Background: an optimization exercise with open tools, aiming at small area. Do not read the settings as production practice.
Where RTL was checked, it was by simulation tests only, not by an equivalence proof against the original.
Some runs may be left out. An edit can pass the tests and still lose a function that they never use.
Only the layout flow was run in runs 2 to 4; the RTL was not checked for function there.
The clock cells of runs 8 to 11 come from the design's own scripts or RTL, not from TritonCTS.
The flow treats the clock pin as an ideal source. Dropping or thinning the clock tree relies on that and would not hold on a real chip.
Power is estimated from default activity; no workload was simulated.

--- config.mk ---
export PLATFORM = sky130hd
export DESIGN_NAME = ExceptionHandler
export DESIGN_NICKNAME = ExceptionHandler
export VERILOG_FILES = /design/flow/design.v
export SDC_FILE = /design/flow/constraint.sdc
export NUM_CORES = 4
export LEC_CHECK = 0
export ABC_AREA = 1
export CAP_MARGIN = 20
export CORE_MARGIN = 2
export CORE_UTILIZATION = 40
export CTS_BUF_LIST = sky130_fd_sc_hd__clkbuf_16
export CTS_CLUSTER_DIAMETER = 80
export CTS_CLUSTER_SIZE = 25
export SLEW_MARGIN = 20
--- design.v ---
module CSRFile (
    input             clk,
    input             rst,
    input      [31:0] wdata,
    input             ms_w, ms_s, ms_c,    
    input             ie_w, ie_s, ie_c,    
    input             ip_w, ip_s, ip_c,    
    input             tv_w,                
    input             ep_w,                
    input             ca_w,                
    input             ca_trap,             
    input      [31:0] trap_cause,
    input             ep_trap,             
    input      [31:0] trap_pc,
    input             ms_enter,            
    input             ms_exit,             
    output     [31:0] mstatus,
    output reg [31:0] mie,
    output reg [31:0] mtvec,
    output reg [31:0] mepc,
    output reg [31:0] mcause,
    output reg [31:0] mip,
    output reg        ms_v, ie_v, tv_v, ep_v, ca_v, ip_v
);
    reg [31:0] ms;         
    reg        mie_b, mpie_b;
    assign mstatus = {ms[31:8], mpie_b, ms[6:4], mie_b, ms[2:0]};
    always @(posedge clk or negedge rst) begin
        if (!rst) begin
            ms_v <= 1'b0; ie_v <= 1'b0; ip_v <= 1'b0;
            tv_v <= 1'b0; ep_v <= 1'b0; ca_v <= 1'b0;
            mie_b <= 1'b0; mpie_b <= 1'b0;
        end else begin
            if (ms_w | ms_s) ms_v <= 1'b1;
            if (ie_w | ie_s) ie_v <= 1'b1;
            if (ip_w | ip_s) ip_v <= 1'b1;
            if (tv_w) tv_v <= 1'b1;
            if (ep_w | ep_trap) ep_v <= 1'b1;
            if (ca_w | ca_trap) ca_v <= 1'b1;
            if (ms_w)
                {mpie_b, mie_b} <= {wdata[7], wdata[3]};
            else if (ms_s)
                {mpie_b, mie_b} <= {mpie_b | wdata[7], mie_b | wdata[3]};
            else if (ms_c)
                {mpie_b, mie_b} <= {mpie_b & ~wdata[7], mie_b & ~wdata[3]};
            else if (ms_enter)
                {mpie_b, mie_b} <= {mie_b, 1'b0};
            else if (ms_exit)
                {mpie_b, mie_b} <= {1'b1, mpie_b};
        end
    end
    wire ms_set = ms_w | ms_s, ms_keep = ~(ms_w | (ms_s & ~ms_v));
    wire ie_set = ie_w | ie_s, ie_keep = ~(ie_w | (ie_s & ~ie_v));
    wire ip_set = ip_w | ip_s, ip_keep = ~(ip_w | (ip_s & ~ip_v));
    wire tv_keep = ~tv_w;
    wire ep_keep = ~(ep_w | ep_trap);
    wire ca_keep = ~(ca_w | ca_trap);
    always @(posedge clk) begin
        ms  <= (wdata & {32{ms_set}}) | (ms  & {32{ms_keep}} & ~(wdata & {32{ms_c}}));
        mie <= (wdata & {32{ie_set}}) | (mie & {32{ie_keep}} & ~(wdata & {32{ie_c}}));
        mip <= (wdata & {32{ip_set}}) | (mip & {32{ip_keep}} & ~(wdata & {32{ip_c}}));
        mtvec  <= (wdata & {32{tv_w}}) | (mtvec & {32{tv_keep}});
        mepc   <= (trap_pc & {32{ep_trap}}) | (wdata & {32{ep_w}}) | (mepc & {32{ep_keep}});
        mcause <= (trap_cause & {32{ca_trap}}) | (wdata & {32{ca_w}}) | (mcause & {32{ca_keep}});
    end
endmodule
module ExceptionHandler (
    input  wire        clk,
    input  wire        rst,
    input  wire        exception,
    input  wire        mret,
    input  wire [31:0] mcause_in,
    input  wire [31:0] pc_actual,
    input  wire        csr_op_valid,
    input  wire [2:0]  csr_op_type,       
    input  wire [11:0] csr_op_addr,
    input  wire [31:0] csr_op_wdata,
    output wire [31:0] csr_op_rdata,
    output wire        csr_op_done,
    output wire [31:0] mtvec_vect_out,
    output wire [31:0] mepc_out,
    output wire        exception_handling_flag
);
    localparam IDLE = 3'd0, CSR = 3'd1, P0 = 3'd2, P1 = 3'd3,
               P2 = 3'd4, H1 = 3'd5, H2 = 3'd6, RST = 3'd7;
    reg [2:0] st;
    reg [2:0] rd;
    wire s_csr = (st == CSR);
    wire a_ms = (csr_op_addr == 12'h300);
    wire a_ie = (csr_op_addr == 12'h304);
    wire a_tv = (csr_op_addr == 12'h305);
    wire a_ep = (csr_op_addr == 12'h341);
    wire a_ca = (csr_op_addr == 12'h342);
    wire a_ip = (csr_op_addr == 12'h344);
    wire t_r = s_csr & (csr_op_type == 3'd0);
    wire t_w = s_csr & (csr_op_type == 3'd1);
    wire t_s = s_csr & (csr_op_type == 3'd2);
    wire t_c = s_csr & (csr_op_type == 3'd3);
    wire [31:0] mstatus, mie, mtvec, mepc, mcause, mip;
    wire ms_v, ie_v, tv_v, ep_v, ca_v, ip_v;
    CSRFile u_csrfile (
        .clk(clk), .rst(rst),
        .wdata(csr_op_wdata),
        .ms_w(t_w & a_ms), .ms_s(t_s & a_ms), .ms_c(t_c & a_ms),
        .ie_w(t_w & a_ie), .ie_s(t_s & a_ie), .ie_c(t_c & a_ie),
        .ip_w(t_w & a_ip), .ip_s(t_s & a_ip), .ip_c(t_c & a_ip),
        .tv_w(t_w & a_tv), .ep_w(t_w & a_ep), .ca_w(t_w & a_ca),
        .ca_trap(st == P0), .trap_cause(mcause_in),
        .ep_trap(st == P1), .trap_pc(pc_actual),
        .ms_enter(st == P2), .ms_exit(st == RST),
        .mstatus(mstatus), .mie(mie), .mtvec(mtvec), .mepc(mepc),
        .mcause(mcause), .mip(mip),
        .ms_v(ms_v), .ie_v(ie_v), .tv_v(tv_v), .ep_v(ep_v), .ca_v(ca_v), .ip_v(ip_v));
    always @(posedge clk or negedge rst) begin
        if (!rst) begin
            st <= IDLE;
            rd <= 3'd0;
        end else begin
            case (st)
                IDLE:    st <= exception ? P0 : csr_op_valid ? CSR : IDLE;
                P0:      st <= P1;
                P1:      st <= P2;
                P2:      st <= H1;
                H1, H2:  st <= mret ? RST : H2;
                default: st <= IDLE;
            endcase
            if (!s_csr)          rd <= 3'd0;
            else if (!t_r)       rd <= 3'd1;
            else if (a_ms)       rd <= 3'd2;
            else if (a_ie)       rd <= ie_v ? 3'd3 : 3'd1;
            else if (a_tv)       rd <= tv_v ? 3'd4 : 3'd1;
            else if (a_ep)       rd <= ep_v ? 3'd5 : 3'd1;
            else if (a_ca)       rd <= ca_v ? 3'd6 : 3'd1;
            else if (a_ip)       rd <= ip_v ? 3'd7 : 3'd1;
            else                 rd <= 3'd1;
        end
    end
    assign csr_op_done = (rd != 3'd0);
    wire [31:0] ms_read = {mstatus[31:8] & {24{ms_v}}, mstatus[7], mstatus[6:4] & {3{ms_v}},
                           mstatus[3], mstatus[2:0] & {3{ms_v}}};
    assign csr_op_rdata = ({32{rd == 3'd2}} & ms_read)
                        | ({32{rd == 3'd3}} & mie)
                        | ({32{rd == 3'd4}} & mtvec)
                        | ({32{rd == 3'd5}} & mepc)
                        | ({32{rd == 3'd6}} & mcause)
                        | ({32{rd == 3'd7}} & mip);
    wire [14:0] pa = mtvec[16:2];
    wire [14:0] pb = mcause_in[14:0] & {15{mtvec[0]}};
    wire [15:0] pc;
    assign pc[0] = 1'b0;
    genvar i;
    generate for (i = 0; i < 15; i = i + 1) begin : g_pre
        assign pc[i+1] = (pa[i] & pb[i]) | (pc[i] & (pa[i] | pb[i]));
    end endgenerate
    reg c15;
    always @(posedge clk) c15 <= pc[15];
    wire [29:0] va = mtvec[31:2];
    wire [29:0] vb = mcause[29:0] & {30{mtvec[0]}};
    wire [30:0] vc;
    assign vc[0] = 1'b0;
    generate for (i = 0; i < 30; i = i + 1) begin : g_add
        if (i == 15) begin : g_mid
            assign vc[i+1] = (va[i] & vb[i]) | (c15 & (va[i] ^ vb[i]));
        end else begin : g_bit
            assign vc[i+1] = (va[i] & vb[i]) | (vc[i] & (va[i] ^ vb[i]));
        end
    end endgenerate
    wire [29:0] vec = va ^ vb ^ {vc[29:16], c15, vc[14:0]};
    assign mtvec_vect_out = {vec & {30{st == P1 && tv_v}}, 2'b00};
    assign mepc_out = mepc & {32{st == P2}};
    assign exception_handling_flag = (st == H2) | (st == RST);
endmodule
--- run.sh ---
#!/bin/bash
# synth_recipe.tcl (not shown) runs the flow's synth.tcl, then flattens the netlist and writes it again
# the make line also repeats each setting of config.mk as NAME=value (left out here)
make -C /OpenROAD-flow-scripts/flow DESIGN_CONFIG=/design/flow/config.mk WORK_HOME=/design/flow/orfs CLKGATE_MAP_FILE= SYNTH_SCRIPT=/design/flow/synth_recipe.tcl finish
--- constraint.sdc ---
create_clock -name core_clock -period 10.0 [get_ports {clk}]
set_input_delay 2.0000 -clock core_clock [delete_from_list [all_inputs] [get_ports {clk}]]
set_output_delay 2.0000 -clock core_clock [all_outputs]
set_load 0.01 [all_outputs]
==> run notes, run 1 <==
final WL 37.2 mm; Setup TNS 0 ns; synth unique cells 35; total congestion overflow 0; antenna diode count 0; post-CTS setup buffers 0; Sink Count 205; die height around 160 um; Max IR drop VDD 0.106 mV; Final Cell Area between 10000 and 15000 sq um; Most Crowded Layer GR met2; Fin. Hold Viols 0; # nets final 1577; vias 9917; combinational share of power 31.7%; Int Pwr 1.61 mW; commonest non-fill, non-tap cell in the layout nand2_1; register bit total from synthesis 205; critical path data required time ~8 ns; CTS tree built; Layout area overhead 28.7%; 1st-iter DRT viols 822; CP max stage delay about 0.55 ns; global-route wire length before repair 57.3 mm; H-Tree Level Count 1; max_slew headroom 30.4%; # DRC 0; cells along the critical path buf_4 > nand2_1 > fa_1 > fa_1 > fa_1 > fa_1 > fa_1 > fa_1 > fa_1 > fa_1 > fa_1 > fa_1 > fa_1 > fa_1 > inv_1 > fa_1 > xor2_1 > o21ai_0 > a21oi_1 > clkdlybuf4s50_1; Mapped Area 10000 sq um; PostCTS Resize Cnt 0; YS warnings 2; Seq/Total Area, Yosys between 40 and 50%; Worst Skew 0.0177 ns; fraction of layout cells with a size suffix above 1 4.03%; Top FF cell, synth dfxtp_1; Arrival @ worst endpoint 7.63 ns; worst-margin pin slew 1.04 ns; Routed Antenna Nets 0; Highest Signal Layer met5; Syn Inst Count ~1300; Post-synth EDFFs 32; Routed WL per cell 21.1 um; total CTS buffers 13; die area 26400 sq um; clock share of power 24.7%; switching pwr 834 uW; Root Buffer clkbuf_16; Max clock buf depth 3; Final Non-Filler Cells 1763; CP Class flip-flop to output port; 1st-pass router iterations 5; class of the worst hold path flip-flop to flip-flop; GPL Wtd Cong 0.919; GR Util met2 roughly 47%; post-layout min period 9.63 ns; Max Fclk 104 MHz; hpwl dp 24.4 mm; Switching Share between 30 and 40%; GRT Total Usage 28.1%; initial antenna violation count 2; Clk Latency, worst-skew pair 0.48 ns; Die W 162 um; cts-stage hold buffer count 0; sequential power share a little over two fifths; Initial Utilization between 40% and 50%; Worst-path clk slew 0.10 ns; Pleak 5.01 nW; met3 wire length 2.80 mm; Final period util a little over nine tenths; max-cap violations 0; RSZ-0062 raised after global routing no; CP max FO 16; fill cell count roughly 2300; Async S/R FF share, synth 6.83%; FP Rows 57; Final Setup Violations 0; Place WS between 0.7 and 0.8 ns; Placed Area 12500 sq um; Core Region 24500 sq um; average size of a mapped cell 7.97 sq um; vias in the first global route 9823; max-slew violations 0; most used cell, CP fa_1; Boundary Pins 214; largest net degree at the start of global routing 35; PortBufs around 210; hold_ws 0.462 ns; CP max-delay cell clkdlybuf4s50_1; final worst slack 0.372 ns; Reg2Reg Setup Slack slightly above 6 ns; placed cells about 1700; Setup crit end kind output port; metal1 wirelength 15.9 mm; status timing/DRC/antenna clean; grt met1 use 38.0%; Startpoint Class flip-flop; met3 Use GR 4.00%; WL met2 17.5 mm; Vias/cell 5.63; Finished Core Util 52.8%; most frequent cells in the layout nand2_1, clkdlybuf4s50_1, inv_1
-- run 1: kinds of logic (layout without fill, tap and decap cells) --
family	count (synthesis)	count (layout)	share of synthesized area, %
compound gates	343	343	22.1
xor+xnor	2	2	0.175
fa+ha+maj	28	28	5.51
buf+inv	241	420	9.22
flops	205	205	44.8
other cells	1	2	0.0374
simple gates	439	439	18.2
-- run 1: worst max-delay path: cells and delay by family, from the launching register on --
family,cells,cell delay [ns]
buffers and inverters,3,0.89
AO/OA/AOI/OAI,2,0.20
adder cells (fa/ha/maj),13,5.36
flip-flops,1,0.42
XOR/XNOR,1,0.18
AND/OR/NAND/NOR,1,0.10
-- run 1: power groups by stage --
stage	registers, mW	clock network (mW)	logic [mW]
floorplan	1.05	0	0.446
global placement	1.08	0	0.767
detailed placement	1.08	0	0.773
CTS	1.06	0.607	0.776
global route	1.08	0.636	0.860
finish	1.07	0.602	0.773
-- run 1: worst paths after layout --
check | startpoint | endpoint | depth (start not counted)
max | flip-flop | mtvec_vect_out[16] | 20
min | u_csrfile.ca_v | u_csrfile.ca_v | 2
max reg2reg | st[2] | u_csrfile.mepc[22] | 9
min reg2reg | u_csrfile.ca_v | u_csrfile.ca_v | 2
min in group asynchronous | rst | u_csrfile.mie_b | 1
max in group asynchronous | rst | u_csrfile.ep_v | 1
-- run 1: final cells by class --
class	instances	area [sq um]	share of cell area, %
Clock inverter	8	111	0.862
Multi-Input combinational cell	814	4680	36.2
Inverter	165	619	4.79
Tap cell	324	405	3.14
Sequential cell	205	4490	34.8
Timing Repair Buffer	234	2290	17.7
Clock buffer	13	325	2.52
-- run 1: synthesized netlist by cell type (2+ instances only) --
cell	n	share of area, %
o21bai_1	2	0.15
o2111ai_1	2	0.17
o22ai_1	19	1.2
a221oi_1	4	0.35
nand2_1	230	8.6
o21ai_0	110	5.5
nor3_1	13	0.65
a31oi_1	3	0.19
nor4_1	6	0.37
nand3_1	91	4.5
nand4_1	6	0.37
buf_1	5	0.19
dfrtp_1	14	3.5
o21ai_1	13	0.65
clkbuf_1	58	2.2
a21oi_1	37	1.8
dfxtp_1	159	32
buf_2	11	0.55
a22oi_1	23	1.7
clkinv_1	2	0.075
o221ai_1	48	4.2
inv_1	159	5.9
buf_4	2	0.15
o211ai_1	82	6.1
fa_1	27	5.4
nor2_1	90	3.4
edfxtp_1	32	9.6
inv_2	4	0.15
Fig. 1: run 1, M3 wires
Drawn at 4 px/um.
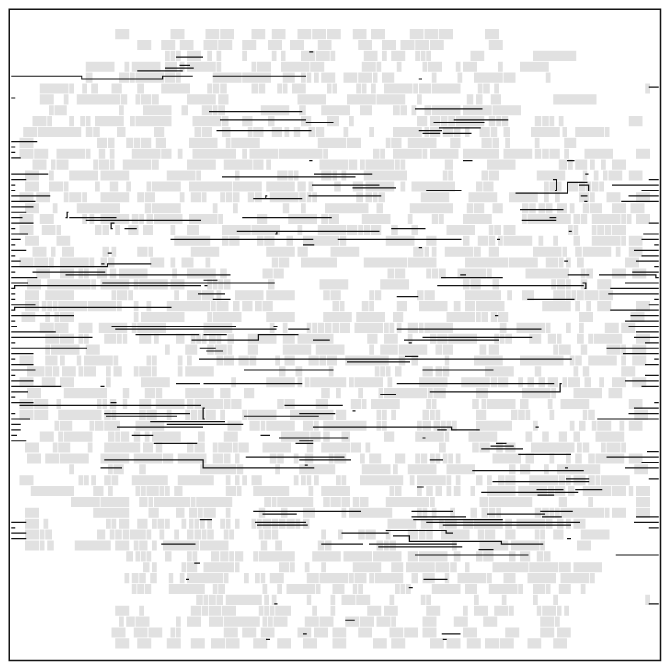
- nets with wire on the layer: 187
- wire length on this layer: 2800 um
- main direction: horizontal

Fig. 2: run 1, where the registers sit
Drawn at 4 px/um.
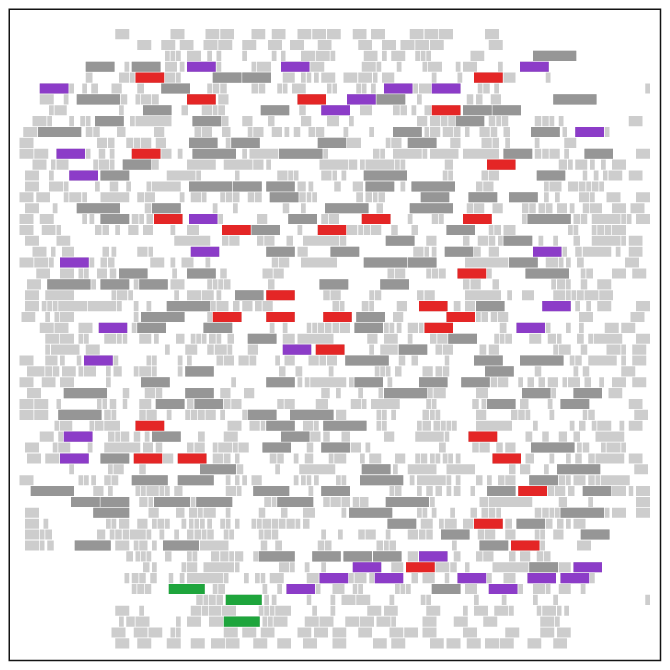
- u_csrfile.mepc: purple (flops 32; where all over the die)
- u_csrfile.ms: red (flops 30)
- st: green (flops 3)
- not coloured: 140

Fig. 3: run 1, clock distribution
Drawn at 2 px/um.
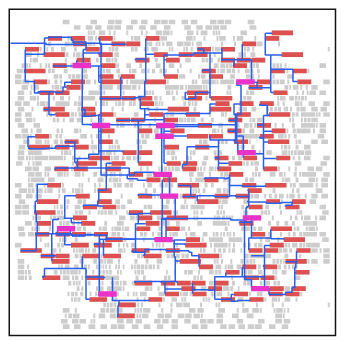
- clock wires: blue (length 2410 um)
- flip-flops: red (count 205)
- clock-net drivers: magenta (count 13)
- flops lie: all over the die

Fig. 4: run 1, static IR drop
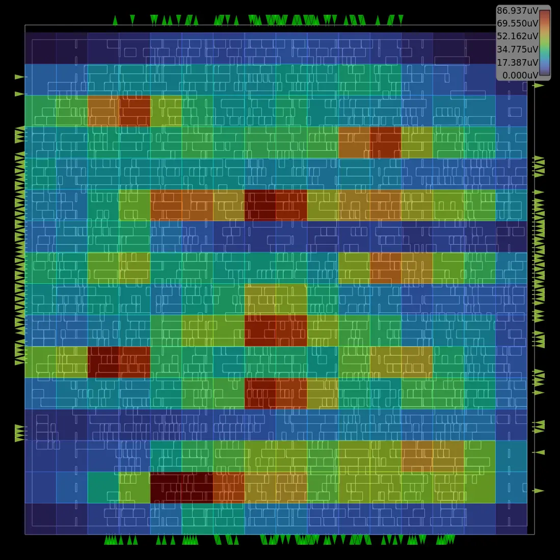
Total Power: 2.44 mW
power per cell area: 189 nW/um^2

==> run 2, diff against run 1 <==
--- a/design.v
+++ b/design.v
@@ -51,15 +51,14 @@
     end
-    wire ms_set = ms_w | ms_s, ms_keep = ~(ms_w | (ms_s & ~ms_v));
-    wire ie_set = ie_w | ie_s, ie_keep = ~(ie_w | (ie_s & ~ie_v));
-    wire ip_set = ip_w | ip_s, ip_keep = ~(ip_w | (ip_s & ~ip_v));
-    wire tv_keep = ~tv_w;
-    wire ep_keep = ~(ep_w | ep_trap);
-    wire ca_keep = ~(ca_w | ca_trap);
+    wire ms_k = ms_w | (ms_s & ~ms_v);
+    wire ie_k = ie_w | (ie_s & ~ie_v);
+    wire ip_k = ip_w | (ip_s & ~ip_v);
     always @(posedge clk) begin
-        ms  <= (wdata & {32{ms_set}}) | (ms  & {32{ms_keep}} & ~(wdata & {32{ms_c}}));
-        mie <= (wdata & {32{ie_set}}) | (mie & {32{ie_keep}} & ~(wdata & {32{ie_c}}));
-        mip <= (wdata & {32{ip_set}}) | (mip & {32{ip_keep}} & ~(wdata & {32{ip_c}}));
-        mtvec  <= (wdata & {32{tv_w}}) | (mtvec & {32{tv_keep}});
-        mepc   <= (trap_pc & {32{ep_trap}}) | (wdata & {32{ep_w}}) | (mepc & {32{ep_keep}});
-        mcause <= (trap_cause & {32{ca_trap}}) | (wdata & {32{ca_w}}) | (mcause & {32{ca_keep}});
+        ms  <= (wdata & {32{ms_w | ms_s}}) | (ms  & ~{32{ms_k}} & ~(wdata & {32{ms_c}}));
+        mie <= (wdata & {32{ie_w | ie_s}}) | (mie & ~{32{ie_k}} & ~(wdata & {32{ie_c}}));
+        mip <= (wdata & {32{ip_w | ip_s}}) | (mip & ~{32{ip_k}} & ~(wdata & {32{ip_c}}));
+        if (tv_w) mtvec <= wdata;
+        if (ep_trap) mepc <= trap_pc;
+        else if (ep_w) mepc <= wdata;
+        if (ca_trap) mcause <= trap_cause;
+        else if (ca_w) mcause <= wdata;
     end
@@ -146,24 +145,3 @@
                         | ({32{rd == 3'd7}} & mip);
-    wire [14:0] pa = mtvec[16:2];
-    wire [14:0] pb = mcause_in[14:0] & {15{mtvec[0]}};
-    wire [15:0] pc;
-    assign pc[0] = 1'b0;
-    genvar i;
-    generate for (i = 0; i < 15; i = i + 1) begin : g_pre
-        assign pc[i+1] = (pa[i] & pb[i]) | (pc[i] & (pa[i] | pb[i]));
-    end endgenerate
-    reg c15;
-    always @(posedge clk) c15 <= pc[15];
-    wire [29:0] va = mtvec[31:2];
-    wire [29:0] vb = mcause[29:0] & {30{mtvec[0]}};
-    wire [30:0] vc;
-    assign vc[0] = 1'b0;
-    generate for (i = 0; i < 30; i = i + 1) begin : g_add
-        if (i == 15) begin : g_mid
-            assign vc[i+1] = (va[i] & vb[i]) | (c15 & (va[i] ^ vb[i]));
-        end else begin : g_bit
-            assign vc[i+1] = (va[i] & vb[i]) | (vc[i] & (va[i] ^ vb[i]));
-        end
-    end endgenerate
-    wire [29:0] vec = va ^ vb ^ {vc[29:16], c15, vc[14:0]};
+    wire [29:0] vec = mtvec[31:2] + (mcause[29:0] & {30{mtvec[0]}});
     assign mtvec_vect_out = {vec & {30{st == P1 && tv_v}}, 2'b00};
--- a/config.mk
+++ b/config.mk
@@ -11,5 +11,2 @@
 export CORE_UTILIZATION = 40
-export CTS_BUF_LIST = sky130_fd_sc_hd__clkbuf_16
-export CTS_CLUSTER_DIAMETER = 80
-export CTS_CLUSTER_SIZE = 25
 export SLEW_MARGIN = 20
Fig. 5: run 2, static IR drop
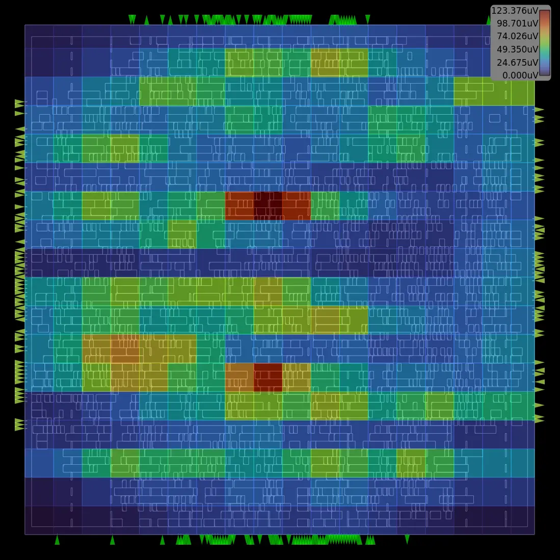
switching pwr: 905 uW
power per cell area: 179 nW/um^2
Int Pwr: 1.86 mW
Total Power: 2.77 mW

Fig. 6: run 2, where the registers sit
Drawn at 3 px/um.
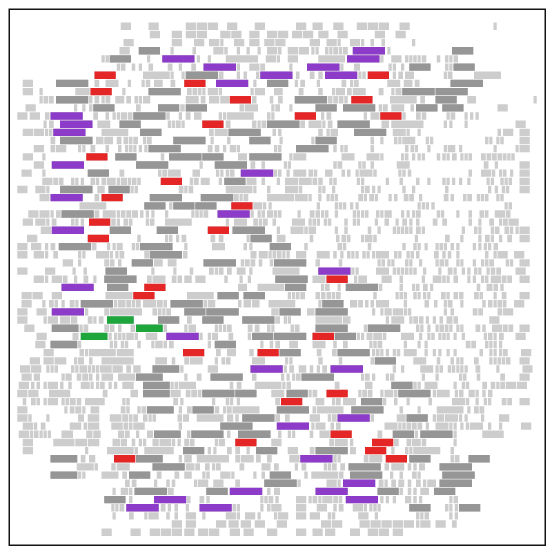
sequential logic power: 1.06 mW
FF+latch area: 5110 sq um

Fig. 7: run 2, M3 wires
Drawn at 4 px/um.
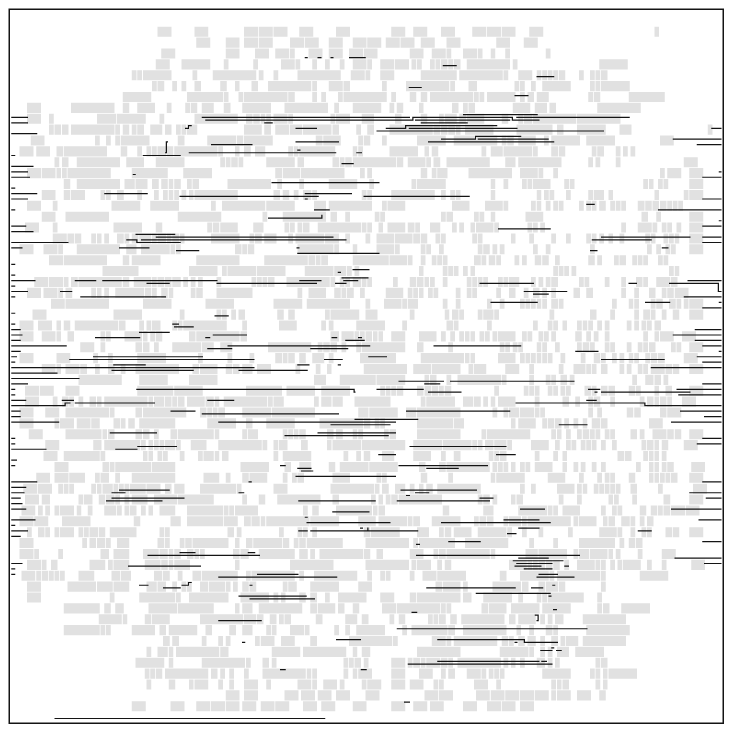
met3 Use GR: 3.82%
final WL: 43.4 mm

==> run notes, run 2 <==
most frequent cells in the layout nand2_1, inv_1, clkdlybuf4s50_1; total CTS buffers 25 (+12); Placed Area 14600 sq um (+17%); # nets final 1990 (+26%); YS warnings 2 (unchanged); Final Non-Filler Cells 2255 (+28%); 1st-pass router iterations 5 (unchanged); Setup crit end kind output port; largest cells by area after synthesis edfxtp_1, dfxtp_1, nand2_1; post-layout min period 5.90 ns (-3.72 ns); Reg2Reg Setup Slack 7.48 ns (+1.39 ns); reg2reg start st[2]; max_slew headroom 21.1% (-9.3 points); Post-synth EDFFs 96 (+200%); Worst Setup EP mtvec_vect_out[30]; Pleak 6.64 nW (+33%); die area 31700 sq um (+20%); PostCTS Resize Cnt 0 (unchanged); total congestion overflow 0 (unchanged); Worst Skew 0.0156 ns (-0.00213 ns); largest net degree at the start of global routing 67 (+91%); hpwl dp 30.1 mm (+23%); H-Tree Level Count 1 (unchanged); register bit total from synthesis 204 (-0.49%); PortBufs 211 (unchanged); CP max FO 18 (+2); vias 12000 (+21%); Clk Latency, worst-skew pair 0.54 ns (+0.06 ns); CTS tree built; die height 178 um (+9.7%); vias in the first global route 11500 (+17%); max-slew violations 0 (unchanged); RSZ-0062 raised after global routing no; worst-margin pin slew 1.18 ns (+0.138 ns); fraction of layout cells with a size suffix above 1 7.03% (+3.0 points); Max clock buf depth 3 (unchanged); capture point of the worst reg-to-reg path u_csrfile.mcause[31]; Core Region 29700 sq um (+21%); Worst-path clk slew 0.06 ns (-0.04 ns); Final Setup Violations 0 (unchanged); # DRC 0 (unchanged); post-CTS setup buffers 0 (unchanged); Arrival @ worst endpoint 3.90 ns (-3.73 ns); CP Class flip-flop to output port; Initial Utilization 40.8% (-0.22 points); Die W 178 um (+9.7%); FP Rows 63 (+11%); Top FF cell, synth edfxtp_1; Post-synth top cells nand2_1, inv_1, nor2_1, nand3_1, edfxtp_1; average size of a mapped cell 7.32 sq um (-8.2%); GRT Total Usage 27.3% (-0.88 points); Mapped Area 12100 sq um (+21%); cell with the most instances after synthesis nand2_1; synth unique cells 46 (+31%); Final period util 59.0% (-37 points); Boundary Pins 214 (unchanged); max-cap violations 0 (unchanged); cts-stage hold buffer count 0 (unchanged); Max Fclk 169 MHz (+63%); fill cell count 2966 (+27%); Startpoint Class flip-flop; commonest non-fill, non-tap cell in the layout nand2_1; initial antenna violation count 3 (+1); Worst R2R Path Depth 6 (-3); area share of the largest cell type after synthesis 23.8% (-7.9 points); critical path data required time 8.00 ns (about the same); Layout area overhead 27.4%; placed cells 2207 (+27%); hold wc startpoint u_csrfile.mie[1]; global-route wire length before repair 65.8 mm (+15%); Synth area leader edfxtp_1; Syn Inst Count 1657 (+32%); status timing/DRC/antenna clean; Setup TNS 0 ns (unchanged); final worst slack 4.10 ns (+3.72 ns); Routed Antenna Nets 0 (unchanged); Seq/Total Area, Yosys 42.2% (-2.6 points); Vias/cell 5.31 (-5.6%); Final Cell Area 15500 sq um (+20%); crit path launch u_csrfile.mtvec[0]; hold path cells 2 (unchanged); Fin. Hold Viols 0 (unchanged); 1st-iter DRT viols 1027 (+25%); Max IR drop VDD 0.120 mV (+13%); Place WS 4.66 ns (+3.96 ns); Root Buffer clkbuf_16; class of the worst hold path flip-flop to flip-flop; Async S/R FF share, synth 6.86% (+0.033 points); hold endpoint u_csrfile.mie[1]; multi-input logic area 5890 sq um (+26%); GPL Wtd Cong 0.922 (+0.24%); Routed WL per cell 19.2 um (-8.9%); Sink Count 204 (-0.49%)
run 2: changes by cell type after synthesis, sizes merged, moves of 28 or more:
cell	previous run	this run
nand3	91	121
ha	1	29
o221ai	48	0
nor2	90	182
o211ai	82	32
edfxtp	32	96
nand2	230	499
inv	163	220
dfxtp	159	94
clkbuf	58	24
a21oi	37	89
run 2: worst max-delay path, cell delays in order, from the launching register on:
cell	delay (ns)
edfxtp_1	0.78
buf_4	0.31
nand2_1	0.07
inv_1	0.06
ha_1	0.17
inv_1	0.06
fa_1	0.42
inv_1	0.09
nand3_1	0.06
nand3_1	0.18
nand2_1	0.08
nand3_1	0.14
nand2_1	0.09
nand3_1	0.09
nand2_1	0.05
nor2_1	0.15
clkdlybuf4s50_1	0.56
run 2: per-layer routing:
| metal | track usage, % | routed length (um) | part of all wire (%) | up-vias |
|---|---|---|---|---|
| li1 | - | - | - | 5814 |
| met2 | 43.9 | 19700 | 45 | 477 |
| met4 | 7.96 | 938 | 2.2 | 2 |
| met3 | 3.82 | 3100 | 7.1 | 63 |
| met5 | 0 | 13 | 0.030 | - |
| met1 | 38.1 | 19700 | 45 | 5612 |
run 2: report_power, final:
group	total [mW]	switching (mW)	leakage [nW]	internal [mW]
sequential	1.06	0.0600	1.79	0.997
combinational	0.742	0.470	4.42	0.272
clock	0.970	0.375	0.431	0.595
run 2: logic make-up (layout without fill, tap and decap cells):
group	Yosys count	count (layout)	synth area share, %
AOI/OAI and AO/OA	289	289	15.1
DFF	204	204	42.2
other	1	4	0.0309
buffers and inverters	290	495	10.0
adders and majority gates	30	30	3.16
and+or+nand+nor	841	841	29.4
xor gates and xnor gates	2	2	0.144
run 2: through the flow:
| step | total power, mW | hold slack, ns | utilization, % |
|---|---|---|---|
| 3_5_place_dp | 1.81 | 0.460 | 49.1 |
| 3_3_place_gp | 1.81 | 0.453 | 49.0 |
| 2_1_floorplan | 1.47 | 0.440 | - |
| 4_1_cts | 2.77 | 0.468 | 52.0 |
| 5_1_grt | 2.89 | 0.482 | 52.0 |
| 6_report | 2.77 | 0.466 | 52.0 |
run 2: area by class of cell:
type	count	area share, %
tap	390	3.16
timing repair buffer	227	14.6
antenna	2	0.0324
clock inverter	19	1.48
sequential	204	33.1
clock buffer	27	4.16
multi-input combinational	1164	38.1
inverter	222	5.39
==> run 3, diff against run 2 <==
--- a/config.mk
+++ b/config.mk
@@ -11,2 +11,3 @@
 export CORE_UTILIZATION = 40
+export CTS_BUF_LIST = sky130_fd_sc_hd__clkbuf_4
 export SLEW_MARGIN = 20
Fig. 8: run 3, static IR drop
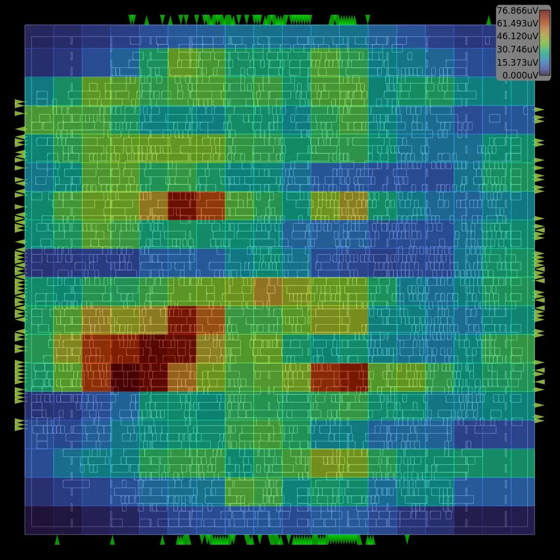
switching pwr: 893 uW
Total Power: 2.54 mW
power per cell area: 166 nW/um^2
Int Pwr: 1.65 mW

Fig. 9: run 3, M3 wires
Drawn at 4 px/um.
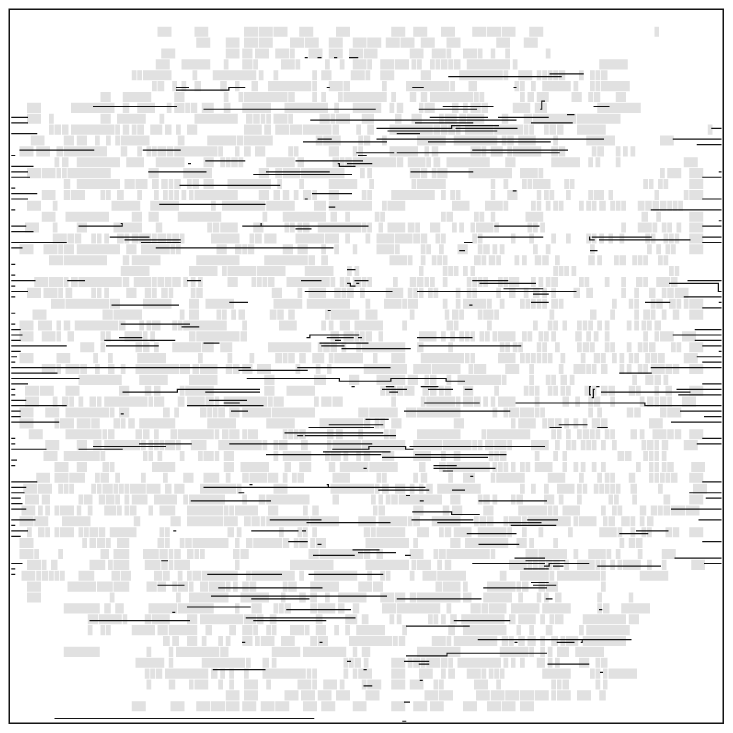
- longest straight run: 64.6 um
- share of all routed wire: 7.6%

Fig. 10: run 3, clock distribution
Drawn at 2 px/um.
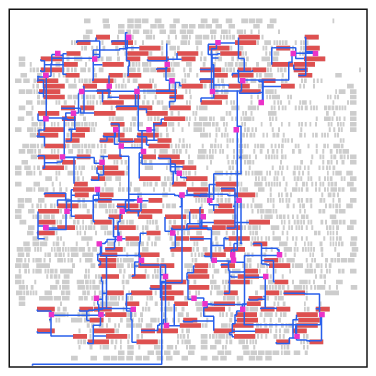
- clock wires: blue (length 2990 um)
- flip-flops: red (count 204)
- clock-net drivers: magenta (count 54)
- routed clock nets: 55

==> run notes, run 3 <==
status timing/DRC/antenna clean; Max IR drop VDD 0.118 mV (-1.1%); Top FF cell, synth edfxtp_1; cells along the critical path buf_4 > nand2_1 > inv_1 > ha_1 > inv_1 > fa_1 > inv_1 > nand3_1 > nand3_1 > nand2_1 > nand3_1 > nand2_1 > nand3_1 > nand2_1 > nor2_1 > clkdlybuf4s50_1; CP max FO 18 (unchanged); Worst Skew 0.0549 ns (+0.0393 ns); Clk Latency, worst-skew pair 0.71 ns (+0.17 ns); PostCTS Resize Cnt 0 (unchanged); Startpoint Class flip-flop; fraction of layout cells with a size suffix above 1 9.17% (+2.1 points); met3 Use GR 4.54% (+0.72 points); class of the worst hold path flip-flop to flip-flop; max_slew headroom 22.2% (+1.1 points); final worst slack 3.91 ns (-0.190 ns); Pleak 6.63 nW (-0.20%); combinational share of power 29.2% (+2.4 points); Mapped Area 12100 sq um (unchanged); critical path data required time 8.00 ns (about the same); Root Buffer clkbuf_4; GRT Total Usage 27.4% (+0.14 points); Worst-path clk slew 0.07 ns (about the same); grt met1 use 37.6% (-0.54 points); vias in the first global route 11700 (+2.0%); hpwl dp 30.1 mm (unchanged); Finished Core Util 51.5% (-0.53 points); Most Crowded Layer GR met2; Initial Utilization 40.8% (unchanged); Post-synth EDFFs 96 (unchanged); 1st-pass router iterations 6 (+1); Place WS 4.66 ns (unchanged); average size of a mapped cell 7.32 sq um (unchanged); H-Tree Level Count 2 (+1); max-cap violations 0 (unchanged); Syn Inst Count 1657 (unchanged); Final period util 60.9% (+1.9 points); YS warnings 2 (unchanged); post-layout min period 6.09 ns (+0.190 ns); CP delay by family, top buffers and inverters; Layout area overhead 26.1%; CP max-delay cell edfxtp_1; Setup TNS 0 ns (unchanged); Max Fclk 164 MHz (-3.1%); # DRC 0 (unchanged); die height 178 um (unchanged); global-route wire length before repair 66.0 mm (+0.26%); sequential power share 41.6% (+3.4 points); Seq/Total Area, Yosys 42.2% (unchanged); Core Region 29700 sq um (unchanged); initial antenna violation count 3 (unchanged); # nets final 2019 (+1.5%); FP Rows 63 (unchanged); GPL Wtd Cong 0.922 (unchanged); RSZ-0062 raised after global routing no; synth unique cells 46 (unchanged); Routed Antenna Nets 0 (unchanged); commonest non-fill, non-tap cell in the layout nand2_1; Final Cell Area 15300 sq um (-1.0%); worst-margin pin slew 1.16 ns (-0.0169 ns); Final Setup Violations 0 (unchanged); die area 31700 sq um (unchanged); cell with the most instances after synthesis nand2_1; PortBufs 211 (unchanged); CP max stage delay 0.78 ns (about the same); area share of the largest cell type after synthesis 23.8% (unchanged); total congestion overflow 0 (unchanged); 1st-iter DRT viols 1075 (+4.7%); post-CTS setup buffers 0 (unchanged); largest net degree at the start of global routing 67 (unchanged); Fin. Hold Viols 0 (unchanged); Synth area leader edfxtp_1; cts-stage hold buffer count 0 (unchanged); Bufs and invs on worst path 5 (unchanged); GR Util met2 43.7% (-0.19 points); max-slew violations 0 (unchanged); CP Class flip-flop to output port; Sink Count 204 (unchanged); clock share of power 29.3% (-5.7 points); Max clock buf depth 3 (unchanged); Vias/cell 5.28 (-0.52%); Placed Area 14600 sq um (unchanged); Post-synth top cells nand2_1, inv_1, nor2_1, nand3_1, edfxtp_1; register bit total from synthesis 204 (unchanged); largest cells by area after synthesis edfxtp_1, dfxtp_1, nand2_1; Final Non-Filler Cells 2311 (+2.5%); placed cells 2207 (unchanged); Die W 178 um (unchanged); vias 12200 (+1.9%); total CTS buffers 54 (+120%); Boundary Pins 214 (unchanged); hold_ws 0.465 ns (-0.000938 ns); Routed WL per cell 18.8 um (-2.3%); Arrival @ worst endpoint 4.09 ns (+0.19 ns); most frequent cells in the layout nand2_1, inv_1, clkdlybuf4s50_1; final WL 43.4 mm (+0.10%); Setup crit end kind output port; Switching Share 35.2% (+2.5 points); Async S/R FF share, synth 6.86% (unchanged); CTS tree built
## run 3: worst paths after layout
check | from | endpoint | slack, ns | cells past startpoint
min in group asynchronous | rst | st[1] | 1.71 | 1
hold / removal | u_csrfile.mie[1] | u_csrfile.mie[1] | 0.47 | 2
setup reg to reg | st[2] | u_csrfile.mcause[20] | 7.41 | 6
setup / recovery | u_csrfile.mtvec[0] | mtvec_vect_out[30] | 3.91 | 16
hold reg to reg | u_csrfile.mie[1] | u_csrfile.mie[1] | 0.47 | 2
max in group asynchronous | rst | rd[0] | 7.83 | 1
## run 3: area by class of cell
class | count | area, sq um
Timing Repair Buffer | 227 | 2250
Tap cell | 390 | 488
Clock buffer | 82 | 616
Fill cell | 3023 | 14400
Inverter | 222 | 833
Clock inverter | 20 | 97.6
Multi-Input combinational cell | 1164 | 5890
Sequential cell | 204 | 5110
Antenna cell | 2 | 5.00
## run 3: cells by family (layout without fill, tap and decap cells)
logic type                 Yosys count  after routing  share of synthesized area (%)
adders and majority gates           30             30                           3.16
and+or+nand+nor                    841            841                           29.4
AOI/OAI and AO/OA                  289            289                           15.1
buffers and inverters              290            551                           10.0
xor gates and xnor gates             2              2                          0.144
other                                1              4                         0.0309
DFF                                204            204                           42.2
## run 3: routing by layer
layer / vias to the layer above / part of all wire (%)
met2: 522 / 45
met3: 80 / 7.6
met1: 5698 / 44
met4: 2 / 2.6
li1: 5899 / -
met5: - / 0.021
## run 3: power by group through the flow
stage,clock network (mW),logic (mW),registers [mW]
floorplan,0,0.416,1.05
global placement,0,0.733,1.07
detailed placement,0,0.737,1.07
CTS,0.756,0.742,1.05
global route,0.800,0.821,1.06
finish,0.743,0.740,1.06
## run 3: tightest hold or removal path, cell delays in order, from the launching register on
cell and delay [ns]:
dfxtp_1 0.31, nand3_1 0.07, nand2_1 0.04
==> run 4, diff against run 3 <==
--- a/config.mk
+++ b/config.mk
@@ -11,3 +11,4 @@
 export CORE_UTILIZATION = 40
-export CTS_BUF_LIST = sky130_fd_sc_hd__clkbuf_4
+export CTS_BUF_LIST = sky130_fd_sc_hd__clkbuf_2
+export CTS_CLUSTER_SIZE = 20
 export SLEW_MARGIN = 20
Fig. 11: run 4, the metal 2 layer
Drawn at 2 px/um.
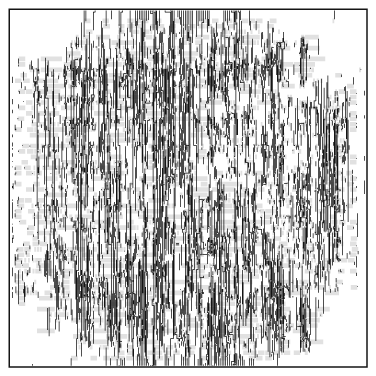
- nets with wire on the layer: 1563
- wire length on this layer: 19800 um

Fig. 12: run 4, clock distribution
Drawn at 2 px/um.
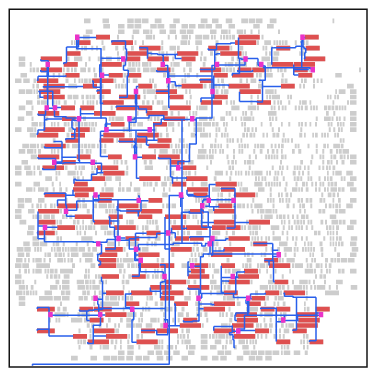
- clock wires: blue (length 2910 um)
- flip-flops: red (count 204)
- clock-net drivers: magenta (count 53)
- routed clock nets: 54

Fig. 13: run 4, static IR drop
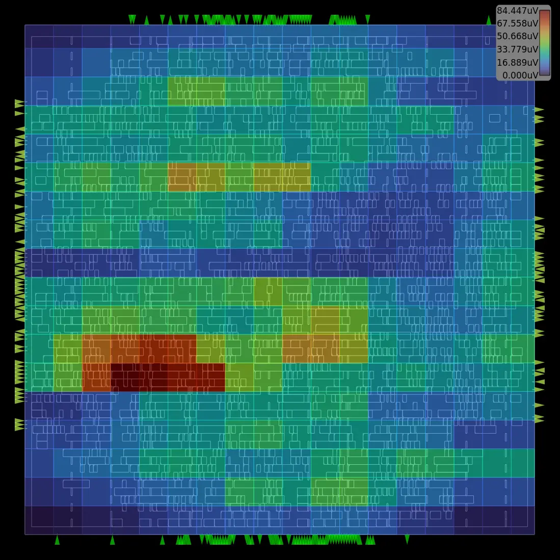
switching pwr: 879 uW
Int Pwr: 1.49 mW
Total Power: 2.37 mW

==> run notes, run 4 <==
PortBufs 211 (unchanged); Final Cell Area 15100 sq um (-1.6%); Setup TNS 0 ns (unchanged); Layout area overhead 24.1%; Final Non-Filler Cells 2304 (-0.30%); Mapped Area 12100 sq um (unchanged); Post-synth top cells nand2_1, inv_1, nor2_1, nand3_1, edfxtp_1; die area 31700 sq um (unchanged); largest net degree at the start of global routing 67 (unchanged); register bit total from synthesis 204 (unchanged); Initial Utilization 40.8% (unchanged); fraction of layout cells with a size suffix above 1 9.31% (+0.14 points); H-Tree Level Count 2 (unchanged); # nets final 2018 (-0.050%); hold_ws 0.470 ns (+0.00479 ns); Root Buffer clkbuf_2; GRT Total Usage 27.3% (-0.063 points); Core Region 29700 sq um (unchanged); max-cap violations 0 (unchanged); average size of a mapped cell 7.32 sq um (unchanged); Routed Antenna Nets 0 (unchanged); # DRC 0 (unchanged); combinational share of power 31.3% (+2.1 points); Final Setup Violations 0 (unchanged); Setup crit end kind output port; Synth area leader edfxtp_1; Clk Latency, worst-skew pair 0.84 ns (+0.13 ns); Final period util 62.4% (+1.5 points); Place WS 4.66 ns (unchanged); synth unique cells 46 (unchanged); commonest non-fill, non-tap cell in the layout nand2_1; cell with the most instances after synthesis nand2_1; hpwl dp 30.1 mm (unchanged); Finished Core Util 50.6% (-0.82 points); Seq/Total Area, Yosys 42.2% (unchanged); fill cell count 3060 (+1.2%); CP max FO 18 (unchanged); die height 178 um (unchanged); Post-synth EDFFs 96 (unchanged); total CTS buffers 53 (-1.9%); final worst slack 3.76 ns (-0.149 ns); 1st-iter DRT viols 1054 (-2.0%); Startpoint Class flip-flop; max-slew violations 0 (unchanged); vias 12200 (+0.016%); Pleak 6.59 nW (-0.62%); area share of the largest cell type after synthesis 23.8% (unchanged); worst-margin pin slew 1.14 ns (-0.0190 ns); Max Fclk 160 MHz (-2.4%); final WL 43.5 mm (+0.22%); vias in the first global route 11600 (-0.68%); Top FF cell, synth edfxtp_1; RSZ-0062 raised after global routing no; largest family of logic cells by synthesized area simple AND/OR/NAND/NOR gates; Worst-path clk slew 0.10 ns (+0.03 ns); clock share of power 24.2% (-5.1 points); class of the worst hold path flip-flop to flip-flop; PostCTS Resize Cnt 0 (unchanged); status timing/DRC/antenna clean; power per cell area 157 nW/um^2 (-5.1%); simple-gate share of the synthesized area 29.4% (unchanged); post-CTS setup buffers 0 (unchanged); GPL Wtd Cong 0.922 (unchanged); Max clock buf depth 3 (unchanged); Die W 178 um (unchanged); Boundary Pins 214 (unchanged); sequential power share 44.5% (+2.9 points); Sink Count 204 (unchanged); Vias/cell 5.30 (+0.32%); post-layout min period 6.24 ns (+0.149 ns); Async S/R FF share, synth 6.86% (unchanged); CTS tree built; global-route wire length before repair 65.9 mm (-0.17%); Fin. Hold Viols 0 (unchanged); cts-stage hold buffer count 0 (unchanged); CP Class flip-flop to output port; initial antenna violation count 3 (unchanged); largest cells by area after synthesis edfxtp_1, dfxtp_1, nand2_1; 1st-pass router iterations 7 (+1); YS warnings 2 (unchanged); Synth Area in Compound Gates 15.1% (unchanged); Arrival @ worst endpoint 4.24 ns (+0.15 ns); placed cells 2207 (unchanged); adder-cell share of the synthesized area 3.16% (unchanged); Syn Inst Count 1657 (unchanged); Switching Share 37.1% (+1.9 points); multiplexer area fraction after synthesis 0% (unchanged); Placed Area 14600 sq um (unchanged); FP Rows 63 (unchanged); Max IR drop VDD 0.126 mV (+6.9%); Synth Area in XOR/XNOR 0.144% (unchanged); total congestion overflow 0 (unchanged); most frequent cells in the layout nand2_1, inv_1, clkdlybuf4s50_1; Routed WL per cell 18.9 um (+0.53%); critical path data required time 8.00 ns (about the same); max_slew headroom 23.5% (+1.3 points); Worst Skew 0.0799 ns (+0.0250 ns)
run 4: cell counts after synthesis:
Identical to the previous run, type by type.
run 4: layout make-up:
class / count / area, sq um / share of cell area (%)
inverters: 222 / 833 / 5.54
diodes: 2 / 5.00 / 0.0333
multi-input cells: 1164 / 5890 / 39.1
clock buffers: 86 / 430 / 2.86
clock inverters: 9 / 38.8 / 0.258
flip-flops and latches: 204 / 5110 / 34.0
repair buffers: 227 / 2250 / 15.0
well taps: 390 / 488 / 3.24
run 4: kinds of logic after synthesis:
logic type                 after synthesis
AOI/OAI and AO/OA                      289
xor gates and xnor gates                 2
adders and majority gates               30
buffers and inverters                  290
DFF                                    204
other                                    1
and+or+nand+nor                        841
run 4: routing by layer:
| metal | part of all wire [%] | GRT usage [%] | vias up |
|---|---|---|---|
| met5 | 0.030 | 0 | - |
| met3 | 8.5 | 4.71 | 71 |
| met4 | 2.2 | 8.37 | 2 |
| li1 | - | - | 5889 |
| met1 | 44 | 37.6 | 5668 |
| met2 | 45 | 43.9 | 573 |
run 4: power by group through the flow:
stage	sequential [mW]	combinational, mW	clock [mW]
after floorplan	1.05	0.416	0
after global placement	1.07	0.733	0
after detailed placement	1.07	0.737	0
after CTS	1.05	0.741	0.578
after global routing	1.06	0.821	0.625
final	1.06	0.742	0.573
run 4: critical path, cell delays in order (launching register included):
cell and delay, ns:
edfxtp_1 0.80, buf_4 0.31, nand2_1 0.07, inv_1 0.06, ha_1 0.17, inv_1 0.06, fa_1 0.42, inv_1 0.09
nand3_1 0.06, nand3_1 0.19, nand2_1 0.09, nand3_1 0.14, nand2_1 0.09, nand3_1 0.09, nand2_1 0.05, nor2_1 0.15
clkdlybuf4s50_1 0.56
run 4: path summary, 6_finish.rpt:
kind	startpoint	to	slack [ns]	depth (start not counted)
min in group asynchronous	rst	st[1]	1.57	1
min reg2reg	u_csrfile.mie[1]	u_csrfile.mie[1]	0.47	2
max reg2reg	st[1]	u_csrfile.mcause[16]	7.41	6
max	u_csrfile.mtvec[0]	mtvec_vect_out[30]	3.76	16
min	u_csrfile.mie[1]	u_csrfile.mie[1]	0.47	2
max in group asynchronous	rst	rd[0]	7.96	1
==> run 5, diff against run 4 <==
--- a/design.v
+++ b/design.v
@@ -51,14 +51,15 @@
     end
-    wire ms_k = ms_w | (ms_s & ~ms_v);
-    wire ie_k = ie_w | (ie_s & ~ie_v);
-    wire ip_k = ip_w | (ip_s & ~ip_v);
+    wire ms_set = ms_w | ms_s, ms_keep = ~(ms_w | (ms_s & ~ms_v));
+    wire ie_set = ie_w | ie_s, ie_keep = ~(ie_w | (ie_s & ~ie_v));
+    wire ip_set = ip_w | ip_s, ip_keep = ~(ip_w | (ip_s & ~ip_v));
+    wire tv_keep = ~tv_w & tv_v;      
+    wire ep_keep = ~(ep_w | ep_trap);
+    wire ca_keep = ~(ca_w | ca_trap);
     always @(posedge clk) begin
-        ms  <= (wdata & {32{ms_w | ms_s}}) | (ms  & ~{32{ms_k}} & ~(wdata & {32{ms_c}}));
-        mie <= (wdata & {32{ie_w | ie_s}}) | (mie & ~{32{ie_k}} & ~(wdata & {32{ie_c}}));
-        mip <= (wdata & {32{ip_w | ip_s}}) | (mip & ~{32{ip_k}} & ~(wdata & {32{ip_c}}));
-        if (tv_w) mtvec <= wdata;
-        if (ep_trap) mepc <= trap_pc;
-        else if (ep_w) mepc <= wdata;
-        if (ca_trap) mcause <= trap_cause;
-        else if (ca_w) mcause <= wdata;
+        ms  <= (wdata & {32{ms_set}}) | (ms  & {32{ms_keep}} & ~(wdata & {32{ms_c}}));
+        mie <= (wdata & {32{ie_set}}) | (mie & {32{ie_keep}} & ~(wdata & {32{ie_c}}));
+        mip <= (wdata & {32{ip_set}}) | (mip & {32{ip_keep}} & ~(wdata & {32{ip_c}}));
+        mtvec  <= (wdata & {32{tv_w}}) | (mtvec & {32{tv_keep}});
+        mepc   <= (trap_pc & {32{ep_trap}}) | (wdata & {32{ep_w}}) | (mepc & {32{ep_keep}});
+        mcause <= (trap_cause & {32{ca_trap}}) | (wdata & {32{ca_w}}) | (mcause & {32{ca_keep}});
     end
@@ -145,3 +146,24 @@
                         | ({32{rd == 3'd7}} & mip);
-    wire [29:0] vec = mtvec[31:2] + (mcause[29:0] & {30{mtvec[0]}});
+    wire [14:0] pa = mtvec[16:2];
+    wire [14:0] pb = mcause_in[14:0] & {15{mtvec[0]}};
+    wire [15:0] pc;
+    assign pc[0] = 1'b0;
+    genvar i;
+    generate for (i = 0; i < 15; i = i + 1) begin : g_pre
+        assign pc[i+1] = (pa[i] & pb[i]) | (pc[i] & (pa[i] | pb[i]));
+    end endgenerate
+    reg c15;
+    always @(posedge clk) c15 <= pc[15];
+    wire [29:0] va = mtvec[31:2];
+    wire [29:0] vb = mcause[29:0] & {30{mtvec[0]}};
+    wire [30:0] vc;
+    assign vc[0] = 1'b0;
+    generate for (i = 0; i < 30; i = i + 1) begin : g_add
+        if (i == 15) begin : g_mid
+            assign vc[i+1] = (va[i] & vb[i]) | (c15 & (va[i] ^ vb[i]));
+        end else begin : g_bit
+            assign vc[i+1] = (va[i] & vb[i]) | (vc[i] & (va[i] ^ vb[i]));
+        end
+    end endgenerate
+    wire [29:0] vec = va ^ vb ^ {vc[29:16], c15, vc[14:0]};
     assign mtvec_vect_out = {vec & {30{st == P1 && tv_v}}, 2'b00};
==> flow/run.sh (new file) <==
#!/bin/bash
# Own layout flow: the standard ORFS flow with three changes:
#  - synthesis is the standard flow's own script (synth_recipe.tcl) with a different ABC
#    script for the combinational logic (area.abc); registers are untouched;
#  - port buffers use the smallest buffer cell;
#  - clock tree with its own clustering and buffer choice, no dummy loads.
# Each tool's output goes to a log in the work folder.
set -euo pipefail
W=$PWD
F=$W/flow
export MY_ABC_SCRIPT=$F/area.abc
RES=$W/orfs/results/sky130hd/ExceptionHandler/base
MK=(make -C "$FLOW_HOME" DESIGN_CONFIG="$W/config.mk" WORK_HOME="$W/orfs" CLKGATE_MAP_FILE=
    SYNTH_SCRIPT="$F/synth.tcl")

"${MK[@]}" synth > "$W/flow_synth.log" 2>&1

"${MK[@]}" "BUFFER_PORTS_ARGS=-buffer_cell sky130_fd_sc_hd__buf_1" \
    "CTS_ARGS=$(cat "$F/cts_args.txt")" finish > "$W/flow_layout.log" 2>&1

: # left out here: write the final layout as DEF
==> flow/area.abc (new file) <==
strash
&get -n
&deepsyn -T 30
&put
dch -f
amap
topo
==> flow/cts_args.txt (new file) <==
-sink_clustering_enable -repair_clock_nets -sink_clustering_size 25 -sink_clustering_max_diameter 80 -buf_list sky130_fd_sc_hd__clkbuf_16 -dont_use_dummy_load
==> flow/synth.tcl (new file) <==
# The standard flow's synthesis script, with ABC run on MY_ABC_SCRIPT instead of ORFS's
# script.  ABC maps only the combinational logic; the registers are as the
# standard synthesis makes them.
proc abc {args} {
  set i [lsearch -exact $args -script]
  if { $i >= 0 } { lset args [expr {$i + 1}] $::env(MY_ABC_SCRIPT) }
  yosys abc {*}$args
}
source [file join [file dirname [file dirname [file normalize [info script]]]] synth_recipe.tcl]
==> standard.sh (new file) <==
#!/bin/bash
# synth_recipe.tcl (not shown) runs the flow's synth.tcl, then flattens the netlist and writes it again
# the make line also repeats each setting of config.mk as NAME=value (left out here)
make -C /OpenROAD-flow-scripts/flow DESIGN_CONFIG=/design/flow/config.mk WORK_HOME=/design/flow/orfs CLKGATE_MAP_FILE= SYNTH_SCRIPT=/design/flow/synth_recipe.tcl "${@:-finish}"
--- a/config.mk
+++ b/config.mk
@@ -11,4 +11,2 @@
 export CORE_UTILIZATION = 40
-export CTS_BUF_LIST = sky130_fd_sc_hd__clkbuf_2
-export CTS_CLUSTER_SIZE = 20
 export SLEW_MARGIN = 20
removed: run.sh
Fig. 14: run 5, M3 wires
Drawn at 4 px/um.
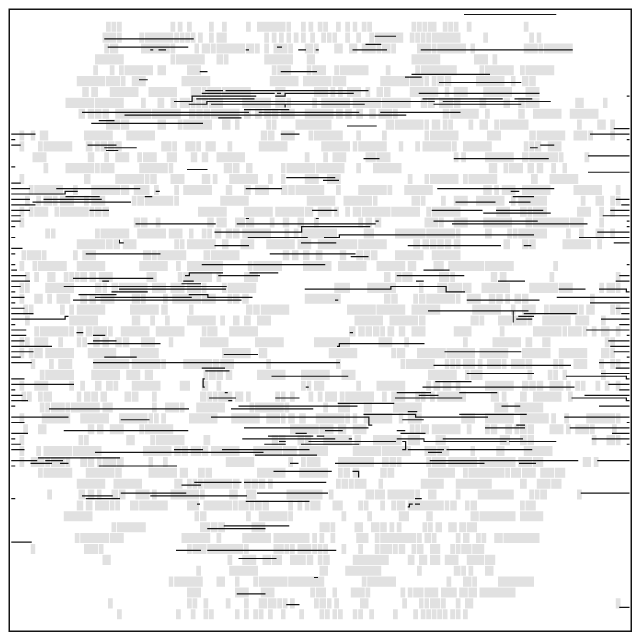
- main direction: horizontal
- wire length on this layer: 3400 um

Fig. 15: run 5, where the registers sit
Drawn at 4 px/um.
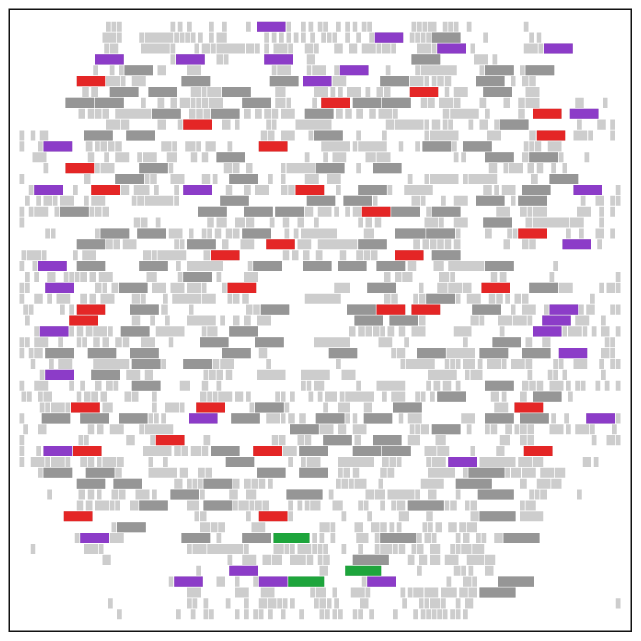
- u_csrfile.ms: red (flops 30)
- st: green (flops 3)
- u_csrfile.mepc: purple (flops 32; where all over the die)

Fig. 16: run 5, clock distribution
Drawn at 2 px/um.
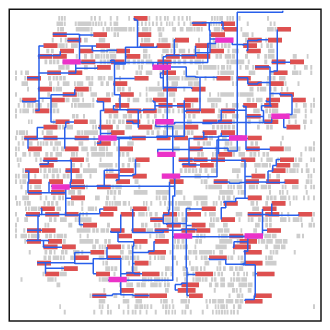
- clock-net drivers: magenta (count 13)
- flip-flops: red (count 205)
- clock wires: blue (length 2500 um)
- routed clock nets: 14
- flops lie: all over the die

==> run notes, run 5 <==
fill cell count 2261 (-26%); Top FF cell, synth dfxtp_1; status timing/DRC/antenna clean; largest net degree at the start of global routing 35 (-48%); Final period util 96.3% (+34 points); most used cell, CP fa_1; Max clock buf depth 3 (unchanged); Mapped Area 9140 sq um (-25%); Die W 155 um (-13%); CTS tree built; Post-synth top cells o21ai_0, dfxtp_1, clkinv_1, a222oi_1, nor2_1; Syn Inst Count 1028 (-38%); initial antenna violation count 0 (-3); Final Cell Area 10900 sq um (-28%); commonest non-fill, non-tap cell in the layout buf_1; 1st-iter DRT viols 1222 (+16%); Fin. Hold Viols 0 (unchanged); Setup TNS 0 ns (unchanged); post-CTS setup buffers 0 (unchanged); grt met1 use 38.5% (+0.88 points); # DRC 0 (unchanged); sequential power share 49.7% (+5.2 points); Pleak 3.54 nW (-46%); register bit total from synthesis 205 (+0.49%); RSZ-0062 raised after global routing no; die area 24100 sq um (-24%); YS warnings 2 (unchanged); critical path data required time 8.00 ns (about the same); combinational share of power 26.6% (-4.7 points); Int Pwr 1.43 mW (-4.4%); max-slew violations 0 (unchanged); CP max stage delay 0.49 ns (-0.31 ns); PortBufs 211 (unchanged); Post-synth EDFFs 0 (-100%); Core Region 22500 sq um (-24%); Worst Skew 0.0352 ns (-0.0447 ns); post-layout min period 9.63 ns (+3.38 ns); Clk Latency, worst-skew pair 0.49 ns (-0.35 ns); Total Power 2.17 mW (-8.4%); CP max-delay cell fa_1; GR Util met2 46.0% (+2.1 points); Switching Share 34.3% (-2.8 points); Bufs and invs on worst path 3 (-2); die height 155 um (-13%); Layout area overhead 19.2%; Reg2Reg Setup Slack 6.38 ns (-1.03 ns); largest cells by area after synthesis dfxtp_1, a222oi_1, o21ai_0; Max IR drop VDD 0.119 mV (-5.9%); Root Buffer clkbuf_16; vias in the first global route 8758 (-25%); Initial Utilization 40.6% (-0.22 points); CP Class flip-flop to output port; most frequent cells in the layout buf_1, o21ai_0, dfxtp_1; average size of a mapped cell 8.89 sq um (+21%); Synth area leader dfxtp_1; Finished Core Util 48.4% (-2.3 points); Routed Antenna Nets 0 (unchanged); Max Fclk 104 MHz (-35%); total congestion overflow 0 (unchanged); global-route wire length before repair 51.7 mm (-22%); multi-input logic area 4430 sq um (-25%); max_slew headroom 25.9% (+2.4 points); FF+latch area 4180 sq um (-18%); power per cell area 199 nW/um^2 (+27%); Routed WL per cell 22.2 um (+18%)
-- run 5: cell count changes in the layout (fill, tap and decap cells not counted), moves of 113 or more --
cell / change
clkinv_1: +156
a222oi_1: +116
o21ai_0: +140
inv_1: -214
buf_1: +211
nand3_1: -113
clkdlybuf4s50_1: -211
nand2_1: -418
-- run 5: metrics by stage --
stage / hold slack [ns] / std cells
global route: 0.493 / 1558
finish: 0.467 / 1559
CTS: 0.473 / 1557
global placement: 0.447 / 1544
detailed placement: 0.452 / 1544
floorplan: 0.424 / 1029
-- run 5: final cells by class --
type | count | share of cell area [%]
Multi-Input combinational cell | 657 | 40.7
Sequential cell | 205 | 38.3
Timing Repair Buffer | 233 | 8.97
Inverter | 165 | 5.69
Tap cell | 285 | 3.27
Clock buffer | 13 | 2.99
Antenna cell | 1 | 0.0230
-- run 5: worst paths after layout --
| path | start | cells past startpoint | endpoint |
|---|---|---|---|
| worst max-delay path | u_csrfile.mtvec[0] | 21 | mtvec_vect_out[31] |
| min in group asynchronous | rst | 1 | u_csrfile.tv_v |
| max in group asynchronous | rst | 1 | u_csrfile.ms_v |
| worst max register to register | st[1] | 13 | u_csrfile.mcause[18] |
| worst min-delay path | u_csrfile.ep_v | 1 | u_csrfile.ep_v |
| worst min register to register | u_csrfile.ep_v | 1 | u_csrfile.ep_v |
-- run 5: cell families after synthesis --
family | Yosys count | synth area share [%]
AOI/OAI and AO/OA | 401 | 30.2
and+or+nand+nor | 226 | 11.1
DFF | 205 | 45.7
buffers and inverters | 167 | 6.94
adders and majority gates | 28 | 6.05
other | 1 | 0.0410
-- run 5: what timing repair did --
action | in CTS | in global routing
hold buffers | 0 | 0
endpoints found under the setup margin | 0 | 2
resized for setup | 0 | 1
-- run 5: metal layers --
layer / vias up / wire [um]
met5: - / 0
met1: 4406 / 14500
met3: 53 / 3400
met2: 541 / 16100
met4: 0 / 729
li1: 4336 / -
-- run 5: power by group through the flow --
stage | logic (mW) | registers [mW] | clock network, mW
final | 0.578 | 1.08 | 0.512
after global placement | 0.562 | 1.09 | 0
after global routing | 0.644 | 1.09 | 0.550
after detailed placement | 0.571 | 1.09 | 0
after CTS | 0.573 | 1.08 | 0.520
after floorplan | 0.383 | 1.05 | 0
## Run 6: files that changed since run 5, shown whole
==> design.v <==
module CSRFile (
    input             clk,
    input             live,
    input      [31:0] wdata,
    input             ms_w, ms_s, ms_c,    
    input             ie_w, ie_s, ie_c,    
    input             ip_w, ip_s, ip_c,    
    input             tv_w,                
    input             ep_w,                
    input             ca_w,                
    input             ca_trap,             
    input      [31:0] trap_cause,
    input             ep_trap,             
    input      [31:0] trap_pc,
    input             ms_enter,            
    input             ms_exit,             
    output reg [31:0] mstatus,
    output reg [31:0] mie,
    output reg [31:0] mtvec,
    output reg [31:0] mepc,
    output reg [31:0] mcause,
    output reg [31:0] mip
);
    wire ms_set = ms_w | ms_s, ms_keep = ~ms_w & live;
    wire ie_set = ie_w | ie_s, ie_keep = ~ie_w & live;
    wire ip_set = ip_w | ip_s, ip_keep = ~ip_w & live;
    wire tv_keep = ~tv_w & live;
    wire ep_keep = ~(ep_w | ep_trap) & live;
    wire ca_keep = ~(ca_w | ca_trap) & live;
    wire [31:0] ms_next = (wdata & {32{ms_set}}) | (mstatus & {32{ms_keep}} & ~(wdata & {32{ms_c}}));
    always @(posedge clk) begin
        mstatus <= {ms_next[31:8],
                    ms_enter ? mstatus[3] : (ms_exit | ms_next[7]),
                    ms_next[6:4],
                    ~ms_enter & (ms_exit ? mstatus[7] : ms_next[3]),
                    ms_next[2:0]};
        mie    <= (wdata & {32{ie_set}}) | (mie & {32{ie_keep}} & ~(wdata & {32{ie_c}}));
        mip    <= (wdata & {32{ip_set}}) | (mip & {32{ip_keep}} & ~(wdata & {32{ip_c}}));
        mtvec  <= (wdata & {32{tv_w}}) | (mtvec & {32{tv_keep}});
        mepc   <= (trap_pc & {32{ep_trap}}) | (wdata & {32{ep_w}}) | (mepc & {32{ep_keep}});
        mcause <= (trap_cause & {32{ca_trap}}) | (wdata & {32{ca_w}}) | (mcause & {32{ca_keep}});
    end
endmodule
module ExceptionHandler (
    input  wire        clk,
    input  wire        rst,
    input  wire        exception,
    input  wire        mret,
    input  wire [31:0] mcause_in,
    input  wire [31:0] pc_actual,
    input  wire        csr_op_valid,
    input  wire [2:0]  csr_op_type,       
    input  wire [11:0] csr_op_addr,
    input  wire [31:0] csr_op_wdata,
    output wire [31:0] csr_op_rdata,
    output wire        csr_op_done,
    output wire [31:0] mtvec_vect_out,
    output wire [31:0] mepc_out,
    output wire        exception_handling_flag
);
    localparam IDLE = 3'd0, CSR = 3'd1, P0 = 3'd2, P1 = 3'd3,
               P2 = 3'd4, H1 = 3'd5, H2 = 3'd6, RST = 3'd7;
    reg [2:0] st;
    reg [2:0] rd;
    reg       live;
    wire s_csr = (st == CSR);
    wire a_ms = (csr_op_addr == 12'h300);
    wire a_ie = (csr_op_addr == 12'h304);
    wire a_tv = (csr_op_addr == 12'h305);
    wire a_ep = (csr_op_addr == 12'h341);
    wire a_ca = (csr_op_addr == 12'h342);
    wire a_ip = (csr_op_addr == 12'h344);
    wire t_r = s_csr & (csr_op_type == 3'd0);
    wire t_w = s_csr & (csr_op_type == 3'd1);
    wire t_s = s_csr & (csr_op_type == 3'd2);
    wire t_c = s_csr & (csr_op_type == 3'd3);
    wire [31:0] mstatus, mie, mtvec, mepc, mcause, mip;
    CSRFile u_csrfile (
        .clk(clk), .live(live),
        .wdata(csr_op_wdata),
        .ms_w(t_w & a_ms), .ms_s(t_s & a_ms), .ms_c(t_c & a_ms),
        .ie_w(t_w & a_ie), .ie_s(t_s & a_ie), .ie_c(t_c & a_ie),
        .ip_w(t_w & a_ip), .ip_s(t_s & a_ip), .ip_c(t_c & a_ip),
        .tv_w(t_w & a_tv), .ep_w(t_w & a_ep), .ca_w(t_w & a_ca),
        .ca_trap(st == P0), .trap_cause(mcause_in),
        .ep_trap(st == P1), .trap_pc(pc_actual),
        .ms_enter(st == P2), .ms_exit(st == RST),
        .mstatus(mstatus), .mie(mie), .mtvec(mtvec), .mepc(mepc),
        .mcause(mcause), .mip(mip));
    always @(posedge clk or negedge rst) begin
        if (!rst) begin
            st <= IDLE;
            rd <= 3'd0;
            live <= 1'b0;
        end else begin
            live <= 1'b1;
            case (st)
                IDLE:    st <= exception ? P0 : csr_op_valid ? CSR : IDLE;
                P0:      st <= P1;
                P1:      st <= P2;
                P2:      st <= H1;
                H1, H2:  st <= mret ? RST : H2;
                default: st <= IDLE;
            endcase
            if (!s_csr)          rd <= 3'd0;
            else if (!t_r)       rd <= 3'd1;
            else if (a_ms)       rd <= 3'd2;
            else if (a_ie)       rd <= 3'd3;
            else if (a_tv)       rd <= 3'd4;
            else if (a_ep)       rd <= 3'd5;
            else if (a_ca)       rd <= 3'd6;
            else if (a_ip)       rd <= 3'd7;
            else                 rd <= 3'd1;
        end
    end
    assign csr_op_done = (rd != 3'd0);
    assign csr_op_rdata = ({32{rd == 3'd2}} & mstatus)
                        | ({32{rd == 3'd3}} & mie)
                        | ({32{rd == 3'd4}} & mtvec)
                        | ({32{rd == 3'd5}} & mepc)
                        | ({32{rd == 3'd6}} & mcause)
                        | ({32{rd == 3'd7}} & mip);
    wire [14:0] pa = mtvec[16:2];
    wire [14:0] pb = mcause_in[14:0] & {15{mtvec[0]}};
    wire [15:0] pc;
    assign pc[0] = 1'b0;
    genvar i;
    generate for (i = 0; i < 15; i = i + 1) begin : g_pre
        assign pc[i+1] = (pa[i] & pb[i]) | (pc[i] & (pa[i] | pb[i]));
    end endgenerate
    reg c15;
    always @(posedge clk) c15 <= pc[15];
    wire [29:0] va = mtvec[31:2];
    wire [29:0] vb = mcause[29:0] & {30{mtvec[0]}};
    wire [30:0] vc;
    assign vc[0] = 1'b0;
    generate for (i = 0; i < 30; i = i + 1) begin : g_add
        if (i == 15) begin : g_mid
            assign vc[i+1] = (va[i] & vb[i]) | (c15 & (va[i] ^ vb[i]));
        end else begin : g_bit
            assign vc[i+1] = (va[i] & vb[i]) | (vc[i] & (va[i] ^ vb[i]));
        end
    end endgenerate
    wire [29:0] vec = va ^ vb ^ {vc[29:16], c15, vc[14:0]};
    assign mtvec_vect_out = {vec & {30{st == P1}}, 2'b00};
    assign mepc_out = mepc & {32{st == P2}};
    assign exception_handling_flag = (st == H2) | (st == RST);
endmodule
==> flow/run.sh <==
#!/bin/bash
# Own layout flow: the standard ORFS flow with three changes:
#  - synthesis is the standard flow's own script (synth_recipe.tcl) with a different ABC
#    script for the combinational logic (area.abc), run with several seeds,
#    keeping the smallest mapping (synth.tcl); registers are untouched;
#  - port buffers use the smallest buffer cell;
#  - clock tree with its own clustering and buffer choice, no dummy loads.
# Each tool's output goes to a log in the work folder.
set -euo pipefail
W=$PWD
F=$W/flow
export MY_ABC_SCRIPT=$F/area.abc
export MY_ABC_SEEDS="1 2 3 4 5 6 7 8 9 10"
RES=$W/orfs/results/sky130hd/ExceptionHandler/base
MK=(make -C "$FLOW_HOME" DESIGN_CONFIG="$W/config.mk" WORK_HOME="$W/orfs" CLKGATE_MAP_FILE=
    SYNTH_SCRIPT="$F/synth.tcl")

"${MK[@]}" synth > "$W/flow_synth.log" 2>&1

"${MK[@]}" "BUFFER_PORTS_ARGS=-buffer_cell sky130_fd_sc_hd__buf_1" \
    "CTS_ARGS=$(cat "$F/cts_args.txt")" finish > "$W/flow_layout.log" 2>&1

: # left out here: write the final layout as DEF
==> flow/area.abc <==
strash
&get -n
&deepsyn -T 30 -S @SEED@
&put
dch -f
amap
topo
==> flow/synth.tcl <==
# The standard flow's synthesis script, with ABC run on the script in MY_ABC_SCRIPT
# instead of ORFS's.  ABC maps only the combinational logic; the registers are
# as the standard synthesis makes them.  The script's @SEED@ is replaced by
# each seed in MY_ABC_SEEDS in turn, and the mapping with the smallest cell
# area is kept.
proc abc {args} {
  set i [lsearch -exact $args -script]
  set lib [lindex $args [expr {[lsearch -exact $args -liberty] + 1}]]
  set fh [open $::env(MY_ABC_SCRIPT) r]
  set text [read $fh]
  close $fh
  yosys design -save my_pre_abc
  set best_area 1e30
  set best_seed ""
  foreach seed $::env(MY_ABC_SEEDS) {
    yosys design -load my_pre_abc
    set script $::env(OBJECTS_DIR)/abc_seed_$seed.script
    set fh [open $script w]
    puts -nonewline $fh [string map [list @SEED@ $seed] $text]
    close $fh
    lset args [expr {$i + 1}] $script
    yosys abc {*}$args
    set report [tee -q -s result.string stat -liberty $lib]
    regexp {Chip area for module [^:]*: ([0-9.]+)} $report -> area
    puts "ABC seed $seed: cell area $area"
    if { $area < $best_area } {
      set best_area $area
      set best_seed $seed
      yosys design -save my_best_abc
    }
  }
  puts "ABC: keeping seed $best_seed, cell area $best_area"
  yosys design -load my_best_abc
}
source [file join [file dirname [file dirname [file normalize [info script]]]] synth_recipe.tcl]
Fig. 17: run 6, clock distribution
Drawn at 2 px/um.
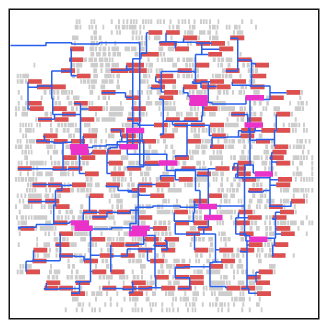
- clock-net drivers: magenta (count 17)
- clock wires: blue (length 2300 um)
- flip-flops: red (count 200)
- flops lie: all over the die

Fig. 18: run 6, static IR drop
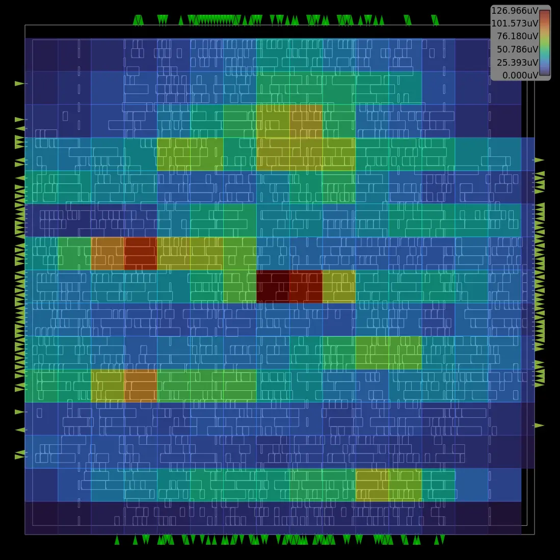
power per cell area: 203 nW/um^2
Total Power: 2.19 mW

Fig. 19: run 6, the metal 2 layer
Drawn at 2 px/um.
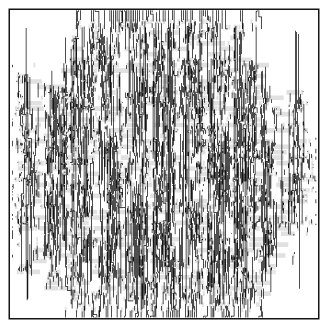
GR Util met2: 48.4%
final WL: 36.3 mm

==> run notes, run 6 <==
status timing/DRC/antenna clean; GRT Total Usage between 20% and 30%; hpwl dp 22.8 mm; max-slew violations 0 (unchanged); Syn Inst Count 1044 (+1.6%); initial antenna violation count 0 (unchanged); largest cells by area after synthesis dfxtp_1, o21ai_0, a222oi_1; total CTS buffers 17; Routed WL per cell 23.1 um (+3.9%); Max clock buf depth 2 (-1); Max IR drop VDD 0.107 mV (-9.7%); worst-margin pin slew 1.06 ns; Vias/cell about 6; vias between 9000 and 10000; most used cell, CP fa_1; Pleak 3.50 nW (-1.3%); CP max stage delay 0.47 ns (-0.02 ns); Final period util 95.2% (-1.1 points); Initial Utilization 41.0% (+0.41 points); Worst Skew 0.0302 ns (-0.00497 ns); # DRC 0 (unchanged); PortBufs 211 (unchanged); area share of the largest cell type after synthesis 42.9%; Setup crit end kind output port; die height 154 um (-0.70%); Startpoint Class flip-flop; Top FF cell, synth dfxtp_1; cells along the critical path buf_6 > nand2_1 > fa_1 > fa_1 > fa_1 > fa_1 > fa_1 > fa_1 > fa_1 > fa_1 > fa_1 > fa_1 > fa_1 > fa_1 > clkinv_1 > fa_1 > clkinv_1 > fa_1 > o21ai_0 > a21oi_1 > buf_1; 1st-pass router iterations 9; global-route wire length before repair 54.2 mm (+4.8%); class of the worst hold path flip-flop to flip-flop; Clk Latency, worst-skew pair 0.44 ns (-0.05 ns); CP max FO 29; CP Class flip-flop to output port; RSZ-0062 raised after global routing no; Routed Antenna Nets 0 (unchanged); post-layout min period 9.52 ns (-0.106 ns); Root Buffer clkbuf_16; most frequent cells in the layout buf_1, o21ai_0, dfxtp_1; register bit total from synthesis 200 (-2.4%); largest net degree at the start of global routing 35 (unchanged); Arrival @ worst endpoint 7.52 ns; Final Setup Violations 0; Max Fclk 105 MHz (+1.1%); synth unique cells 38; Boundary Pins 214; Mapped Area 9010 sq um (-1.4%); Fin. Hold Viols 0 (unchanged); Post-synth EDFFs 0 (unchanged); Synth area leader dfxtp_1; Seq/Total Area, Yosys 44.8%; Worst-path clk slew around 0.06 ns; Bufs and invs on worst path 4 (+1); commonest non-fill, non-tap cell in the layout buf_1; fraction of layout cells with a size suffix above 1 3.88%; total congestion overflow 0 (unchanged); GPL Wtd Cong 0.864; cell with the most instances after synthesis o21ai_0; FP Rows 54; antenna diode count 0 (-1); Sink Count 200; YS warnings 2 (unchanged); CP max-delay cell fa_1; Finished Core Util 49.0% (+0.65 points); Post-synth top cells o21ai_0, dfxtp_1, clkinv_1, nor2_1, a222oi_1; average size of a mapped cell 8.63 sq um (-2.9%); max-cap violations 0; Setup TNS 0 ns (unchanged); Layout area overhead 19.6%; 1st-iter DRT viols 1337 (+9.4%); Die W 154 um (-0.70%); Core Region 22000 sq um (-2.4%); H-Tree Level Count 4; Async S/R FF share, synth 3.50%; die area 23700 sq um (-1.4%); CTS tree built; critical path data required time 8.00 ns (about the same); vias in the first global route 9018 (+3.0%); # nets final 1435; max_slew headroom 29.0% (+3.1 points); CP delay by family, top adder cells
-- run 6: kinds of logic after synthesis --
group           share of synthesized area [%]
fa+ha+maj                                6.14
simple gates                             12.3
flops                                    44.8
compound gates                           29.8
buf+inv                                  6.84
other cells                            0.0834
-- run 6: where the power goes --
part           total (mW)  internal (mW)  switching [mW]
logic               0.556          0.187           0.369
clock network       0.571          0.296           0.275
registers            1.06          0.935           0.125
-- run 6: metrics by stage --
step | area, sq um | hold slack (ns) | setup WS [ns] | cells
final | 10800 | 0.466 | 0.480 | 1569
after floorplan | 9010 | 0.426 | 0.800 | 1045
after global routing | 10800 | 0.488 | 0.0520 | 1569
after CTS | 10800 | 0.469 | 0.359 | 1569
after detailed placement | 10300 | 0.449 | 0.859 | 1552
after global placement | 10300 | 0.450 | 0.901 | 1552
-- run 6: routing by layer --
metal,global-route usage [%],vias up,wire length [um]
met3,6.03,58,3930
met2,48.4,583,16700
met1,40.4,4663,14900
met4,8.99,0,706
li1,-,4358,-
met5,0,-,0
-- run 6: tightest hold or removal path, delay by kind of cell (launching register included) --
| kind | cells | cell delay [ns] |
|---|---|---|
| flip-flops | 1 | 0.33 |
| buffers and inverters | 1 | 0.05 |
| AO/OA/AOI/OAI | 1 | 0.07 |
-- run 6: worst paths after layout --
path	slack, ns	from	to	cells past startpoint
worst max-delay path	0.48	u_csrfile.mtvec[0]	mtvec_vect_out[31]	21
worst min-delay path	0.47	u_csrfile.mepc[17]	u_csrfile.mepc[17]	2
worst max register to register	6.57	st[2]	u_csrfile.mtvec[4]	7
worst min register to register	0.47	u_csrfile.mepc[17]	u_csrfile.mepc[17]	2
max in group asynchronous	8.24	rst	rd[2]	1
min in group asynchronous	1.45	rst	st[0]	1
-- run 6: layout make-up --
class | count | area [sq um]
timing repair buffer | 229 | 931
multi-input combinational | 683 | 4420
sequential | 200 | 4040
fill | 2200 | 11200
clock buffer | 17 | 425
inverter | 160 | 601
tap | 280 | 350
-- run 6: repair_timing --
| action | in CTS | in global routing |
|---|---|---|
| setup endpoints to repair | 0 | 1 |
| hold buffers | 0 | 0 |
| buffers inserted | 0 | 0 |
| resized for setup | 0 | 1 |
==> run 7, diff against run 6 <==
--- a/design.v
+++ b/design.v
@@ -14,2 +14,4 @@
     input      [31:0] trap_pc,
+    input             ep_scratch,          
+    input      [31:0] scratch,
     input             ms_enter,            
@@ -27,3 +29,3 @@
     wire tv_keep = ~tv_w & live;
-    wire ep_keep = ~(ep_w | ep_trap) & live;
+    wire ep_keep = ~(ep_w | ep_trap | ep_scratch) & live;
     wire ca_keep = ~(ca_w | ca_trap) & live;
@@ -39,3 +41,4 @@
         mtvec  <= (wdata & {32{tv_w}}) | (mtvec & {32{tv_keep}});
-        mepc   <= (trap_pc & {32{ep_trap}}) | (wdata & {32{ep_w}}) | (mepc & {32{ep_keep}});
+        mepc   <= (scratch & {32{ep_scratch}}) | (trap_pc & {32{ep_trap}}) | (wdata & {32{ep_w}})
+                | (mepc & {32{ep_keep}});
         mcause <= (trap_cause & {32{ca_trap}}) | (wdata & {32{ca_w}}) | (mcause & {32{ca_keep}});
@@ -77,2 +80,3 @@
     wire [31:0] mstatus, mie, mtvec, mepc, mcause, mip;
+    wire [31:0] scratch;
     CSRFile u_csrfile (
@@ -86,2 +90,3 @@
         .ep_trap(st == P1), .trap_pc(pc_actual),
+        .ep_scratch(st == P0), .scratch(scratch),
         .ms_enter(st == P2), .ms_exit(st == RST),
@@ -122,24 +127,20 @@
                         | ({32{rd == 3'd7}} & mip);
-    wire [14:0] pa = mtvec[16:2];
-    wire [14:0] pb = mcause_in[14:0] & {15{mtvec[0]}};
-    wire [15:0] pc;
-    assign pc[0] = 1'b0;
+    wire        mode = mtvec[0];
+    wire [14:0] la = mtvec[16:2];
+    wire [14:0] lb = mcause_in[14:0] & {15{mode}};
+    wire [15:0] lc;
+    assign lc[0] = 1'b0;
     genvar i;
-    generate for (i = 0; i < 15; i = i + 1) begin : g_pre
-        assign pc[i+1] = (pa[i] & pb[i]) | (pc[i] & (pa[i] | pb[i]));
+    generate for (i = 0; i < 15; i = i + 1) begin : g_lo
+        assign lc[i+1] = (la[i] & lb[i]) | (lc[i] & (la[i] ^ lb[i]));
     end endgenerate
-    reg c15;
-    always @(posedge clk) c15 <= pc[15];
-    wire [29:0] va = mtvec[31:2];
-    wire [29:0] vb = mcause[29:0] & {30{mtvec[0]}};
-    wire [30:0] vc;
-    assign vc[0] = 1'b0;
-    generate for (i = 0; i < 30; i = i + 1) begin : g_add
-        if (i == 15) begin : g_mid
-            assign vc[i+1] = (va[i] & vb[i]) | (c15 & (va[i] ^ vb[i]));
-        end else begin : g_bit
-            assign vc[i+1] = (va[i] & vb[i]) | (vc[i] & (va[i] ^ vb[i]));
-        end
+    assign scratch = {15'd0, la ^ lb ^ lc[14:0], 1'b0, lc[15]};
+    wire [14:0] ha = mtvec[31:17];
+    wire [14:0] hb = mcause[29:15] & {15{mode}};
+    wire [15:0] hc;
+    assign hc[0] = mepc[0];
+    generate for (i = 0; i < 15; i = i + 1) begin : g_hi
+        assign hc[i+1] = (ha[i] & hb[i]) | (hc[i] & (ha[i] ^ hb[i]));
     end endgenerate
-    wire [29:0] vec = va ^ vb ^ {vc[29:16], c15, vc[14:0]};
+    wire [29:0] vec = {ha ^ hb ^ hc[14:0], mepc[16:2]};
     assign mtvec_vect_out = {vec & {30{st == P1}}, 2'b00};
Fig. 20: run 7, static IR drop
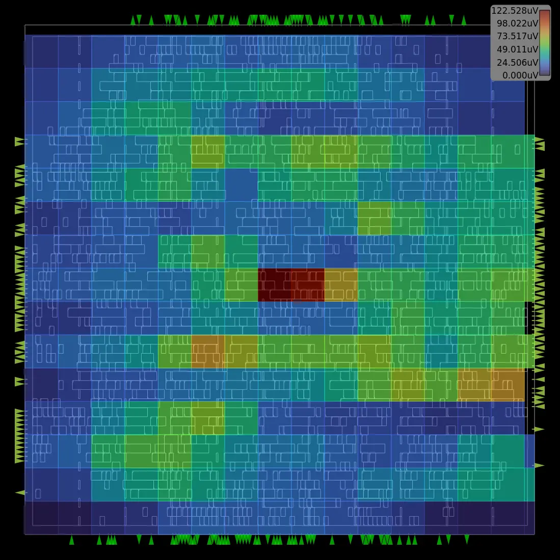
Total Power: 2.01 mW
switching pwr: 669 uW
power per cell area: 188 nW/um^2

Fig. 21: run 7, cell classes on the final placement
Drawn at 2 px/um.
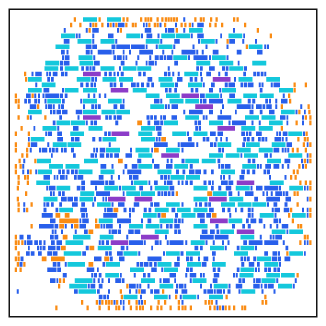
- clock-net drivers: purple (cells 17; share of their area 4.1%)
- remaining buffers and delay cells: orange (cells 233; share of their area 9.6%)
- sequential cells: cyan (cells 199; share of their area 39%)
- remaining logic cells: blue (cells 846; share of their area 48%)

Fig. 22: run 7, clock distribution
Drawn at 2 px/um.
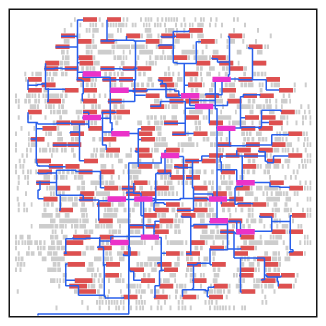
P_clk: 571 uW
clock share of power: 28.4%
Clk Latency, worst-skew pair: 0.44 ns

==> run notes, run 7 <==
Max Fclk 105 MHz (+0.28%); cell with the most instances after synthesis o21ai_0; CP Class flip-flop to output port; PortBufs 211 (unchanged); Routed Antenna Nets 0 (unchanged); Setup crit end kind output port; Worst-path clk slew 0.07 ns (about the same); die height 153 um (-0.67%); Routed WL per cell 21.5 um (-7.2%); commonest non-fill, non-tap cell in the layout buf_1; Post-synth EDFFs 0 (unchanged); Setup TNS 0 ns (unchanged); # DRC 0 (unchanged); CP max stage delay 0.46 ns (about the same); # nets final 1442 (+0.49%); class of the worst hold path flip-flop to flip-flop; register bit total from synthesis 199 (-0.50%); cells along the critical path clkinv_1 > fa_1 > fa_1 > fa_1 > fa_1 > fa_1 > fa_1 > fa_1 > fa_1 > fa_1 > fa_1 > fa_1 > fa_1 > clkinv_1 > fa_1 > clkinv_1 > fa_1 > nor2_1 > a21oi_1 > o21a_1 > nor3_1 > buf_1; vias 9201 (-4.8%); FP Rows 54 (unchanged); antenna diode count 0 (unchanged); Boundary Pins 214 (unchanged); Arrival @ worst endpoint 7.49 ns (-0.03 ns); Placed Area 10300 sq um (-0.79%); Bufs and invs on worst path 4 (unchanged); GRT Total Usage 28.6% (-1.2 points); RSZ-0062 raised after global routing no; final WL 33.8 mm (-6.8%); Max clock buf depth 2 (unchanged); CP max FO 4 (-86%); Max IR drop VDD 0.101 mV (-5.9%); Mapped Area 8880 sq um (-1.4%); cts-stage hold buffer count 0 (unchanged); max-cap violations 0 (unchanged); vias in the first global route 8884 (-1.5%); GPL Wtd Cong 0.809 (-6.3%); total CTS buffers 17 (unchanged); total congestion overflow 0 (unchanged); worst-margin pin slew 1.04 ns (-0.0184 ns); Startpoint Class flip-flop; largest net degree at the start of global routing 37 (+5.7%); fill cell count 2188 (-0.55%); post-CTS setup buffers 0 (unchanged); max-slew violations 0 (unchanged); Post-synth top cells o21ai_0, dfxtp_1, clkinv_1, nor2_1, nand2_1; fraction of layout cells with a size suffix above 1 3.86% (-0.018 points); most used cell, CP fa_1; CP delay by family, top adder cells; critical path data required time 8.00 ns (about the same); Sink Count 199 (-0.50%); Synth area leader dfxtp_1; initial antenna violation count 0 (unchanged); global-route wire length before repair 52.1 mm (-3.9%); largest cells by area after synthesis dfxtp_1, o21ai_0, fa_1; Final period util 94.9% (-0.27 points); Async S/R FF share, synth 3.52% (+0.018 points); Root Buffer clkbuf_16; max_slew headroom 30.0% (+1.0 points); Final Cell Area 10700 sq um (-0.56%); Layout area overhead 20.6%; Die W 153 um (-0.67%); status timing/DRC/antenna clean; Final Setup Violations 0 (unchanged); Finished Core Util 49.1% (about the same); 1st-pass router iterations 8 (-1); CTS tree built; YS warnings 2 (unchanged); Syn Inst Count 1046 (+0.19%); hpwl dp 21.2 mm (-6.9%); CP max-delay cell fa_1; 1st-iter DRT viols 928 (-31%); die area 23400 sq um (-1.3%); Pleak 3.33 nW (-4.8%); Initial Utilization 40.7% (-0.31 points); post-layout min period 9.49 ns (-0.0269 ns); Worst Skew 0.0201 ns (-0.0101 ns); synth unique cells 34 (-11%); H-Tree Level Count 4 (unchanged); area share of the largest cell type after synthesis 43.3% (+0.37 points); average size of a mapped cell 8.49 sq um (-1.6%); Top FF cell, synth dfxtp_1; most frequent cells in the layout buf_1, o21ai_0, dfxtp_1; Vias/cell 5.84 (-5.1%); Seq/Total Area, Yosys 45.2% (+0.40 points); PostCTS Resize Cnt 0 (unchanged); Core Region 21800 sq um (-0.62%); Fin. Hold Viols 0 (unchanged)
-- run 7: cell types whose count changed in the layout (fill, tap and decap cells not counted), moves of 15 or more --
cell | previous run | this run
o221ai_1 | 8 | 38
nor2b_1 | 30 | 4
a222oi_1 | 81 | 32
a221o_1 | 17 | 0
nor2_1 | 110 | 128
o22ai_1 | 52 | 37
a221oi_1 | 1 | 25
nand2_1 | 58 | 86
-- run 7: per-layer routing --
layer	routed length, um	GRT usage, %
met5	0	0
met3	3230	5.64
met4	600	7.89
met1	14600	39.9
met2	15300	45.5
-- run 7: power breakdown --
part           internal [mW]  switching, mW
sequential             0.905         0.0658
combinational          0.138          0.328
clock                  0.296          0.275
-- run 7: layout make-up --
class | instances | area (sq um) | area share, %
multi-input cells | 700 | 4380 | 40.9
flip-flops and latches | 199 | 4020 | 37.5
repair buffers | 233 | 990 | 9.24
inverters | 146 | 548 | 5.12
clock buffers | 17 | 425 | 3.97
well taps | 280 | 350 | 3.27
-- run 7: kinds of logic (layout without fill, tap and decap cells) --
group | after synthesis | in the layout | share of synthesized area, %
AO/OA/AOI/OAI | 411 | 411 | 30.0
AND/OR/NAND/NOR | 257 | 257 | 11.9
flip-flops | 199 | 199 | 45.2
buffers and inverters | 148 | 396 | 6.34
adder cells (fa/ha/maj) | 29 | 29 | 6.45
other | 2 | 3 | 0.0846
-- run 7: path summary, 6_finish.rpt --
check / startpoint / endpoint / slack [ns] / cells after the start
min in group asynchronous: rst / st[0] / 1.46 / 1
hold / removal: u_csrfile.mtvec[1] / u_csrfile.mtvec[1] / 0.47 / 2
hold reg to reg: u_csrfile.mtvec[1] / u_csrfile.mtvec[1] / 0.47 / 2
max in group asynchronous: rst / live / 8.27 / 1
setup reg to reg: u_csrfile.mtvec[0] / u_csrfile.mepc[16] / 2.12 / 22
setup / recovery: u_csrfile.mepc[0] / mtvec_vect_out[31] / 0.51 / 22
-- run 7: per-stage QoR --
stage / setup slack [ns] / hold slack [ns] / total power [mW] / std cells
finish: 0.507 / 0.471 / 2.01 / 1575
global route: 0.112 / 0.500 / 2.10 / 1575
detailed placement: 0.893 / 0.466 / 1.45 / 1557
CTS: 0.444 / 0.476 / 2.01 / 1574
global placement: 0.953 / 0.458 / 1.44 / 1556
floorplan: 0.954 / 0.447 / 1.24 / 1047
==> run 8, diff against run 7 <==
--- a/flow/run.sh
+++ b/flow/run.sh
@@ -6,3 +6,3 @@
 #  - port buffers use the smallest buffer cell;
-#  - clock tree with its own clustering and buffer choice, no dummy loads.
+#  - a two-level clock tree of its own (cts.tcl, in place of TritonCTS).
 # Each tool's output goes to a log in the work folder.
@@ -13,2 +13,4 @@
 export MY_ABC_SEEDS="1 2 3 4 5 6 7 8 9 10"
+export MY_CTS_LEAF_BUF=sky130_fd_sc_hd__clkbuf_16 MY_CTS_ROOT_BUF=sky130_fd_sc_hd__clkbuf_16
+export MY_CTS_CLOCK_PORT=clk MY_CTS_FANOUT=27
 RES=$W/orfs/results/sky130hd/ExceptionHandler/base
@@ -20,3 +22,3 @@
 "${MK[@]}" "BUFFER_PORTS_ARGS=-buffer_cell sky130_fd_sc_hd__buf_1" \
-    "CTS_ARGS=$(cat "$F/cts_args.txt")" finish > "$W/flow_layout.log" 2>&1
+    "PRE_CTS_TCL=$F/cts.tcl" finish > "$W/flow_layout.log" 2>&1
 
==> flow/cts.tcl (new file) <==
# Sourced by ORFS's CTS step (PRE_CTS_TCL): replaces clock_tree_synthesis with
# a two-level clock tree.  The flip-flops are split by recursive bisection of
# their positions into clusters of at most MY_CTS_FANOUT; each cluster gets a
# leaf buffer at its centre, and one root buffer, fed by the clock port,
# drives the leaf buffers.  All leaves see the same number of buffers and
# about the same load, so the tree is balanced.
proc my_cts_split {items parts} {
  # items: list of {iterm x y}; returns parts clusters of near-equal size,
  # cut across the longer side of the region, recursively
  if {$parts <= 1} { return [list $items] }
  set xs [lmap it $items {lindex $it 1}]
  set ys [lmap it $items {lindex $it 2}]
  set dx [expr {[tcl::mathfunc::max {*}$xs] - [tcl::mathfunc::min {*}$xs]}]
  set dy [expr {[tcl::mathfunc::max {*}$ys] - [tcl::mathfunc::min {*}$ys]}]
  set k [expr {$dx >= $dy ? 1 : 2}]
  set sorted [lsort -integer -index $k $items]
  set lo [expr {$parts / 2}]
  set cut [expr {int(round([llength $sorted] * double($lo) / $parts))}]
  return [concat [my_cts_split [lrange $sorted 0 [expr {$cut - 1}]] $lo] \
                 [my_cts_split [lrange $sorted $cut end] [expr {$parts - $lo}]]]
}

proc clock_tree_synthesis {args} {
  set block [ord::get_db_block]
  set db [ord::get_db]
  set leaf_master [$db findMaster $::env(MY_CTS_LEAF_BUF)]
  set root_master [$db findMaster $::env(MY_CTS_ROOT_BUF)]
  set clk_net [[$block findBTerm $::env(MY_CTS_CLOCK_PORT)] getNet]
  set items {}
  foreach it [$clk_net getITerms] {
    set bb [[$it getInst] getBBox]
    lappend items [list $it [expr {([$bb xMin] + [$bb xMax]) / 2}] [expr {([$bb yMin] + [$bb yMax]) / 2}]]
  }
  set parts [expr {int(ceil([llength $items] / double($::env(MY_CTS_FANOUT))))}]
  set clusters [my_cts_split $items $parts]
  set root_net [odb::dbNet_create $block clknet_root]
  $root_net setSigType CLOCK
  set sx 0; set sy 0; set n 0
  set k 0
  foreach cl $clusters {
    set cx 0; set cy 0
    foreach it $cl { set cx [expr {$cx + [lindex $it 1]}]; set cy [expr {$cy + [lindex $it 2]}] }
    set cx [expr {$cx / [llength $cl]}]; set cy [expr {$cy / [llength $cl]}]
    set net [odb::dbNet_create $block clknet_leaf_$k]
    $net setSigType CLOCK
    set buf [odb::dbInst_create $block $leaf_master clkbuf_leaf_$k]
    $buf setLocation $cx $cy
    $buf setPlacementStatus PLACED
    foreach it $cl {
      set iterm [lindex $it 0]
      $iterm disconnect
      $iterm connect $net
    }
    [$buf findITerm X] connect $net
    [$buf findITerm A] connect $root_net
    puts "clock tree: leaf $k, [llength $cl] flip-flops"
    set sx [expr {$sx + $cx}]; set sy [expr {$sy + $cy}]; incr n
    incr k
  }
  set root [odb::dbInst_create $block $root_master clkbuf_root]
  $root setLocation [expr {$sx / $n}] [expr {$sy / $n}]
  $root setPlacementStatus PLACED
  [$root findITerm A] connect $clk_net
  [$root findITerm X] connect $root_net
  puts "clock tree: 1 root buffer, $n leaf buffers"
  set_propagated_clock [all_clocks]
}
removed: flow/cts_args.txt
Fig. 23: run 8, cell classes on the final placement
Drawn at 2 px/um.
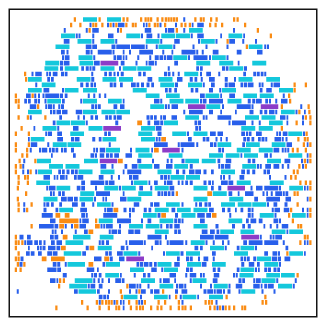
register share of the cell area: 38.2%
Finished Core Util: 48.2%
Core Region: 21800 sq um
Final Cell Area: 10500 sq um
FP Rows: 54

Fig. 24: run 8, M3 wires
Drawn at 4 px/um.
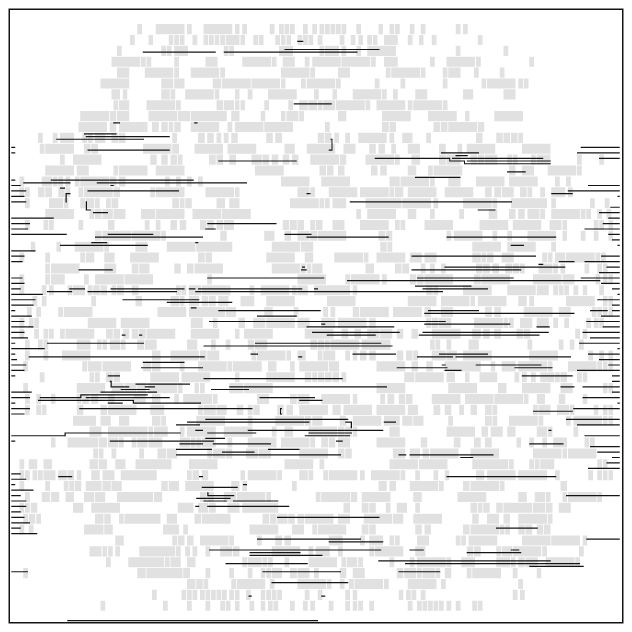
- main direction: horizontal
- share of all routed wire: 9.5%

Fig. 25: run 8, static IR drop
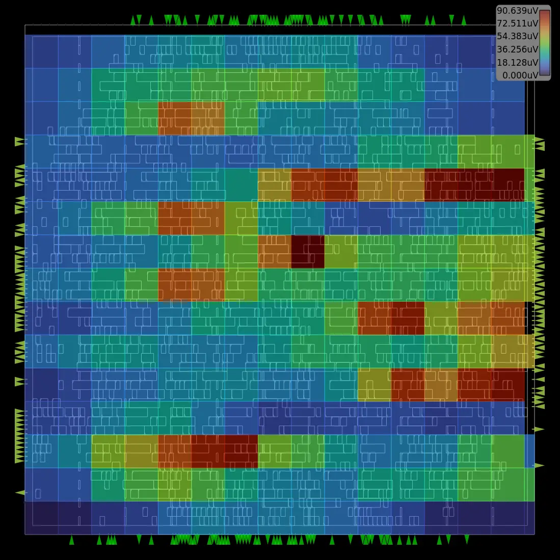
switching pwr: 644 uW
Total Power: 1.85 mW
Int Pwr: 1.21 mW

==> run notes, run 8 <==
status timing/DRC/antenna clean; Worst Skew 0.0122 ns (-0.00792 ns); Synth Area in XOR/XNOR 0% (unchanged); Synth area leader dfxtp_1; final worst slack 0.521 ns (+0.0146 ns); Routed Antenna Nets 0 (unchanged); Arrival @ worst endpoint 7.48 ns (about the same); CP max FO 4 (unchanged); Routed WL per cell 21.5 um (about the same); Worst-path clk slew 0.11 ns (+0.04 ns); global-route wire length before repair 51.7 mm (-0.62%); hold endpoint u_csrfile.mtvec[1]; hpwl dp 21.2 mm (unchanged); max_slew headroom 30.6% (+0.59 points); Synth Area in Compound Gates 30.0% (unchanged); hold path cells 2 (unchanged); Mapped Area 8880 sq um (unchanged); Pleak 3.23 nW (-3.0%); initial antenna violation count 1 (+1); post-CTS setup buffers 0 (unchanged); most frequent cells in the layout buf_1, o21ai_0, dfxtp_1; YS warnings 2 (unchanged); Initial Utilization 40.7% (unchanged); Post-synth EDFFs 0 (unchanged); total congestion overflow 0 (unchanged); largest net degree at the start of global routing 37 (unchanged); 1st-iter DRT viols 817 (-12%); adder-cell share of the synthesized area 6.45% (unchanged); GPL Wtd Cong 0.809 (unchanged); multi-input logic area 4380 sq um (unchanged); sequential power share 52.4% (+4.1 points); vias in the first global route 8793 (-1.0%); Setup crit end kind output port; Worst R2R Path Depth 22 (unchanged); Boundary Pins 214 (unchanged); clock share of power 22.4% (-6.0 points); Max IR drop VDD 0.105 mV (+3.8%); # nets final 1434 (-0.55%); Fin. Hold Viols 0 (unchanged); worst-margin pin slew 1.04 ns (-0.00874 ns); multiplexer area fraction after synthesis 0% (unchanged); Startpoint Class flip-flop; vias 9190 (-0.12%); area share of the largest cell type after synthesis 43.3% (unchanged); final WL 33.7 mm (-0.36%); CP Class flip-flop to output port; critical path data required time 8.00 ns (about the same); PortBufs 211 (unchanged); power per cell area 176 nW/um^2 (-6.2%); Top FF cell, synth dfxtp_1; most used cell, CP fa_1; P_clk 414 uW (-27%); Pwr top registers; post-layout min period 9.48 ns (-0.0146 ns); 1st-pass router iterations 7 (-1); # DRC 0 (unchanged); CP max stage delay 0.46 ns (about the same); synth unique cells 34 (unchanged); RSZ-0062 raised after global routing no; commonest non-fill, non-tap cell in the layout buf_1; Syn Inst Count 1046 (unchanged); Final Setup Violations 0 (unchanged); CP delay by family, top adder cells; CP max-delay cell fa_1; Final period util 94.8% (-0.15 points); cell with the most instances after synthesis o21ai_0; die area 23400 sq um (unchanged); Clk Latency, worst-skew pair 0.40 ns (-0.04 ns); simple-gate share of the synthesized area 11.9% (unchanged); Switching Share 34.8% (+1.5 points); Layout area overhead 18.4%; combinational share of power 25.2% (+2.0 points); sequential logic power 970 uW (about the same); cells along the critical path clkinv_1 > fa_1 > fa_1 > fa_1 > fa_1 > fa_1 > fa_1 > fa_1 > fa_1 > fa_1 > fa_1 > fa_1 > fa_1 > clkinv_1 > fa_1 > clkinv_1 > fa_1 > nor2_1 > a21oi_1 > o21a_1 > nor3_1 > buf_1; capture point of the worst reg-to-reg path u_csrfile.mepc[16]; Async S/R FF share, synth 3.52% (unchanged); Bufs and invs on worst path 4 (unchanged); Place WS 0.893 ns (unchanged); class of the worst hold path flip-flop to flip-flop; die height 153 um (unchanged); max-cap violations 0 (unchanged); Seq/Total Area, Yosys 45.2% (unchanged); PostCTS Resize Cnt 0 (unchanged); largest cells by area after synthesis dfxtp_1, o21ai_0, fa_1; Max Fclk 105 MHz (+0.15%); fill cell count 2221 (+1.5%); FF+latch area 4020 sq um (unchanged); Reg2Reg Setup Slack 2.15 ns (+0.03 ns); Die W 153 um (unchanged); fraction of layout cells with a size suffix above 1 3.26% (-0.60 points); largest family of logic cells by synthesized area compound AO/OA/AOI/OAI gates; Vias/cell 5.86 (+0.33%); Logic power comb 466 uW (about the same); Setup TNS 0 ns (unchanged); GRT Total Usage 27.8% (-0.81 points); Post-synth top cells o21ai_0, dfxtp_1, clkinv_1, nor2_1, nand2_1
-- run 8: cell count changes in the layout (fill, tap and decap cells not counted) --
cell / previous run / this run
diode_2: 0 / 1
clkbuf_16: 17 / 9
-- run 8: metrics by stage --
step	instances	power (mW)	util [%]	cell area, sq um	hold slack, ns
CTS	1566	1.85	48.0	10500	0.480
global placement	1556	1.44	46.9	10200	0.458
global route	1568	1.94	48.2	10500	0.509
finish	1568	1.85	48.2	10500	0.478
floorplan	1047	1.24	-	8890	0.447
detailed placement	1557	1.45	47.0	10300	0.466
-- run 8: worst max-delay path by stage --
stage / from / endpoint / slack (ns) / cells after the start
after floorplan: u_csrfile.mtvec[0] / mtvec_vect_out[31] / 0.95 / 21
after global placement: u_csrfile.mepc[0] / mtvec_vect_out[31] / 0.95 / 22
after detailed placement: u_csrfile.mepc[0] / mtvec_vect_out[31] / 0.89 / 22
after CTS: u_csrfile.mepc[0] / mtvec_vect_out[31] / 0.46 / 22
after global routing: u_csrfile.mepc[0] / mtvec_vect_out[31] / 0.12 / 22
final: u_csrfile.mepc[0] / mtvec_vect_out[31] / 0.52 / 22
-- run 8: area by class of cell --
| cell class | count | area share (%) |
|---|---|---|
| flip-flops and latches | 199 | 38.2 |
| inverters | 146 | 5.21 |
| multi-input cells | 700 | 41.6 |
| repair buffers | 233 | 9.41 |
| diodes | 1 | 0.0238 |
| well taps | 280 | 3.33 |
| plain buffers | 9 | 2.14 |
-- run 8: per-layer routing --
| metal | GRT usage, % | vias to the layer above | share of wire [%] |
|---|---|---|---|
| li1 | - | 4274 | - |
| met1 | 40.0 | 4403 | 43 |
| met2 | 44.9 | 465 | 45 |
| met5 | 0 | - | 0 |
| met3 | 3.32 | 48 | 9.5 |
| met4 | 6.70 | 0 | 2.3 |
-- run 8: worst reg2reg max path, stage by stage, from the launching register on --
cell and delay (ns):
dfxtp_1 0.34, buf_4 0.35, clkinv_1 0.44, nor2b_1 0.24, ha_1 0.17, clkinv_1 0.08
fa_1 0.42, fa_1 0.45, fa_1 0.43, fa_1 0.43, fa_1 0.42, fa_1 0.43
fa_1 0.43, fa_1 0.43, fa_1 0.44, fa_1 0.43, fa_1 0.43, fa_1 0.41
clkinv_1 0.07, fa_1 0.18, clkinv_1 0.09, fa_1 0.51, o221ai_1 0.11
==> run 9, diff against run 8 <==
--- a/design.v
+++ b/design.v
@@ -63,6 +63,5 @@
 );
-    localparam IDLE = 3'd0, CSR = 3'd1, P0 = 3'd2, P1 = 3'd3,
-               P2 = 3'd4, H1 = 3'd5, H2 = 3'd6, RST = 3'd7;
-    reg [2:0] st;
-    reg [2:0] rd;
+    localparam IDLE = 4'd0, CSR = 4'd9, P0 = 4'd10, P1 = 4'd11,
+               P2 = 4'd12, H1 = 4'd13, H2 = 4'd14, RST = 4'd15;
+    reg [3:0] st;
     reg       live;
@@ -97,3 +96,2 @@
             st <= IDLE;
-            rd <= 3'd0;
             live <= 1'b0;
@@ -101,4 +99,7 @@
             live <= 1'b1;
-            case (st)
-                IDLE:    st <= exception ? P0 : csr_op_valid ? CSR : IDLE;
+            if (!st[3])
+                st <= exception ? P0 : csr_op_valid ? CSR : IDLE;
+            else case (st)
+                CSR:     st <= !t_r ? 4'd1 : a_ms ? 4'd2 : a_ie ? 4'd3 : a_tv ? 4'd4 :
+                               a_ep ? 4'd5 : a_ca ? 4'd6 : a_ip ? 4'd7 : 4'd1;
                 P0:      st <= P1;
@@ -109,20 +110,11 @@
             endcase
-            if (!s_csr)          rd <= 3'd0;
-            else if (!t_r)       rd <= 3'd1;
-            else if (a_ms)       rd <= 3'd2;
-            else if (a_ie)       rd <= 3'd3;
-            else if (a_tv)       rd <= 3'd4;
-            else if (a_ep)       rd <= 3'd5;
-            else if (a_ca)       rd <= 3'd6;
-            else if (a_ip)       rd <= 3'd7;
-            else                 rd <= 3'd1;
         end
     end
-    assign csr_op_done = (rd != 3'd0);
-    assign csr_op_rdata = ({32{rd == 3'd2}} & mstatus)
-                        | ({32{rd == 3'd3}} & mie)
-                        | ({32{rd == 3'd4}} & mtvec)
-                        | ({32{rd == 3'd5}} & mepc)
-                        | ({32{rd == 3'd6}} & mcause)
-                        | ({32{rd == 3'd7}} & mip);
+    assign csr_op_done = ~st[3] & (st[2:0] != 3'd0);
+    assign csr_op_rdata = ({32{st == 4'd2}} & mstatus)
+                        | ({32{st == 4'd3}} & mie)
+                        | ({32{st == 4'd4}} & mtvec)
+                        | ({32{st == 4'd5}} & mepc)
+                        | ({32{st == 4'd6}} & mcause)
+                        | ({32{st == 4'd7}} & mip);
     wire        mode = mtvec[0];
--- a/flow/run.sh
+++ b/flow/run.sh
@@ -12,3 +12,3 @@
 export MY_ABC_SCRIPT=$F/area.abc
-export MY_ABC_SEEDS="1 2 3 4 5 6 7 8 9 10"
+export MY_ABC_SEEDS="1 2 3 4 5 6 7 8 9 10 11 12 13 14 15 16"
 export MY_CTS_LEAF_BUF=sky130_fd_sc_hd__clkbuf_16 MY_CTS_ROOT_BUF=sky130_fd_sc_hd__clkbuf_16
Fig. 26: run 9, M3 wires
Drawn at 4 px/um.
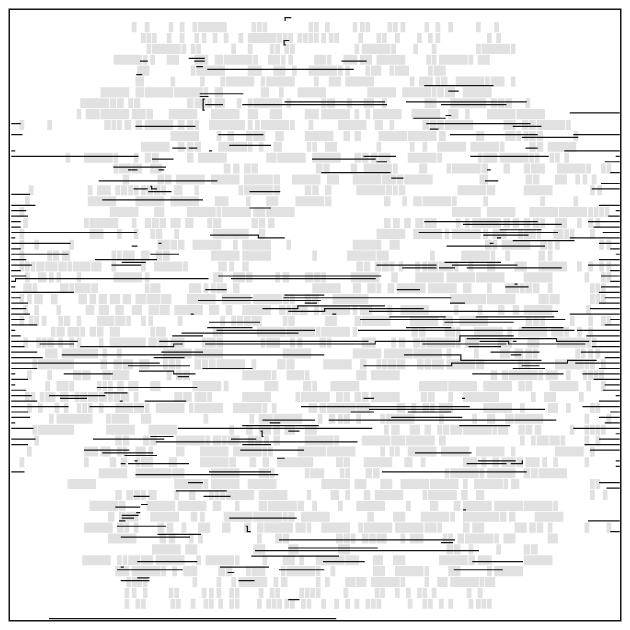
- main direction: horizontal
- share of all routed wire: 11%

Fig. 27: run 9, cell classes on the final placement
Drawn at 2 px/um.
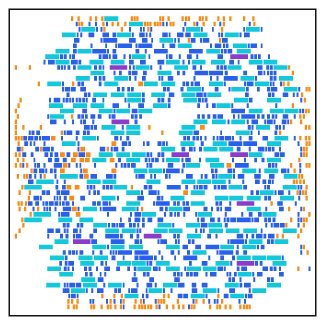
register share of the cell area: 38.1%
Finished Core Util: 47.8%

Fig. 28: run 9, clock distribution
Drawn at 2 px/um.
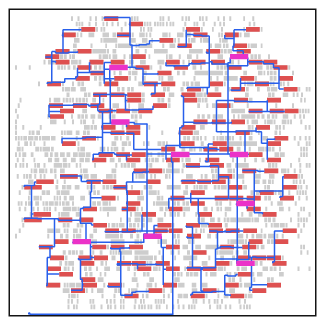
Clk Latency, worst-skew pair: 0.39 ns
Worst Skew: 0.00991 ns
clock share of power: 21.4%
P_clk: 411 uW

==> run notes, run 9 <==
capture point of the worst reg-to-reg path u_csrfile.mepc[16]; most used cell, CP fa_1; status timing/DRC/antenna clean; die height 153 um (-0.32%); YS warnings 2 (unchanged); RSZ-0062 raised after global routing no; PostCTS Resize Cnt 0 (unchanged); Mapped Area 8820 sq um (-0.66%); hold endpoint u_csrfile.mcause[13]; max-cap violations 0 (unchanged); class of the worst hold path flip-flop to flip-flop; Routed Antenna Nets 0 (unchanged); Pleak 3.19 nW (-1.4%); power per cell area 184 nW/um^2 (+4.6%); Arrival @ worst endpoint 7.50 ns (+0.02 ns); met3 wire length 3.61 mm (+12%); initial antenna violation count 1 (unchanged); Boundary Pins 214 (unchanged); post-CTS setup buffers 0 (unchanged); Syn Inst Count 1041 (-0.48%); WL met2 15.0 mm (-1.4%); die area 23300 sq um (-0.65%); Synth area leader dfxtp_1; Setup crit end kind output port; CP max-delay cell fa_1; Async S/R FF share, synth 2.54% (-0.98 points); largest cells by area after synthesis dfxtp_1, o21ai_0, clkinv_1; area share of the largest cell type after synthesis 43.6% (+0.29 points); FP Rows 54 (unchanged); 1st-iter DRT viols 947 (+16%); total congestion overflow 0 (unchanged); Total Power 1.92 mW (+3.6%); cells along the critical path clkinv_1 > fa_1 > fa_1 > fa_1 > fa_1 > fa_1 > fa_1 > fa_1 > fa_1 > fa_1 > fa_1 > fa_1 > fa_1 > clkinv_1 > fa_1 > clkinv_1 > fa_1 > o21ai_0 > nor3_1 > nor3_1 > buf_1; Max IR drop VDD 0.114 mV (+8.3%); critical path data required time 8.00 ns (about the same); PortBufs 211 (unchanged); GRT Total Usage 28.0% (+0.19 points); Bufs and invs on worst path 4 (unchanged); final WL 33.9 mm (+0.71%); Reg2Reg Setup Slack 2.05 ns (-0.10 ns); cell with the most instances after synthesis o21ai_0; antenna diode count 0 (-1); # nets final 1431 (-0.21%); cts-stage hold buffer count 0; CP delay by family, top adder cells; CP Class flip-flop to output port; synth unique cells 35 (+2.9%); Seq/Total Area, Yosys 45.0% (-0.27 points); metal1 wirelength 14.7 mm (+1.5%); 1st-pass router iterations 6 (-1); final worst slack 0.501 ns (-0.0198 ns); CP max FO 4 (unchanged); GPL Wtd Cong 0.847 (+4.7%); register bit total from synthesis roughly 200; global-route wire length before repair 51.9 mm (+0.37%); Fin. Hold Viols 0 (unchanged); Die W 153 um (-0.32%); Post-synth top cells o21ai_0, dfxtp_1, clkinv_1, nor2_1, nand2_1; Core Region 21800 sq um (-0.31%); Worst R2R Path Depth 24 (+9.1%); Final Setup Violations 0 (unchanged); CP max stage delay 0.47 ns (about the same); worst-margin pin slew 1.05 ns (+0.0155 ns); max-slew violations 0; average size of a mapped cell 8.48 sq um; Layout area overhead 18.0%; vias 9339 (+1.6%); Final period util 95.0% (+0.20 points); hold path cells 2 (unchanged); Top FF cell, synth dfxtp_1; largest net degree at the start of global routing 36 (-2.7%); fraction of layout cells with a size suffix above 1 3.35% (+0.086 points); Routed WL per cell 21.7 um (+0.97%); post-layout min period 9.50 ns (+0.0198 ns); most frequent cells in the layout buf_1, o21ai_0, dfxtp_1; Post-synth EDFFs 0 (unchanged); Setup TNS 0 ns (unchanged); max_slew headroom 29.5% (-1.1 points); reg2reg start u_csrfile.mtvec[0]; Worst-path clk slew 0.10 ns (about the same); Highest Signal Layer met5; hpwl dp 20.7 mm (-2.6%); Startpoint Class flip-flop; Place WS 0.908 ns (+0.0152 ns); hold wc startpoint u_csrfile.mcause[13]; commonest non-fill, non-tap cell in the layout buf_1; vias in the first global route 8944 (+1.7%); # DRC 0 (unchanged); Initial Utilization 40.6% (-0.14 points); Max Fclk 105 MHz (-0.21%); Vias/cell 5.97 (+1.9%)
==> run 9: changes by cell type in the layout (fill, tap and decap cells not counted), sizes merged, moves of 5 or more <==
| cell | change |
|---|---|
| nor4 | +6 |
| clkinv | +5 |
| nor2 | -10 |
| o22ai | +11 |
| a22oi | +8 |
| a21oi | -6 |
| nand4 | +7 |
| a222oi | +7 |
==> run 9: worst max path at each step <==
stage                  startpoint                 end  cells past startpoint
2_1_floorplan  u_csrfile.mtvec[0]  mtvec_vect_out[31]                     20
3_3_place_gp    u_csrfile.mepc[0]  mtvec_vect_out[31]                     21
3_5_place_dp    u_csrfile.mepc[0]  mtvec_vect_out[31]                     21
4_1_cts         u_csrfile.mepc[0]  mtvec_vect_out[31]                     21
5_1_grt         u_csrfile.mepc[0]  mtvec_vect_out[31]                     21
6_report        u_csrfile.mepc[0]  mtvec_vect_out[31]                     21
==> run 9: metal layers <==
metal | up-vias | track usage, %
met4 | 2 | 5.38
met3 | 43 | 5.77
met2 | 515 | 44.0
met5 | - | 0
li1 | 4298 | -
met1 | 4481 | 40.4
==> run 9: stage by stage <==
step	cell area, sq um	instances	util, %	hold slack, ns
global route	10400	1564	47.8	0.499
detailed placement	10200	1555	46.8	0.447
CTS	10400	1564	47.8	0.472
global placement	10200	1555	46.8	0.449
finish	10400	1564	47.8	0.470
floorplan	8830	1042	-	0.431
==> run 9: report_power, final <==
| group | switching, mW | internal, mW | leakage (nW) |
|---|---|---|---|
| Clock | 0.248 | 0.163 | 0.111 |
| Sequential | 0.0698 | 0.892 | 1.61 |
| Combinational | 0.397 | 0.147 | 1.46 |
| Total | 0.714 | 1.20 | 3.19 |
==> run 9: cell type report <==
cell class                 count  area [sq um]
inverter                     151           567
timing repair buffer         235           972
sequential                   197          3970
tap                          280           350
buffer                         9           225
multi-input combinational    692          4330
fill                        2256         11300
==> run 9: cell families after synthesis <==
kind of cell	count (synthesis)	synth area share [%]
compound gates	411	30.2
simple gates	249	11.7
flops	197	45.0
buf+inv	153	6.59
fa+ha+maj	29	6.49
other cells	2	0.0851
==> run 10, diff against run 9 <==
--- a/flow/run.sh
+++ b/flow/run.sh
@@ -12,5 +12,5 @@
 export MY_ABC_SCRIPT=$F/area.abc
-export MY_ABC_SEEDS="1 2 3 4 5 6 7 8 9 10 11 12 13 14 15 16"
-export MY_CTS_LEAF_BUF=sky130_fd_sc_hd__clkbuf_16 MY_CTS_ROOT_BUF=sky130_fd_sc_hd__clkbuf_16
-export MY_CTS_CLOCK_PORT=clk MY_CTS_FANOUT=27
+export MY_ABC_SEEDS="1 2 3 4 5 6 7 8 9 10 11 12 13 14 15 16 17 18 19 20"
+export MY_CTS_LEAF_BUF=sky130_fd_sc_hd__clkbuf_8 MY_CTS_ROOT_BUF=sky130_fd_sc_hd__clkbuf_16
+export MY_CTS_CLOCK_PORT=clk MY_CTS_FANOUT=16
 RES=$W/orfs/results/sky130hd/ExceptionHandler/base
Fig. 29: run 10, clock distribution
Drawn at 2 px/um.
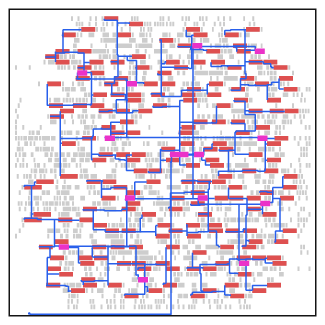
- clock wires: blue (length 2380 um)
- flip-flops: red (count 197)
- clock-net drivers: magenta (count 14)
- flops lie: all over the die

Fig. 30: run 10, M3 wires
Drawn at 4 px/um.
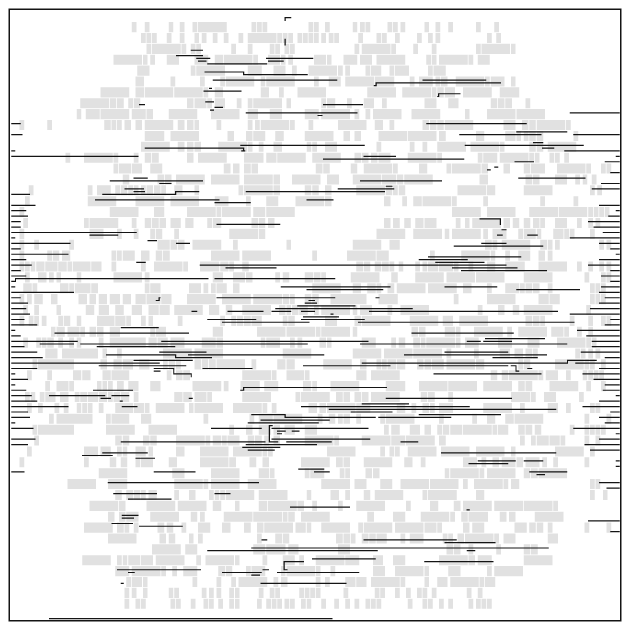
- wire length on this layer: 3530 um
- longest straight run: 76.4 um

Fig. 31: run 10, the metal 2 layer
Drawn at 2 px/um.
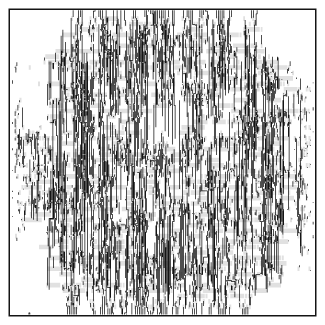
- share of all routed wire: 45%
- nets with wire on the layer: 1170
- main direction: vertical

==> run notes, run 10 <==
FF+latch area 3970 sq um (unchanged); Routed Antenna Nets 0 (unchanged); multi-input logic area 4330 sq um (unchanged); vias 9345 (+0.064%); post-layout min period 9.53 ns (+0.0290 ns); Worst-path clk slew 0.10 ns (about the same); Clk Latency, worst-skew pair 0.41 ns (+0.02 ns); commonest non-fill, non-tap cell in the layout buf_1; Setup TNS 0 ns (unchanged); largest cells by area after synthesis dfxtp_1, o21ai_0, clkinv_1; CP max-delay cell fa_1; initial antenna violation count 1 (unchanged); most frequent cells in the layout buf_1, o21ai_0, dfxtp_1; cts-stage hold buffer count 0 (unchanged); Worst Skew 0.0106 ns (+0.000650 ns); Bufs and invs on worst path 4 (unchanged); CP delay by family, top adder cells; Mapped Area 8820 sq um (unchanged); CP max stage delay 0.47 ns (about the same); met3 wire length 3.53 mm (-2.0%); vias in the first global route 8967 (+0.26%); average size of a mapped cell 8.48 sq um (unchanged); combinational share of power 28.5% (about the same); PortBufs 211 (unchanged); Top FF cell, synth dfxtp_1; 1st-pass router iterations 6 (unchanged); Post-synth top cells o21ai_0, dfxtp_1, clkinv_1, nor2_1, nand2_1; worst-margin pin slew 1.06 ns (+0.0118 ns); Switching Share 38.0% (+0.70 points); metal1 wirelength 14.8 mm (+0.43%); Highest Signal Layer met5; Async S/R FF share, synth 2.54% (unchanged); # nets final 1436 (+0.35%); area share of the largest cell type after synthesis 43.6% (unchanged); Core Region 21800 sq um (unchanged); die area 23300 sq um (unchanged); Layout area overhead 17.7%; Worst R2R Path Depth 24 (unchanged); switching pwr 719 uW (+0.68%); final WL 34.0 mm (about the same); FP Rows 54 (unchanged); WL met2 15.1 mm (+1.2%); Final Setup Violations 0 (unchanged); CP max FO 4 (unchanged); RSZ-0062 raised after global routing no; Final period util 95.3% (+0.29 points); Initial Utilization 40.6% (unchanged); Synth area leader dfxtp_1; Int Pwr 1.18 mW (-2.3%); Fin. Hold Viols 0 (unchanged); Boundary Pins 214 (unchanged); max-slew violations 0 (unchanged); power per cell area 182 nW/um^2 (-0.96%); status timing/DRC/antenna clean; PostCTS Resize Cnt 0 (unchanged); fill cell count 2265 (+0.40%); GRT Total Usage 28.2% (+0.13 points); Startpoint Class flip-flop; die height 153 um (unchanged); Die W 153 um (unchanged); hold path cells 2 (unchanged); Pleak 3.18 nW (-0.16%); CP Class flip-flop to output port; post-CTS setup buffers 0 (unchanged); Max Fclk 105 MHz (-0.30%); synth unique cells 35 (unchanged); Syn Inst Count 1041 (unchanged)
run 10: worst paths after layout:
kind,to,slack [ns],startpoint
worst max-delay path,mtvec_vect_out[31],0.47,u_csrfile.mepc[0]
worst min-delay path,u_csrfile.mcause[13],0.47,u_csrfile.mcause[13]
worst max register to register,u_csrfile.mepc[16],2.09,u_csrfile.mtvec[0]
worst min register to register,u_csrfile.mcause[13],0.47,u_csrfile.mcause[13]
max in group asynchronous,st[1],8.34,rst
min in group asynchronous,live,1.44,rst
run 10: kinds of logic (layout without fill, tap and decap cells):
logic type	count (synthesis)	in the layout	synth area share (%)
AO/OA/AOI/OAI	411	411	30.2
adder cells (fa/ha/maj)	29	29	6.49
buffers and inverters	153	400	6.59
flip-flops	197	197	45.0
other	2	3	0.0851
AND/OR/NAND/NOR	249	249	11.7
run 10: power by group through the flow:
stage               combinational [mW]  clock [mW]  sequential [mW]
finish                           0.541       0.393            0.961
global route                     0.592       0.423            0.975
CTS                              0.532       0.398            0.960
detailed placement               0.530           0            0.977
global placement                 0.526           0            0.978
floorplan                        0.304           0            0.958
run 10: worst min-delay path: stages, from the launching register on:
cell      delay, ns
dfxtp_1        0.34
a222oi_1       0.06
clkinv_1       0.05
run 10: through the flow:
stage | instances | total power, mW | setup slack [ns] | cell area [sq um] | hold slack (ns)
floorplan | 1042 | 1.26 | 0.934 | 8830 | 0.431
global placement | 1555 | 1.50 | 0.922 | 10200 | 0.449
detailed placement | 1555 | 1.51 | 0.908 | 10200 | 0.447
CTS | 1569 | 1.89 | 0.439 | 10400 | 0.471
global route | 1569 | 1.99 | 0.173 | 10400 | 0.499
finish | 1569 | 1.89 | 0.472 | 10400 | 0.472
run 10: cell type report:
| type | count | area share (%) |
|---|---|---|
| repair buffers | 235 | 9.36 |
| plain buffers | 14 | 1.96 |
| flip-flops and latches | 197 | 38.2 |
| inverters | 151 | 5.46 |
| multi-input cells | 692 | 41.6 |
| well taps | 280 | 3.37 |
run 10: metal layers:
layer  global-route usage [%]  vias up
li1                         -     4306
met1                     40.4     4491
met2                     44.7      503
met3                     5.94       43
met4                     4.59        2
met5                        0        -
==> run 11, diff against run 10 <==
--- a/flow/run.sh
+++ b/flow/run.sh
@@ -12,3 +12,3 @@
 export MY_ABC_SCRIPT=$F/area.abc
-export MY_ABC_SEEDS="1 2 3 4 5 6 7 8 9 10 11 12 13 14 15 16 17 18 19 20"
+export MY_ABC_SEEDS="1 2 3 4 5 6 7 8 9 10 11 12 13 14 15 16 17 18 19 20 21 22 23 24 25 26 27 28 29 30 31 32"
 export MY_CTS_LEAF_BUF=sky130_fd_sc_hd__clkbuf_8 MY_CTS_ROOT_BUF=sky130_fd_sc_hd__clkbuf_16
Fig. 32: run 11, static IR drop
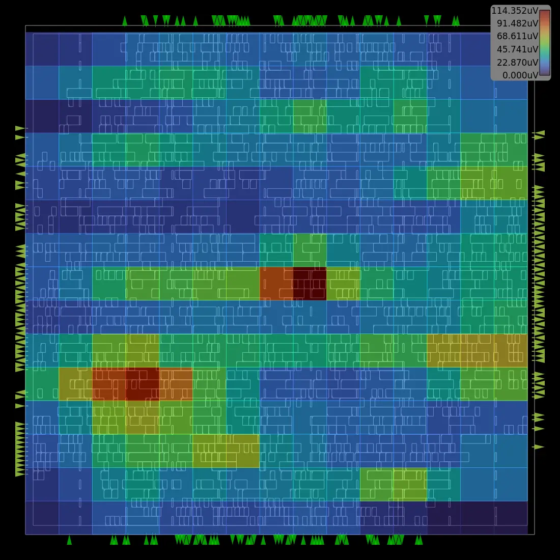
switching pwr: 706 uW
Int Pwr: 1.17 mW
Total Power: 1.88 mW

Fig. 33: run 11, M3 wires
Drawn at 4 px/um.
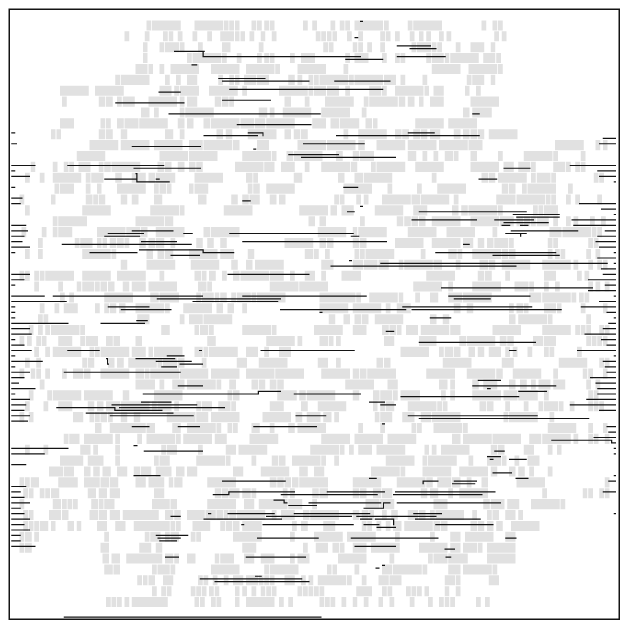
final WL: 33.5 mm
met3 Use GR: 3.02%
vias: 9150

Fig. 34: run 11, cell classes on the final placement
Drawn at 2 px/um.
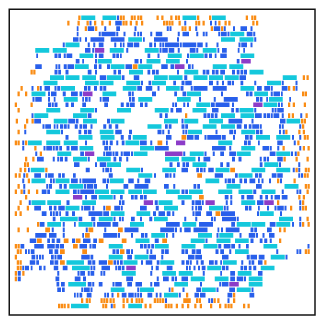
- remaining buffers and delay cells: orange (cells 236; share of their area 9.8%)
- clock-net drivers: purple (cells 14; share of their area 2.0%)
- sequential cells: cyan (cells 197; share of their area 40%)
- remaining logic cells: blue (cells 825; share of their area 49%)

==> run notes, run 11 <==
status timing/DRC/antenna clean; CP max-delay cell fa_1; power per cell area 181 nW/um^2 (-0.76%); YS warnings 2; Syn Inst Count 1023 (-1.7%); Place WS 0.994 ns (+0.0858 ns); post-layout min period 9.25 ns (-0.275 ns); Worst R2R Path Depth 22 (-8.3%); hpwl dp 21.3 mm; # DRC 0; Reg2Reg Setup Slack 2.20 ns (+0.11 ns); Setup TNS 0 ns (unchanged); Mapped Area 8770 sq um (-0.57%); Clk Latency, worst-skew pair 0.41 ns (about the same); PostCTS Resize Cnt 0 (unchanged); max-cap violations 0; total congestion overflow 0; FP Rows 54 (unchanged); cell with the most instances after synthesis dfxtp_1; Routed Antenna Nets 0 (unchanged); largest net degree at the start of global routing 36; FF+latch area 3970 sq um (unchanged); cells along the critical path clkinv_1 > fa_1 > fa_1 > fa_1 > fa_1 > fa_1 > fa_1 > fa_1 > fa_1 > fa_1 > fa_1 > fa_1 > fa_1 > clkinv_1 > fa_1 > clkinv_1 > fa_1 > o21ai_0 > a21oi_1 > buf_1; Worst-path clk slew 0.10 ns (about the same); Seq/Total Area, Yosys between 40% and 50%; Routed WL per cell between 20 and 25 um; PortBufs 211 (unchanged); Finished Core Util 47.9%; Pleak 3.14 nW (-1.3%); final worst slack 0.748 ns (+0.275 ns); Post-synth EDFFs 0; Arrival @ worst endpoint ~7.3 ns; Layout area overhead 18.3%; Final period util 92.5% (-2.8 points); capture point of the worst reg-to-reg path u_csrfile.mepc[16]; Post-synth top cells dfxtp_1, o21ai_0, clkinv_1, nor2_1, nand2_1; Synth area leader dfxtp_1; Max Fclk 108 MHz (+3.0%); cts-stage hold buffer count 0 (unchanged); Final Non-Filler Cells 1552 (-1.1%); fill cell count 2238 (-1.2%); global-route wire length before repair 51.1 mm; commonest non-fill, non-tap cell in the layout buf_1; register bit total from synthesis 197; # nets final 1419 (-1.2%); die area 23100 sq um (-0.55%); worst-margin pin slew 0.988 ns (-0.0745 ns); hold path cells 2 (unchanged); area share of the largest cell type after synthesis 43.8% (+0.25 points); CP Class flip-flop to output port; critical path data required time 8.00 ns; 1st-iter DRT viols 1023; vias in the first global route 8811 (-1.7%); Core Region 21700 sq um (-0.31%); max_slew headroom 34.0%; GRT Total Usage 27.7% (-0.49 points); Initial Utilization 40.5% (-0.10 points); Async S/R FF share, synth 2.54% (unchanged); 1st-pass router iterations 9 (+3); hold wc startpoint u_csrfile.mtvec[1]; max-slew violations 0 (unchanged); CP max FO 4 (unchanged); class of the worst hold path flip-flop to flip-flop; largest cells by area after synthesis dfxtp_1, o21ai_0, a222oi_1; multi-input logic area 4330 sq um (about the same); GPL Wtd Cong 0.822; initial antenna violation count 0 (-1); hold endpoint u_csrfile.mtvec[1]; die height 152 um (-0.28%); Final Cell Area 10400 sq um (about the same); Vias/cell 5.90; fraction of layout cells with a size suffix above 1 4.09%; Fin. Hold Viols 0 (unchanged); CP max stage delay 0.48 ns (about the same); placed cells 1538 (-1.1%); Startpoint Class flip-flop; Top FF cell, synth dfxtp_1; RSZ-0062 raised after global routing no; post-CTS setup buffers 0 (unchanged); hold_ws 0.479 ns (+0.00619 ns); Boundary Pins 214 (unchanged); Setup crit end kind output port; Final Setup Violations 0 (unchanged); average size of a mapped cell 8.58 sq um (+1.2%); synth unique cells 33 (-5.7%); reg2reg start u_csrfile.mtvec[0]; Die W 152 um (-0.28%); most frequent cells in the layout buf_1, dfxtp_1, o21ai_0; most used cell, CP fa_1; Max IR drop VDD 0.130 mV; Placed Area 10200 sq um (about the same); antenna diode count 0; Worst Skew 0.0107 ns (+0.000119 ns)
-- run 11: cell types whose count changed in the layout (fill, tap and decap cells not counted), moves of 6 or more --
cell       delta
o21ai_0      -11
o211ai_1      -6
a222oi_1     +22
o22ai_1      -10
a221oi_1     -20
o2111ai_1    +19
-- run 11: routing by layer --
metal | part of all wire [%] | routed length, um | track usage (%) | vias to the layer above
met5 | 0 | 0 | 0 | -
met4 | 2.6 | 870 | 6.99 | 0
met3 | 8.3 | 2800 | 3.02 | 52
met2 | 45 | 15100 | 44.7 | 457
met1 | 44 | 14700 | 39.7 | 4367
li1 | - | - | - | 4274
-- run 11: layout make-up --
| type | instances | share of cell area, % |
|---|---|---|
| well taps | 280 | 3.38 |
| inverters | 146 | 5.28 |
| repair buffers | 236 | 9.47 |
| flip-flops and latches | 197 | 38.2 |
| plain buffers | 14 | 1.96 |
| multi-input cells | 679 | 41.7 |
-- run 11: cell families (layout without fill, tap and decap cells) --
logic type	Yosys count	count (layout)	share of synthesized area [%]
other cells	2	3	0.0856
simple gates	250	250	11.6
compound gates	397	397	30.1
buf+inv	148	396	6.42
flops	197	197	45.2
fa+ha+maj	29	29	6.53
-- run 11: worst max-delay path by stage --
stage / startpoint / endpoint / slack [ns] / cells past startpoint
after floorplan: u_csrfile.mtvec[0] / mtvec_vect_out[31] / 1.24 / 19
after global placement: mcause_in[0] / u_csrfile.mepc[16] / 1.03 / 21
after detailed placement: mcause_in[0] / u_csrfile.mepc[16] / 0.99 / 21
after CTS: u_csrfile.mepc[0] / mtvec_vect_out[31] / 0.68 / 20
after global routing: u_csrfile.mtvec[17] / mtvec_vect_out[31] / 0.41 / 20
final: u_csrfile.mepc[0] / mtvec_vect_out[31] / 0.75 / 20
-- run 11: worst max-delay path, delay by kind of cell, from the launching register on --
family	cells	cell delay, ns
AO/OA/AOI/OAI	2	0.26
adder cells (fa/ha/maj)	14	5.81
flip-flops	1	0.32
buffers and inverters	4	0.45
-- run 11: report_power, final --
part	leakage (nW)	total (mW)	internal, mW	switching [mW]
registers	1.61	0.961	0.891	0.0707
logic	1.42	0.528	0.145	0.383
clock network	0.106	0.389	0.136	0.253
total	3.14	1.88	1.17	0.706

separate check: timing with driven ports:
In the flow no input, the clock included, has a driving cell. The finished layouts below were timed again as built, in two steps. Step 1 assumes that a clkbuf_16 drives the clock port and a buf_2 every other input. Step 2, shift: input delay + t, output delay - t, t = (earliest + latest rising clock arrival at the registers) / 2. This alone moves slack from input paths to output paths. a / b / c = ideal / step 1 / step 2; a / b = the first two.
run | t (ns) | slack for setup (ns) | hold WS [ns] | worst register clock-pin slew, ns | worst slew at a driven data input, ns
run 1 | 0.517 | 0.372 / 0.323 / 0.840 | 0.462 / 0.462 / 0.462 | 0.10 / 0.10 | 0.08
run 2 | 0.579 | 4.097 / 4.048 / 4.627 | 0.466 / 0.466 / 0.466 | 0.07 / 0.07 | 0.10
run 3 | 0.734 | 3.907 / 3.864 / 4.597 | 0.465 / 0.465 / 0.465 | 0.07 / 0.07 | 0.10
run 4 | 0.842 | 3.758 / 3.716 / 4.558 | 0.470 / 0.470 / 0.470 | 0.12 / 0.12 | 0.10
run 5 | 0.517 | 0.374 / 0.327 / 0.844 | 0.467 / 0.467 / 0.467 | 0.11 / 0.11 | 0.07
run 6 | 0.476 | 0.480 / 0.432 / 0.908 | 0.466 / 0.466 / 0.466 | 0.08 / 0.08 | 0.05
run 7 | 0.477 | 0.507 / 0.460 / 0.936 | 0.471 / 0.471 / 0.471 | 0.08 / 0.08 | 0.07
run 8 | 0.435 | 0.521 / 0.478 / 0.913 | 0.478 / 0.478 / 0.478 | 0.11 / 0.11 | 0.08
run 9 | 0.433 | 0.501 / 0.457 / 0.890 | 0.470 / 0.470 / 0.470 | 0.10 / 0.10 | 0.07
run 10 | 0.448 | 0.472 / 0.428 / 0.875 | 0.472 / 0.472 / 0.472 | 0.11 / 0.11 | 0.08
run 11 | 0.448 | 0.748 / 0.701 / 1.030 | 0.479 / 0.479 / 0.479 | 0.11 / 0.11 | 0.07
After both steps every run listed still meets setup and hold.
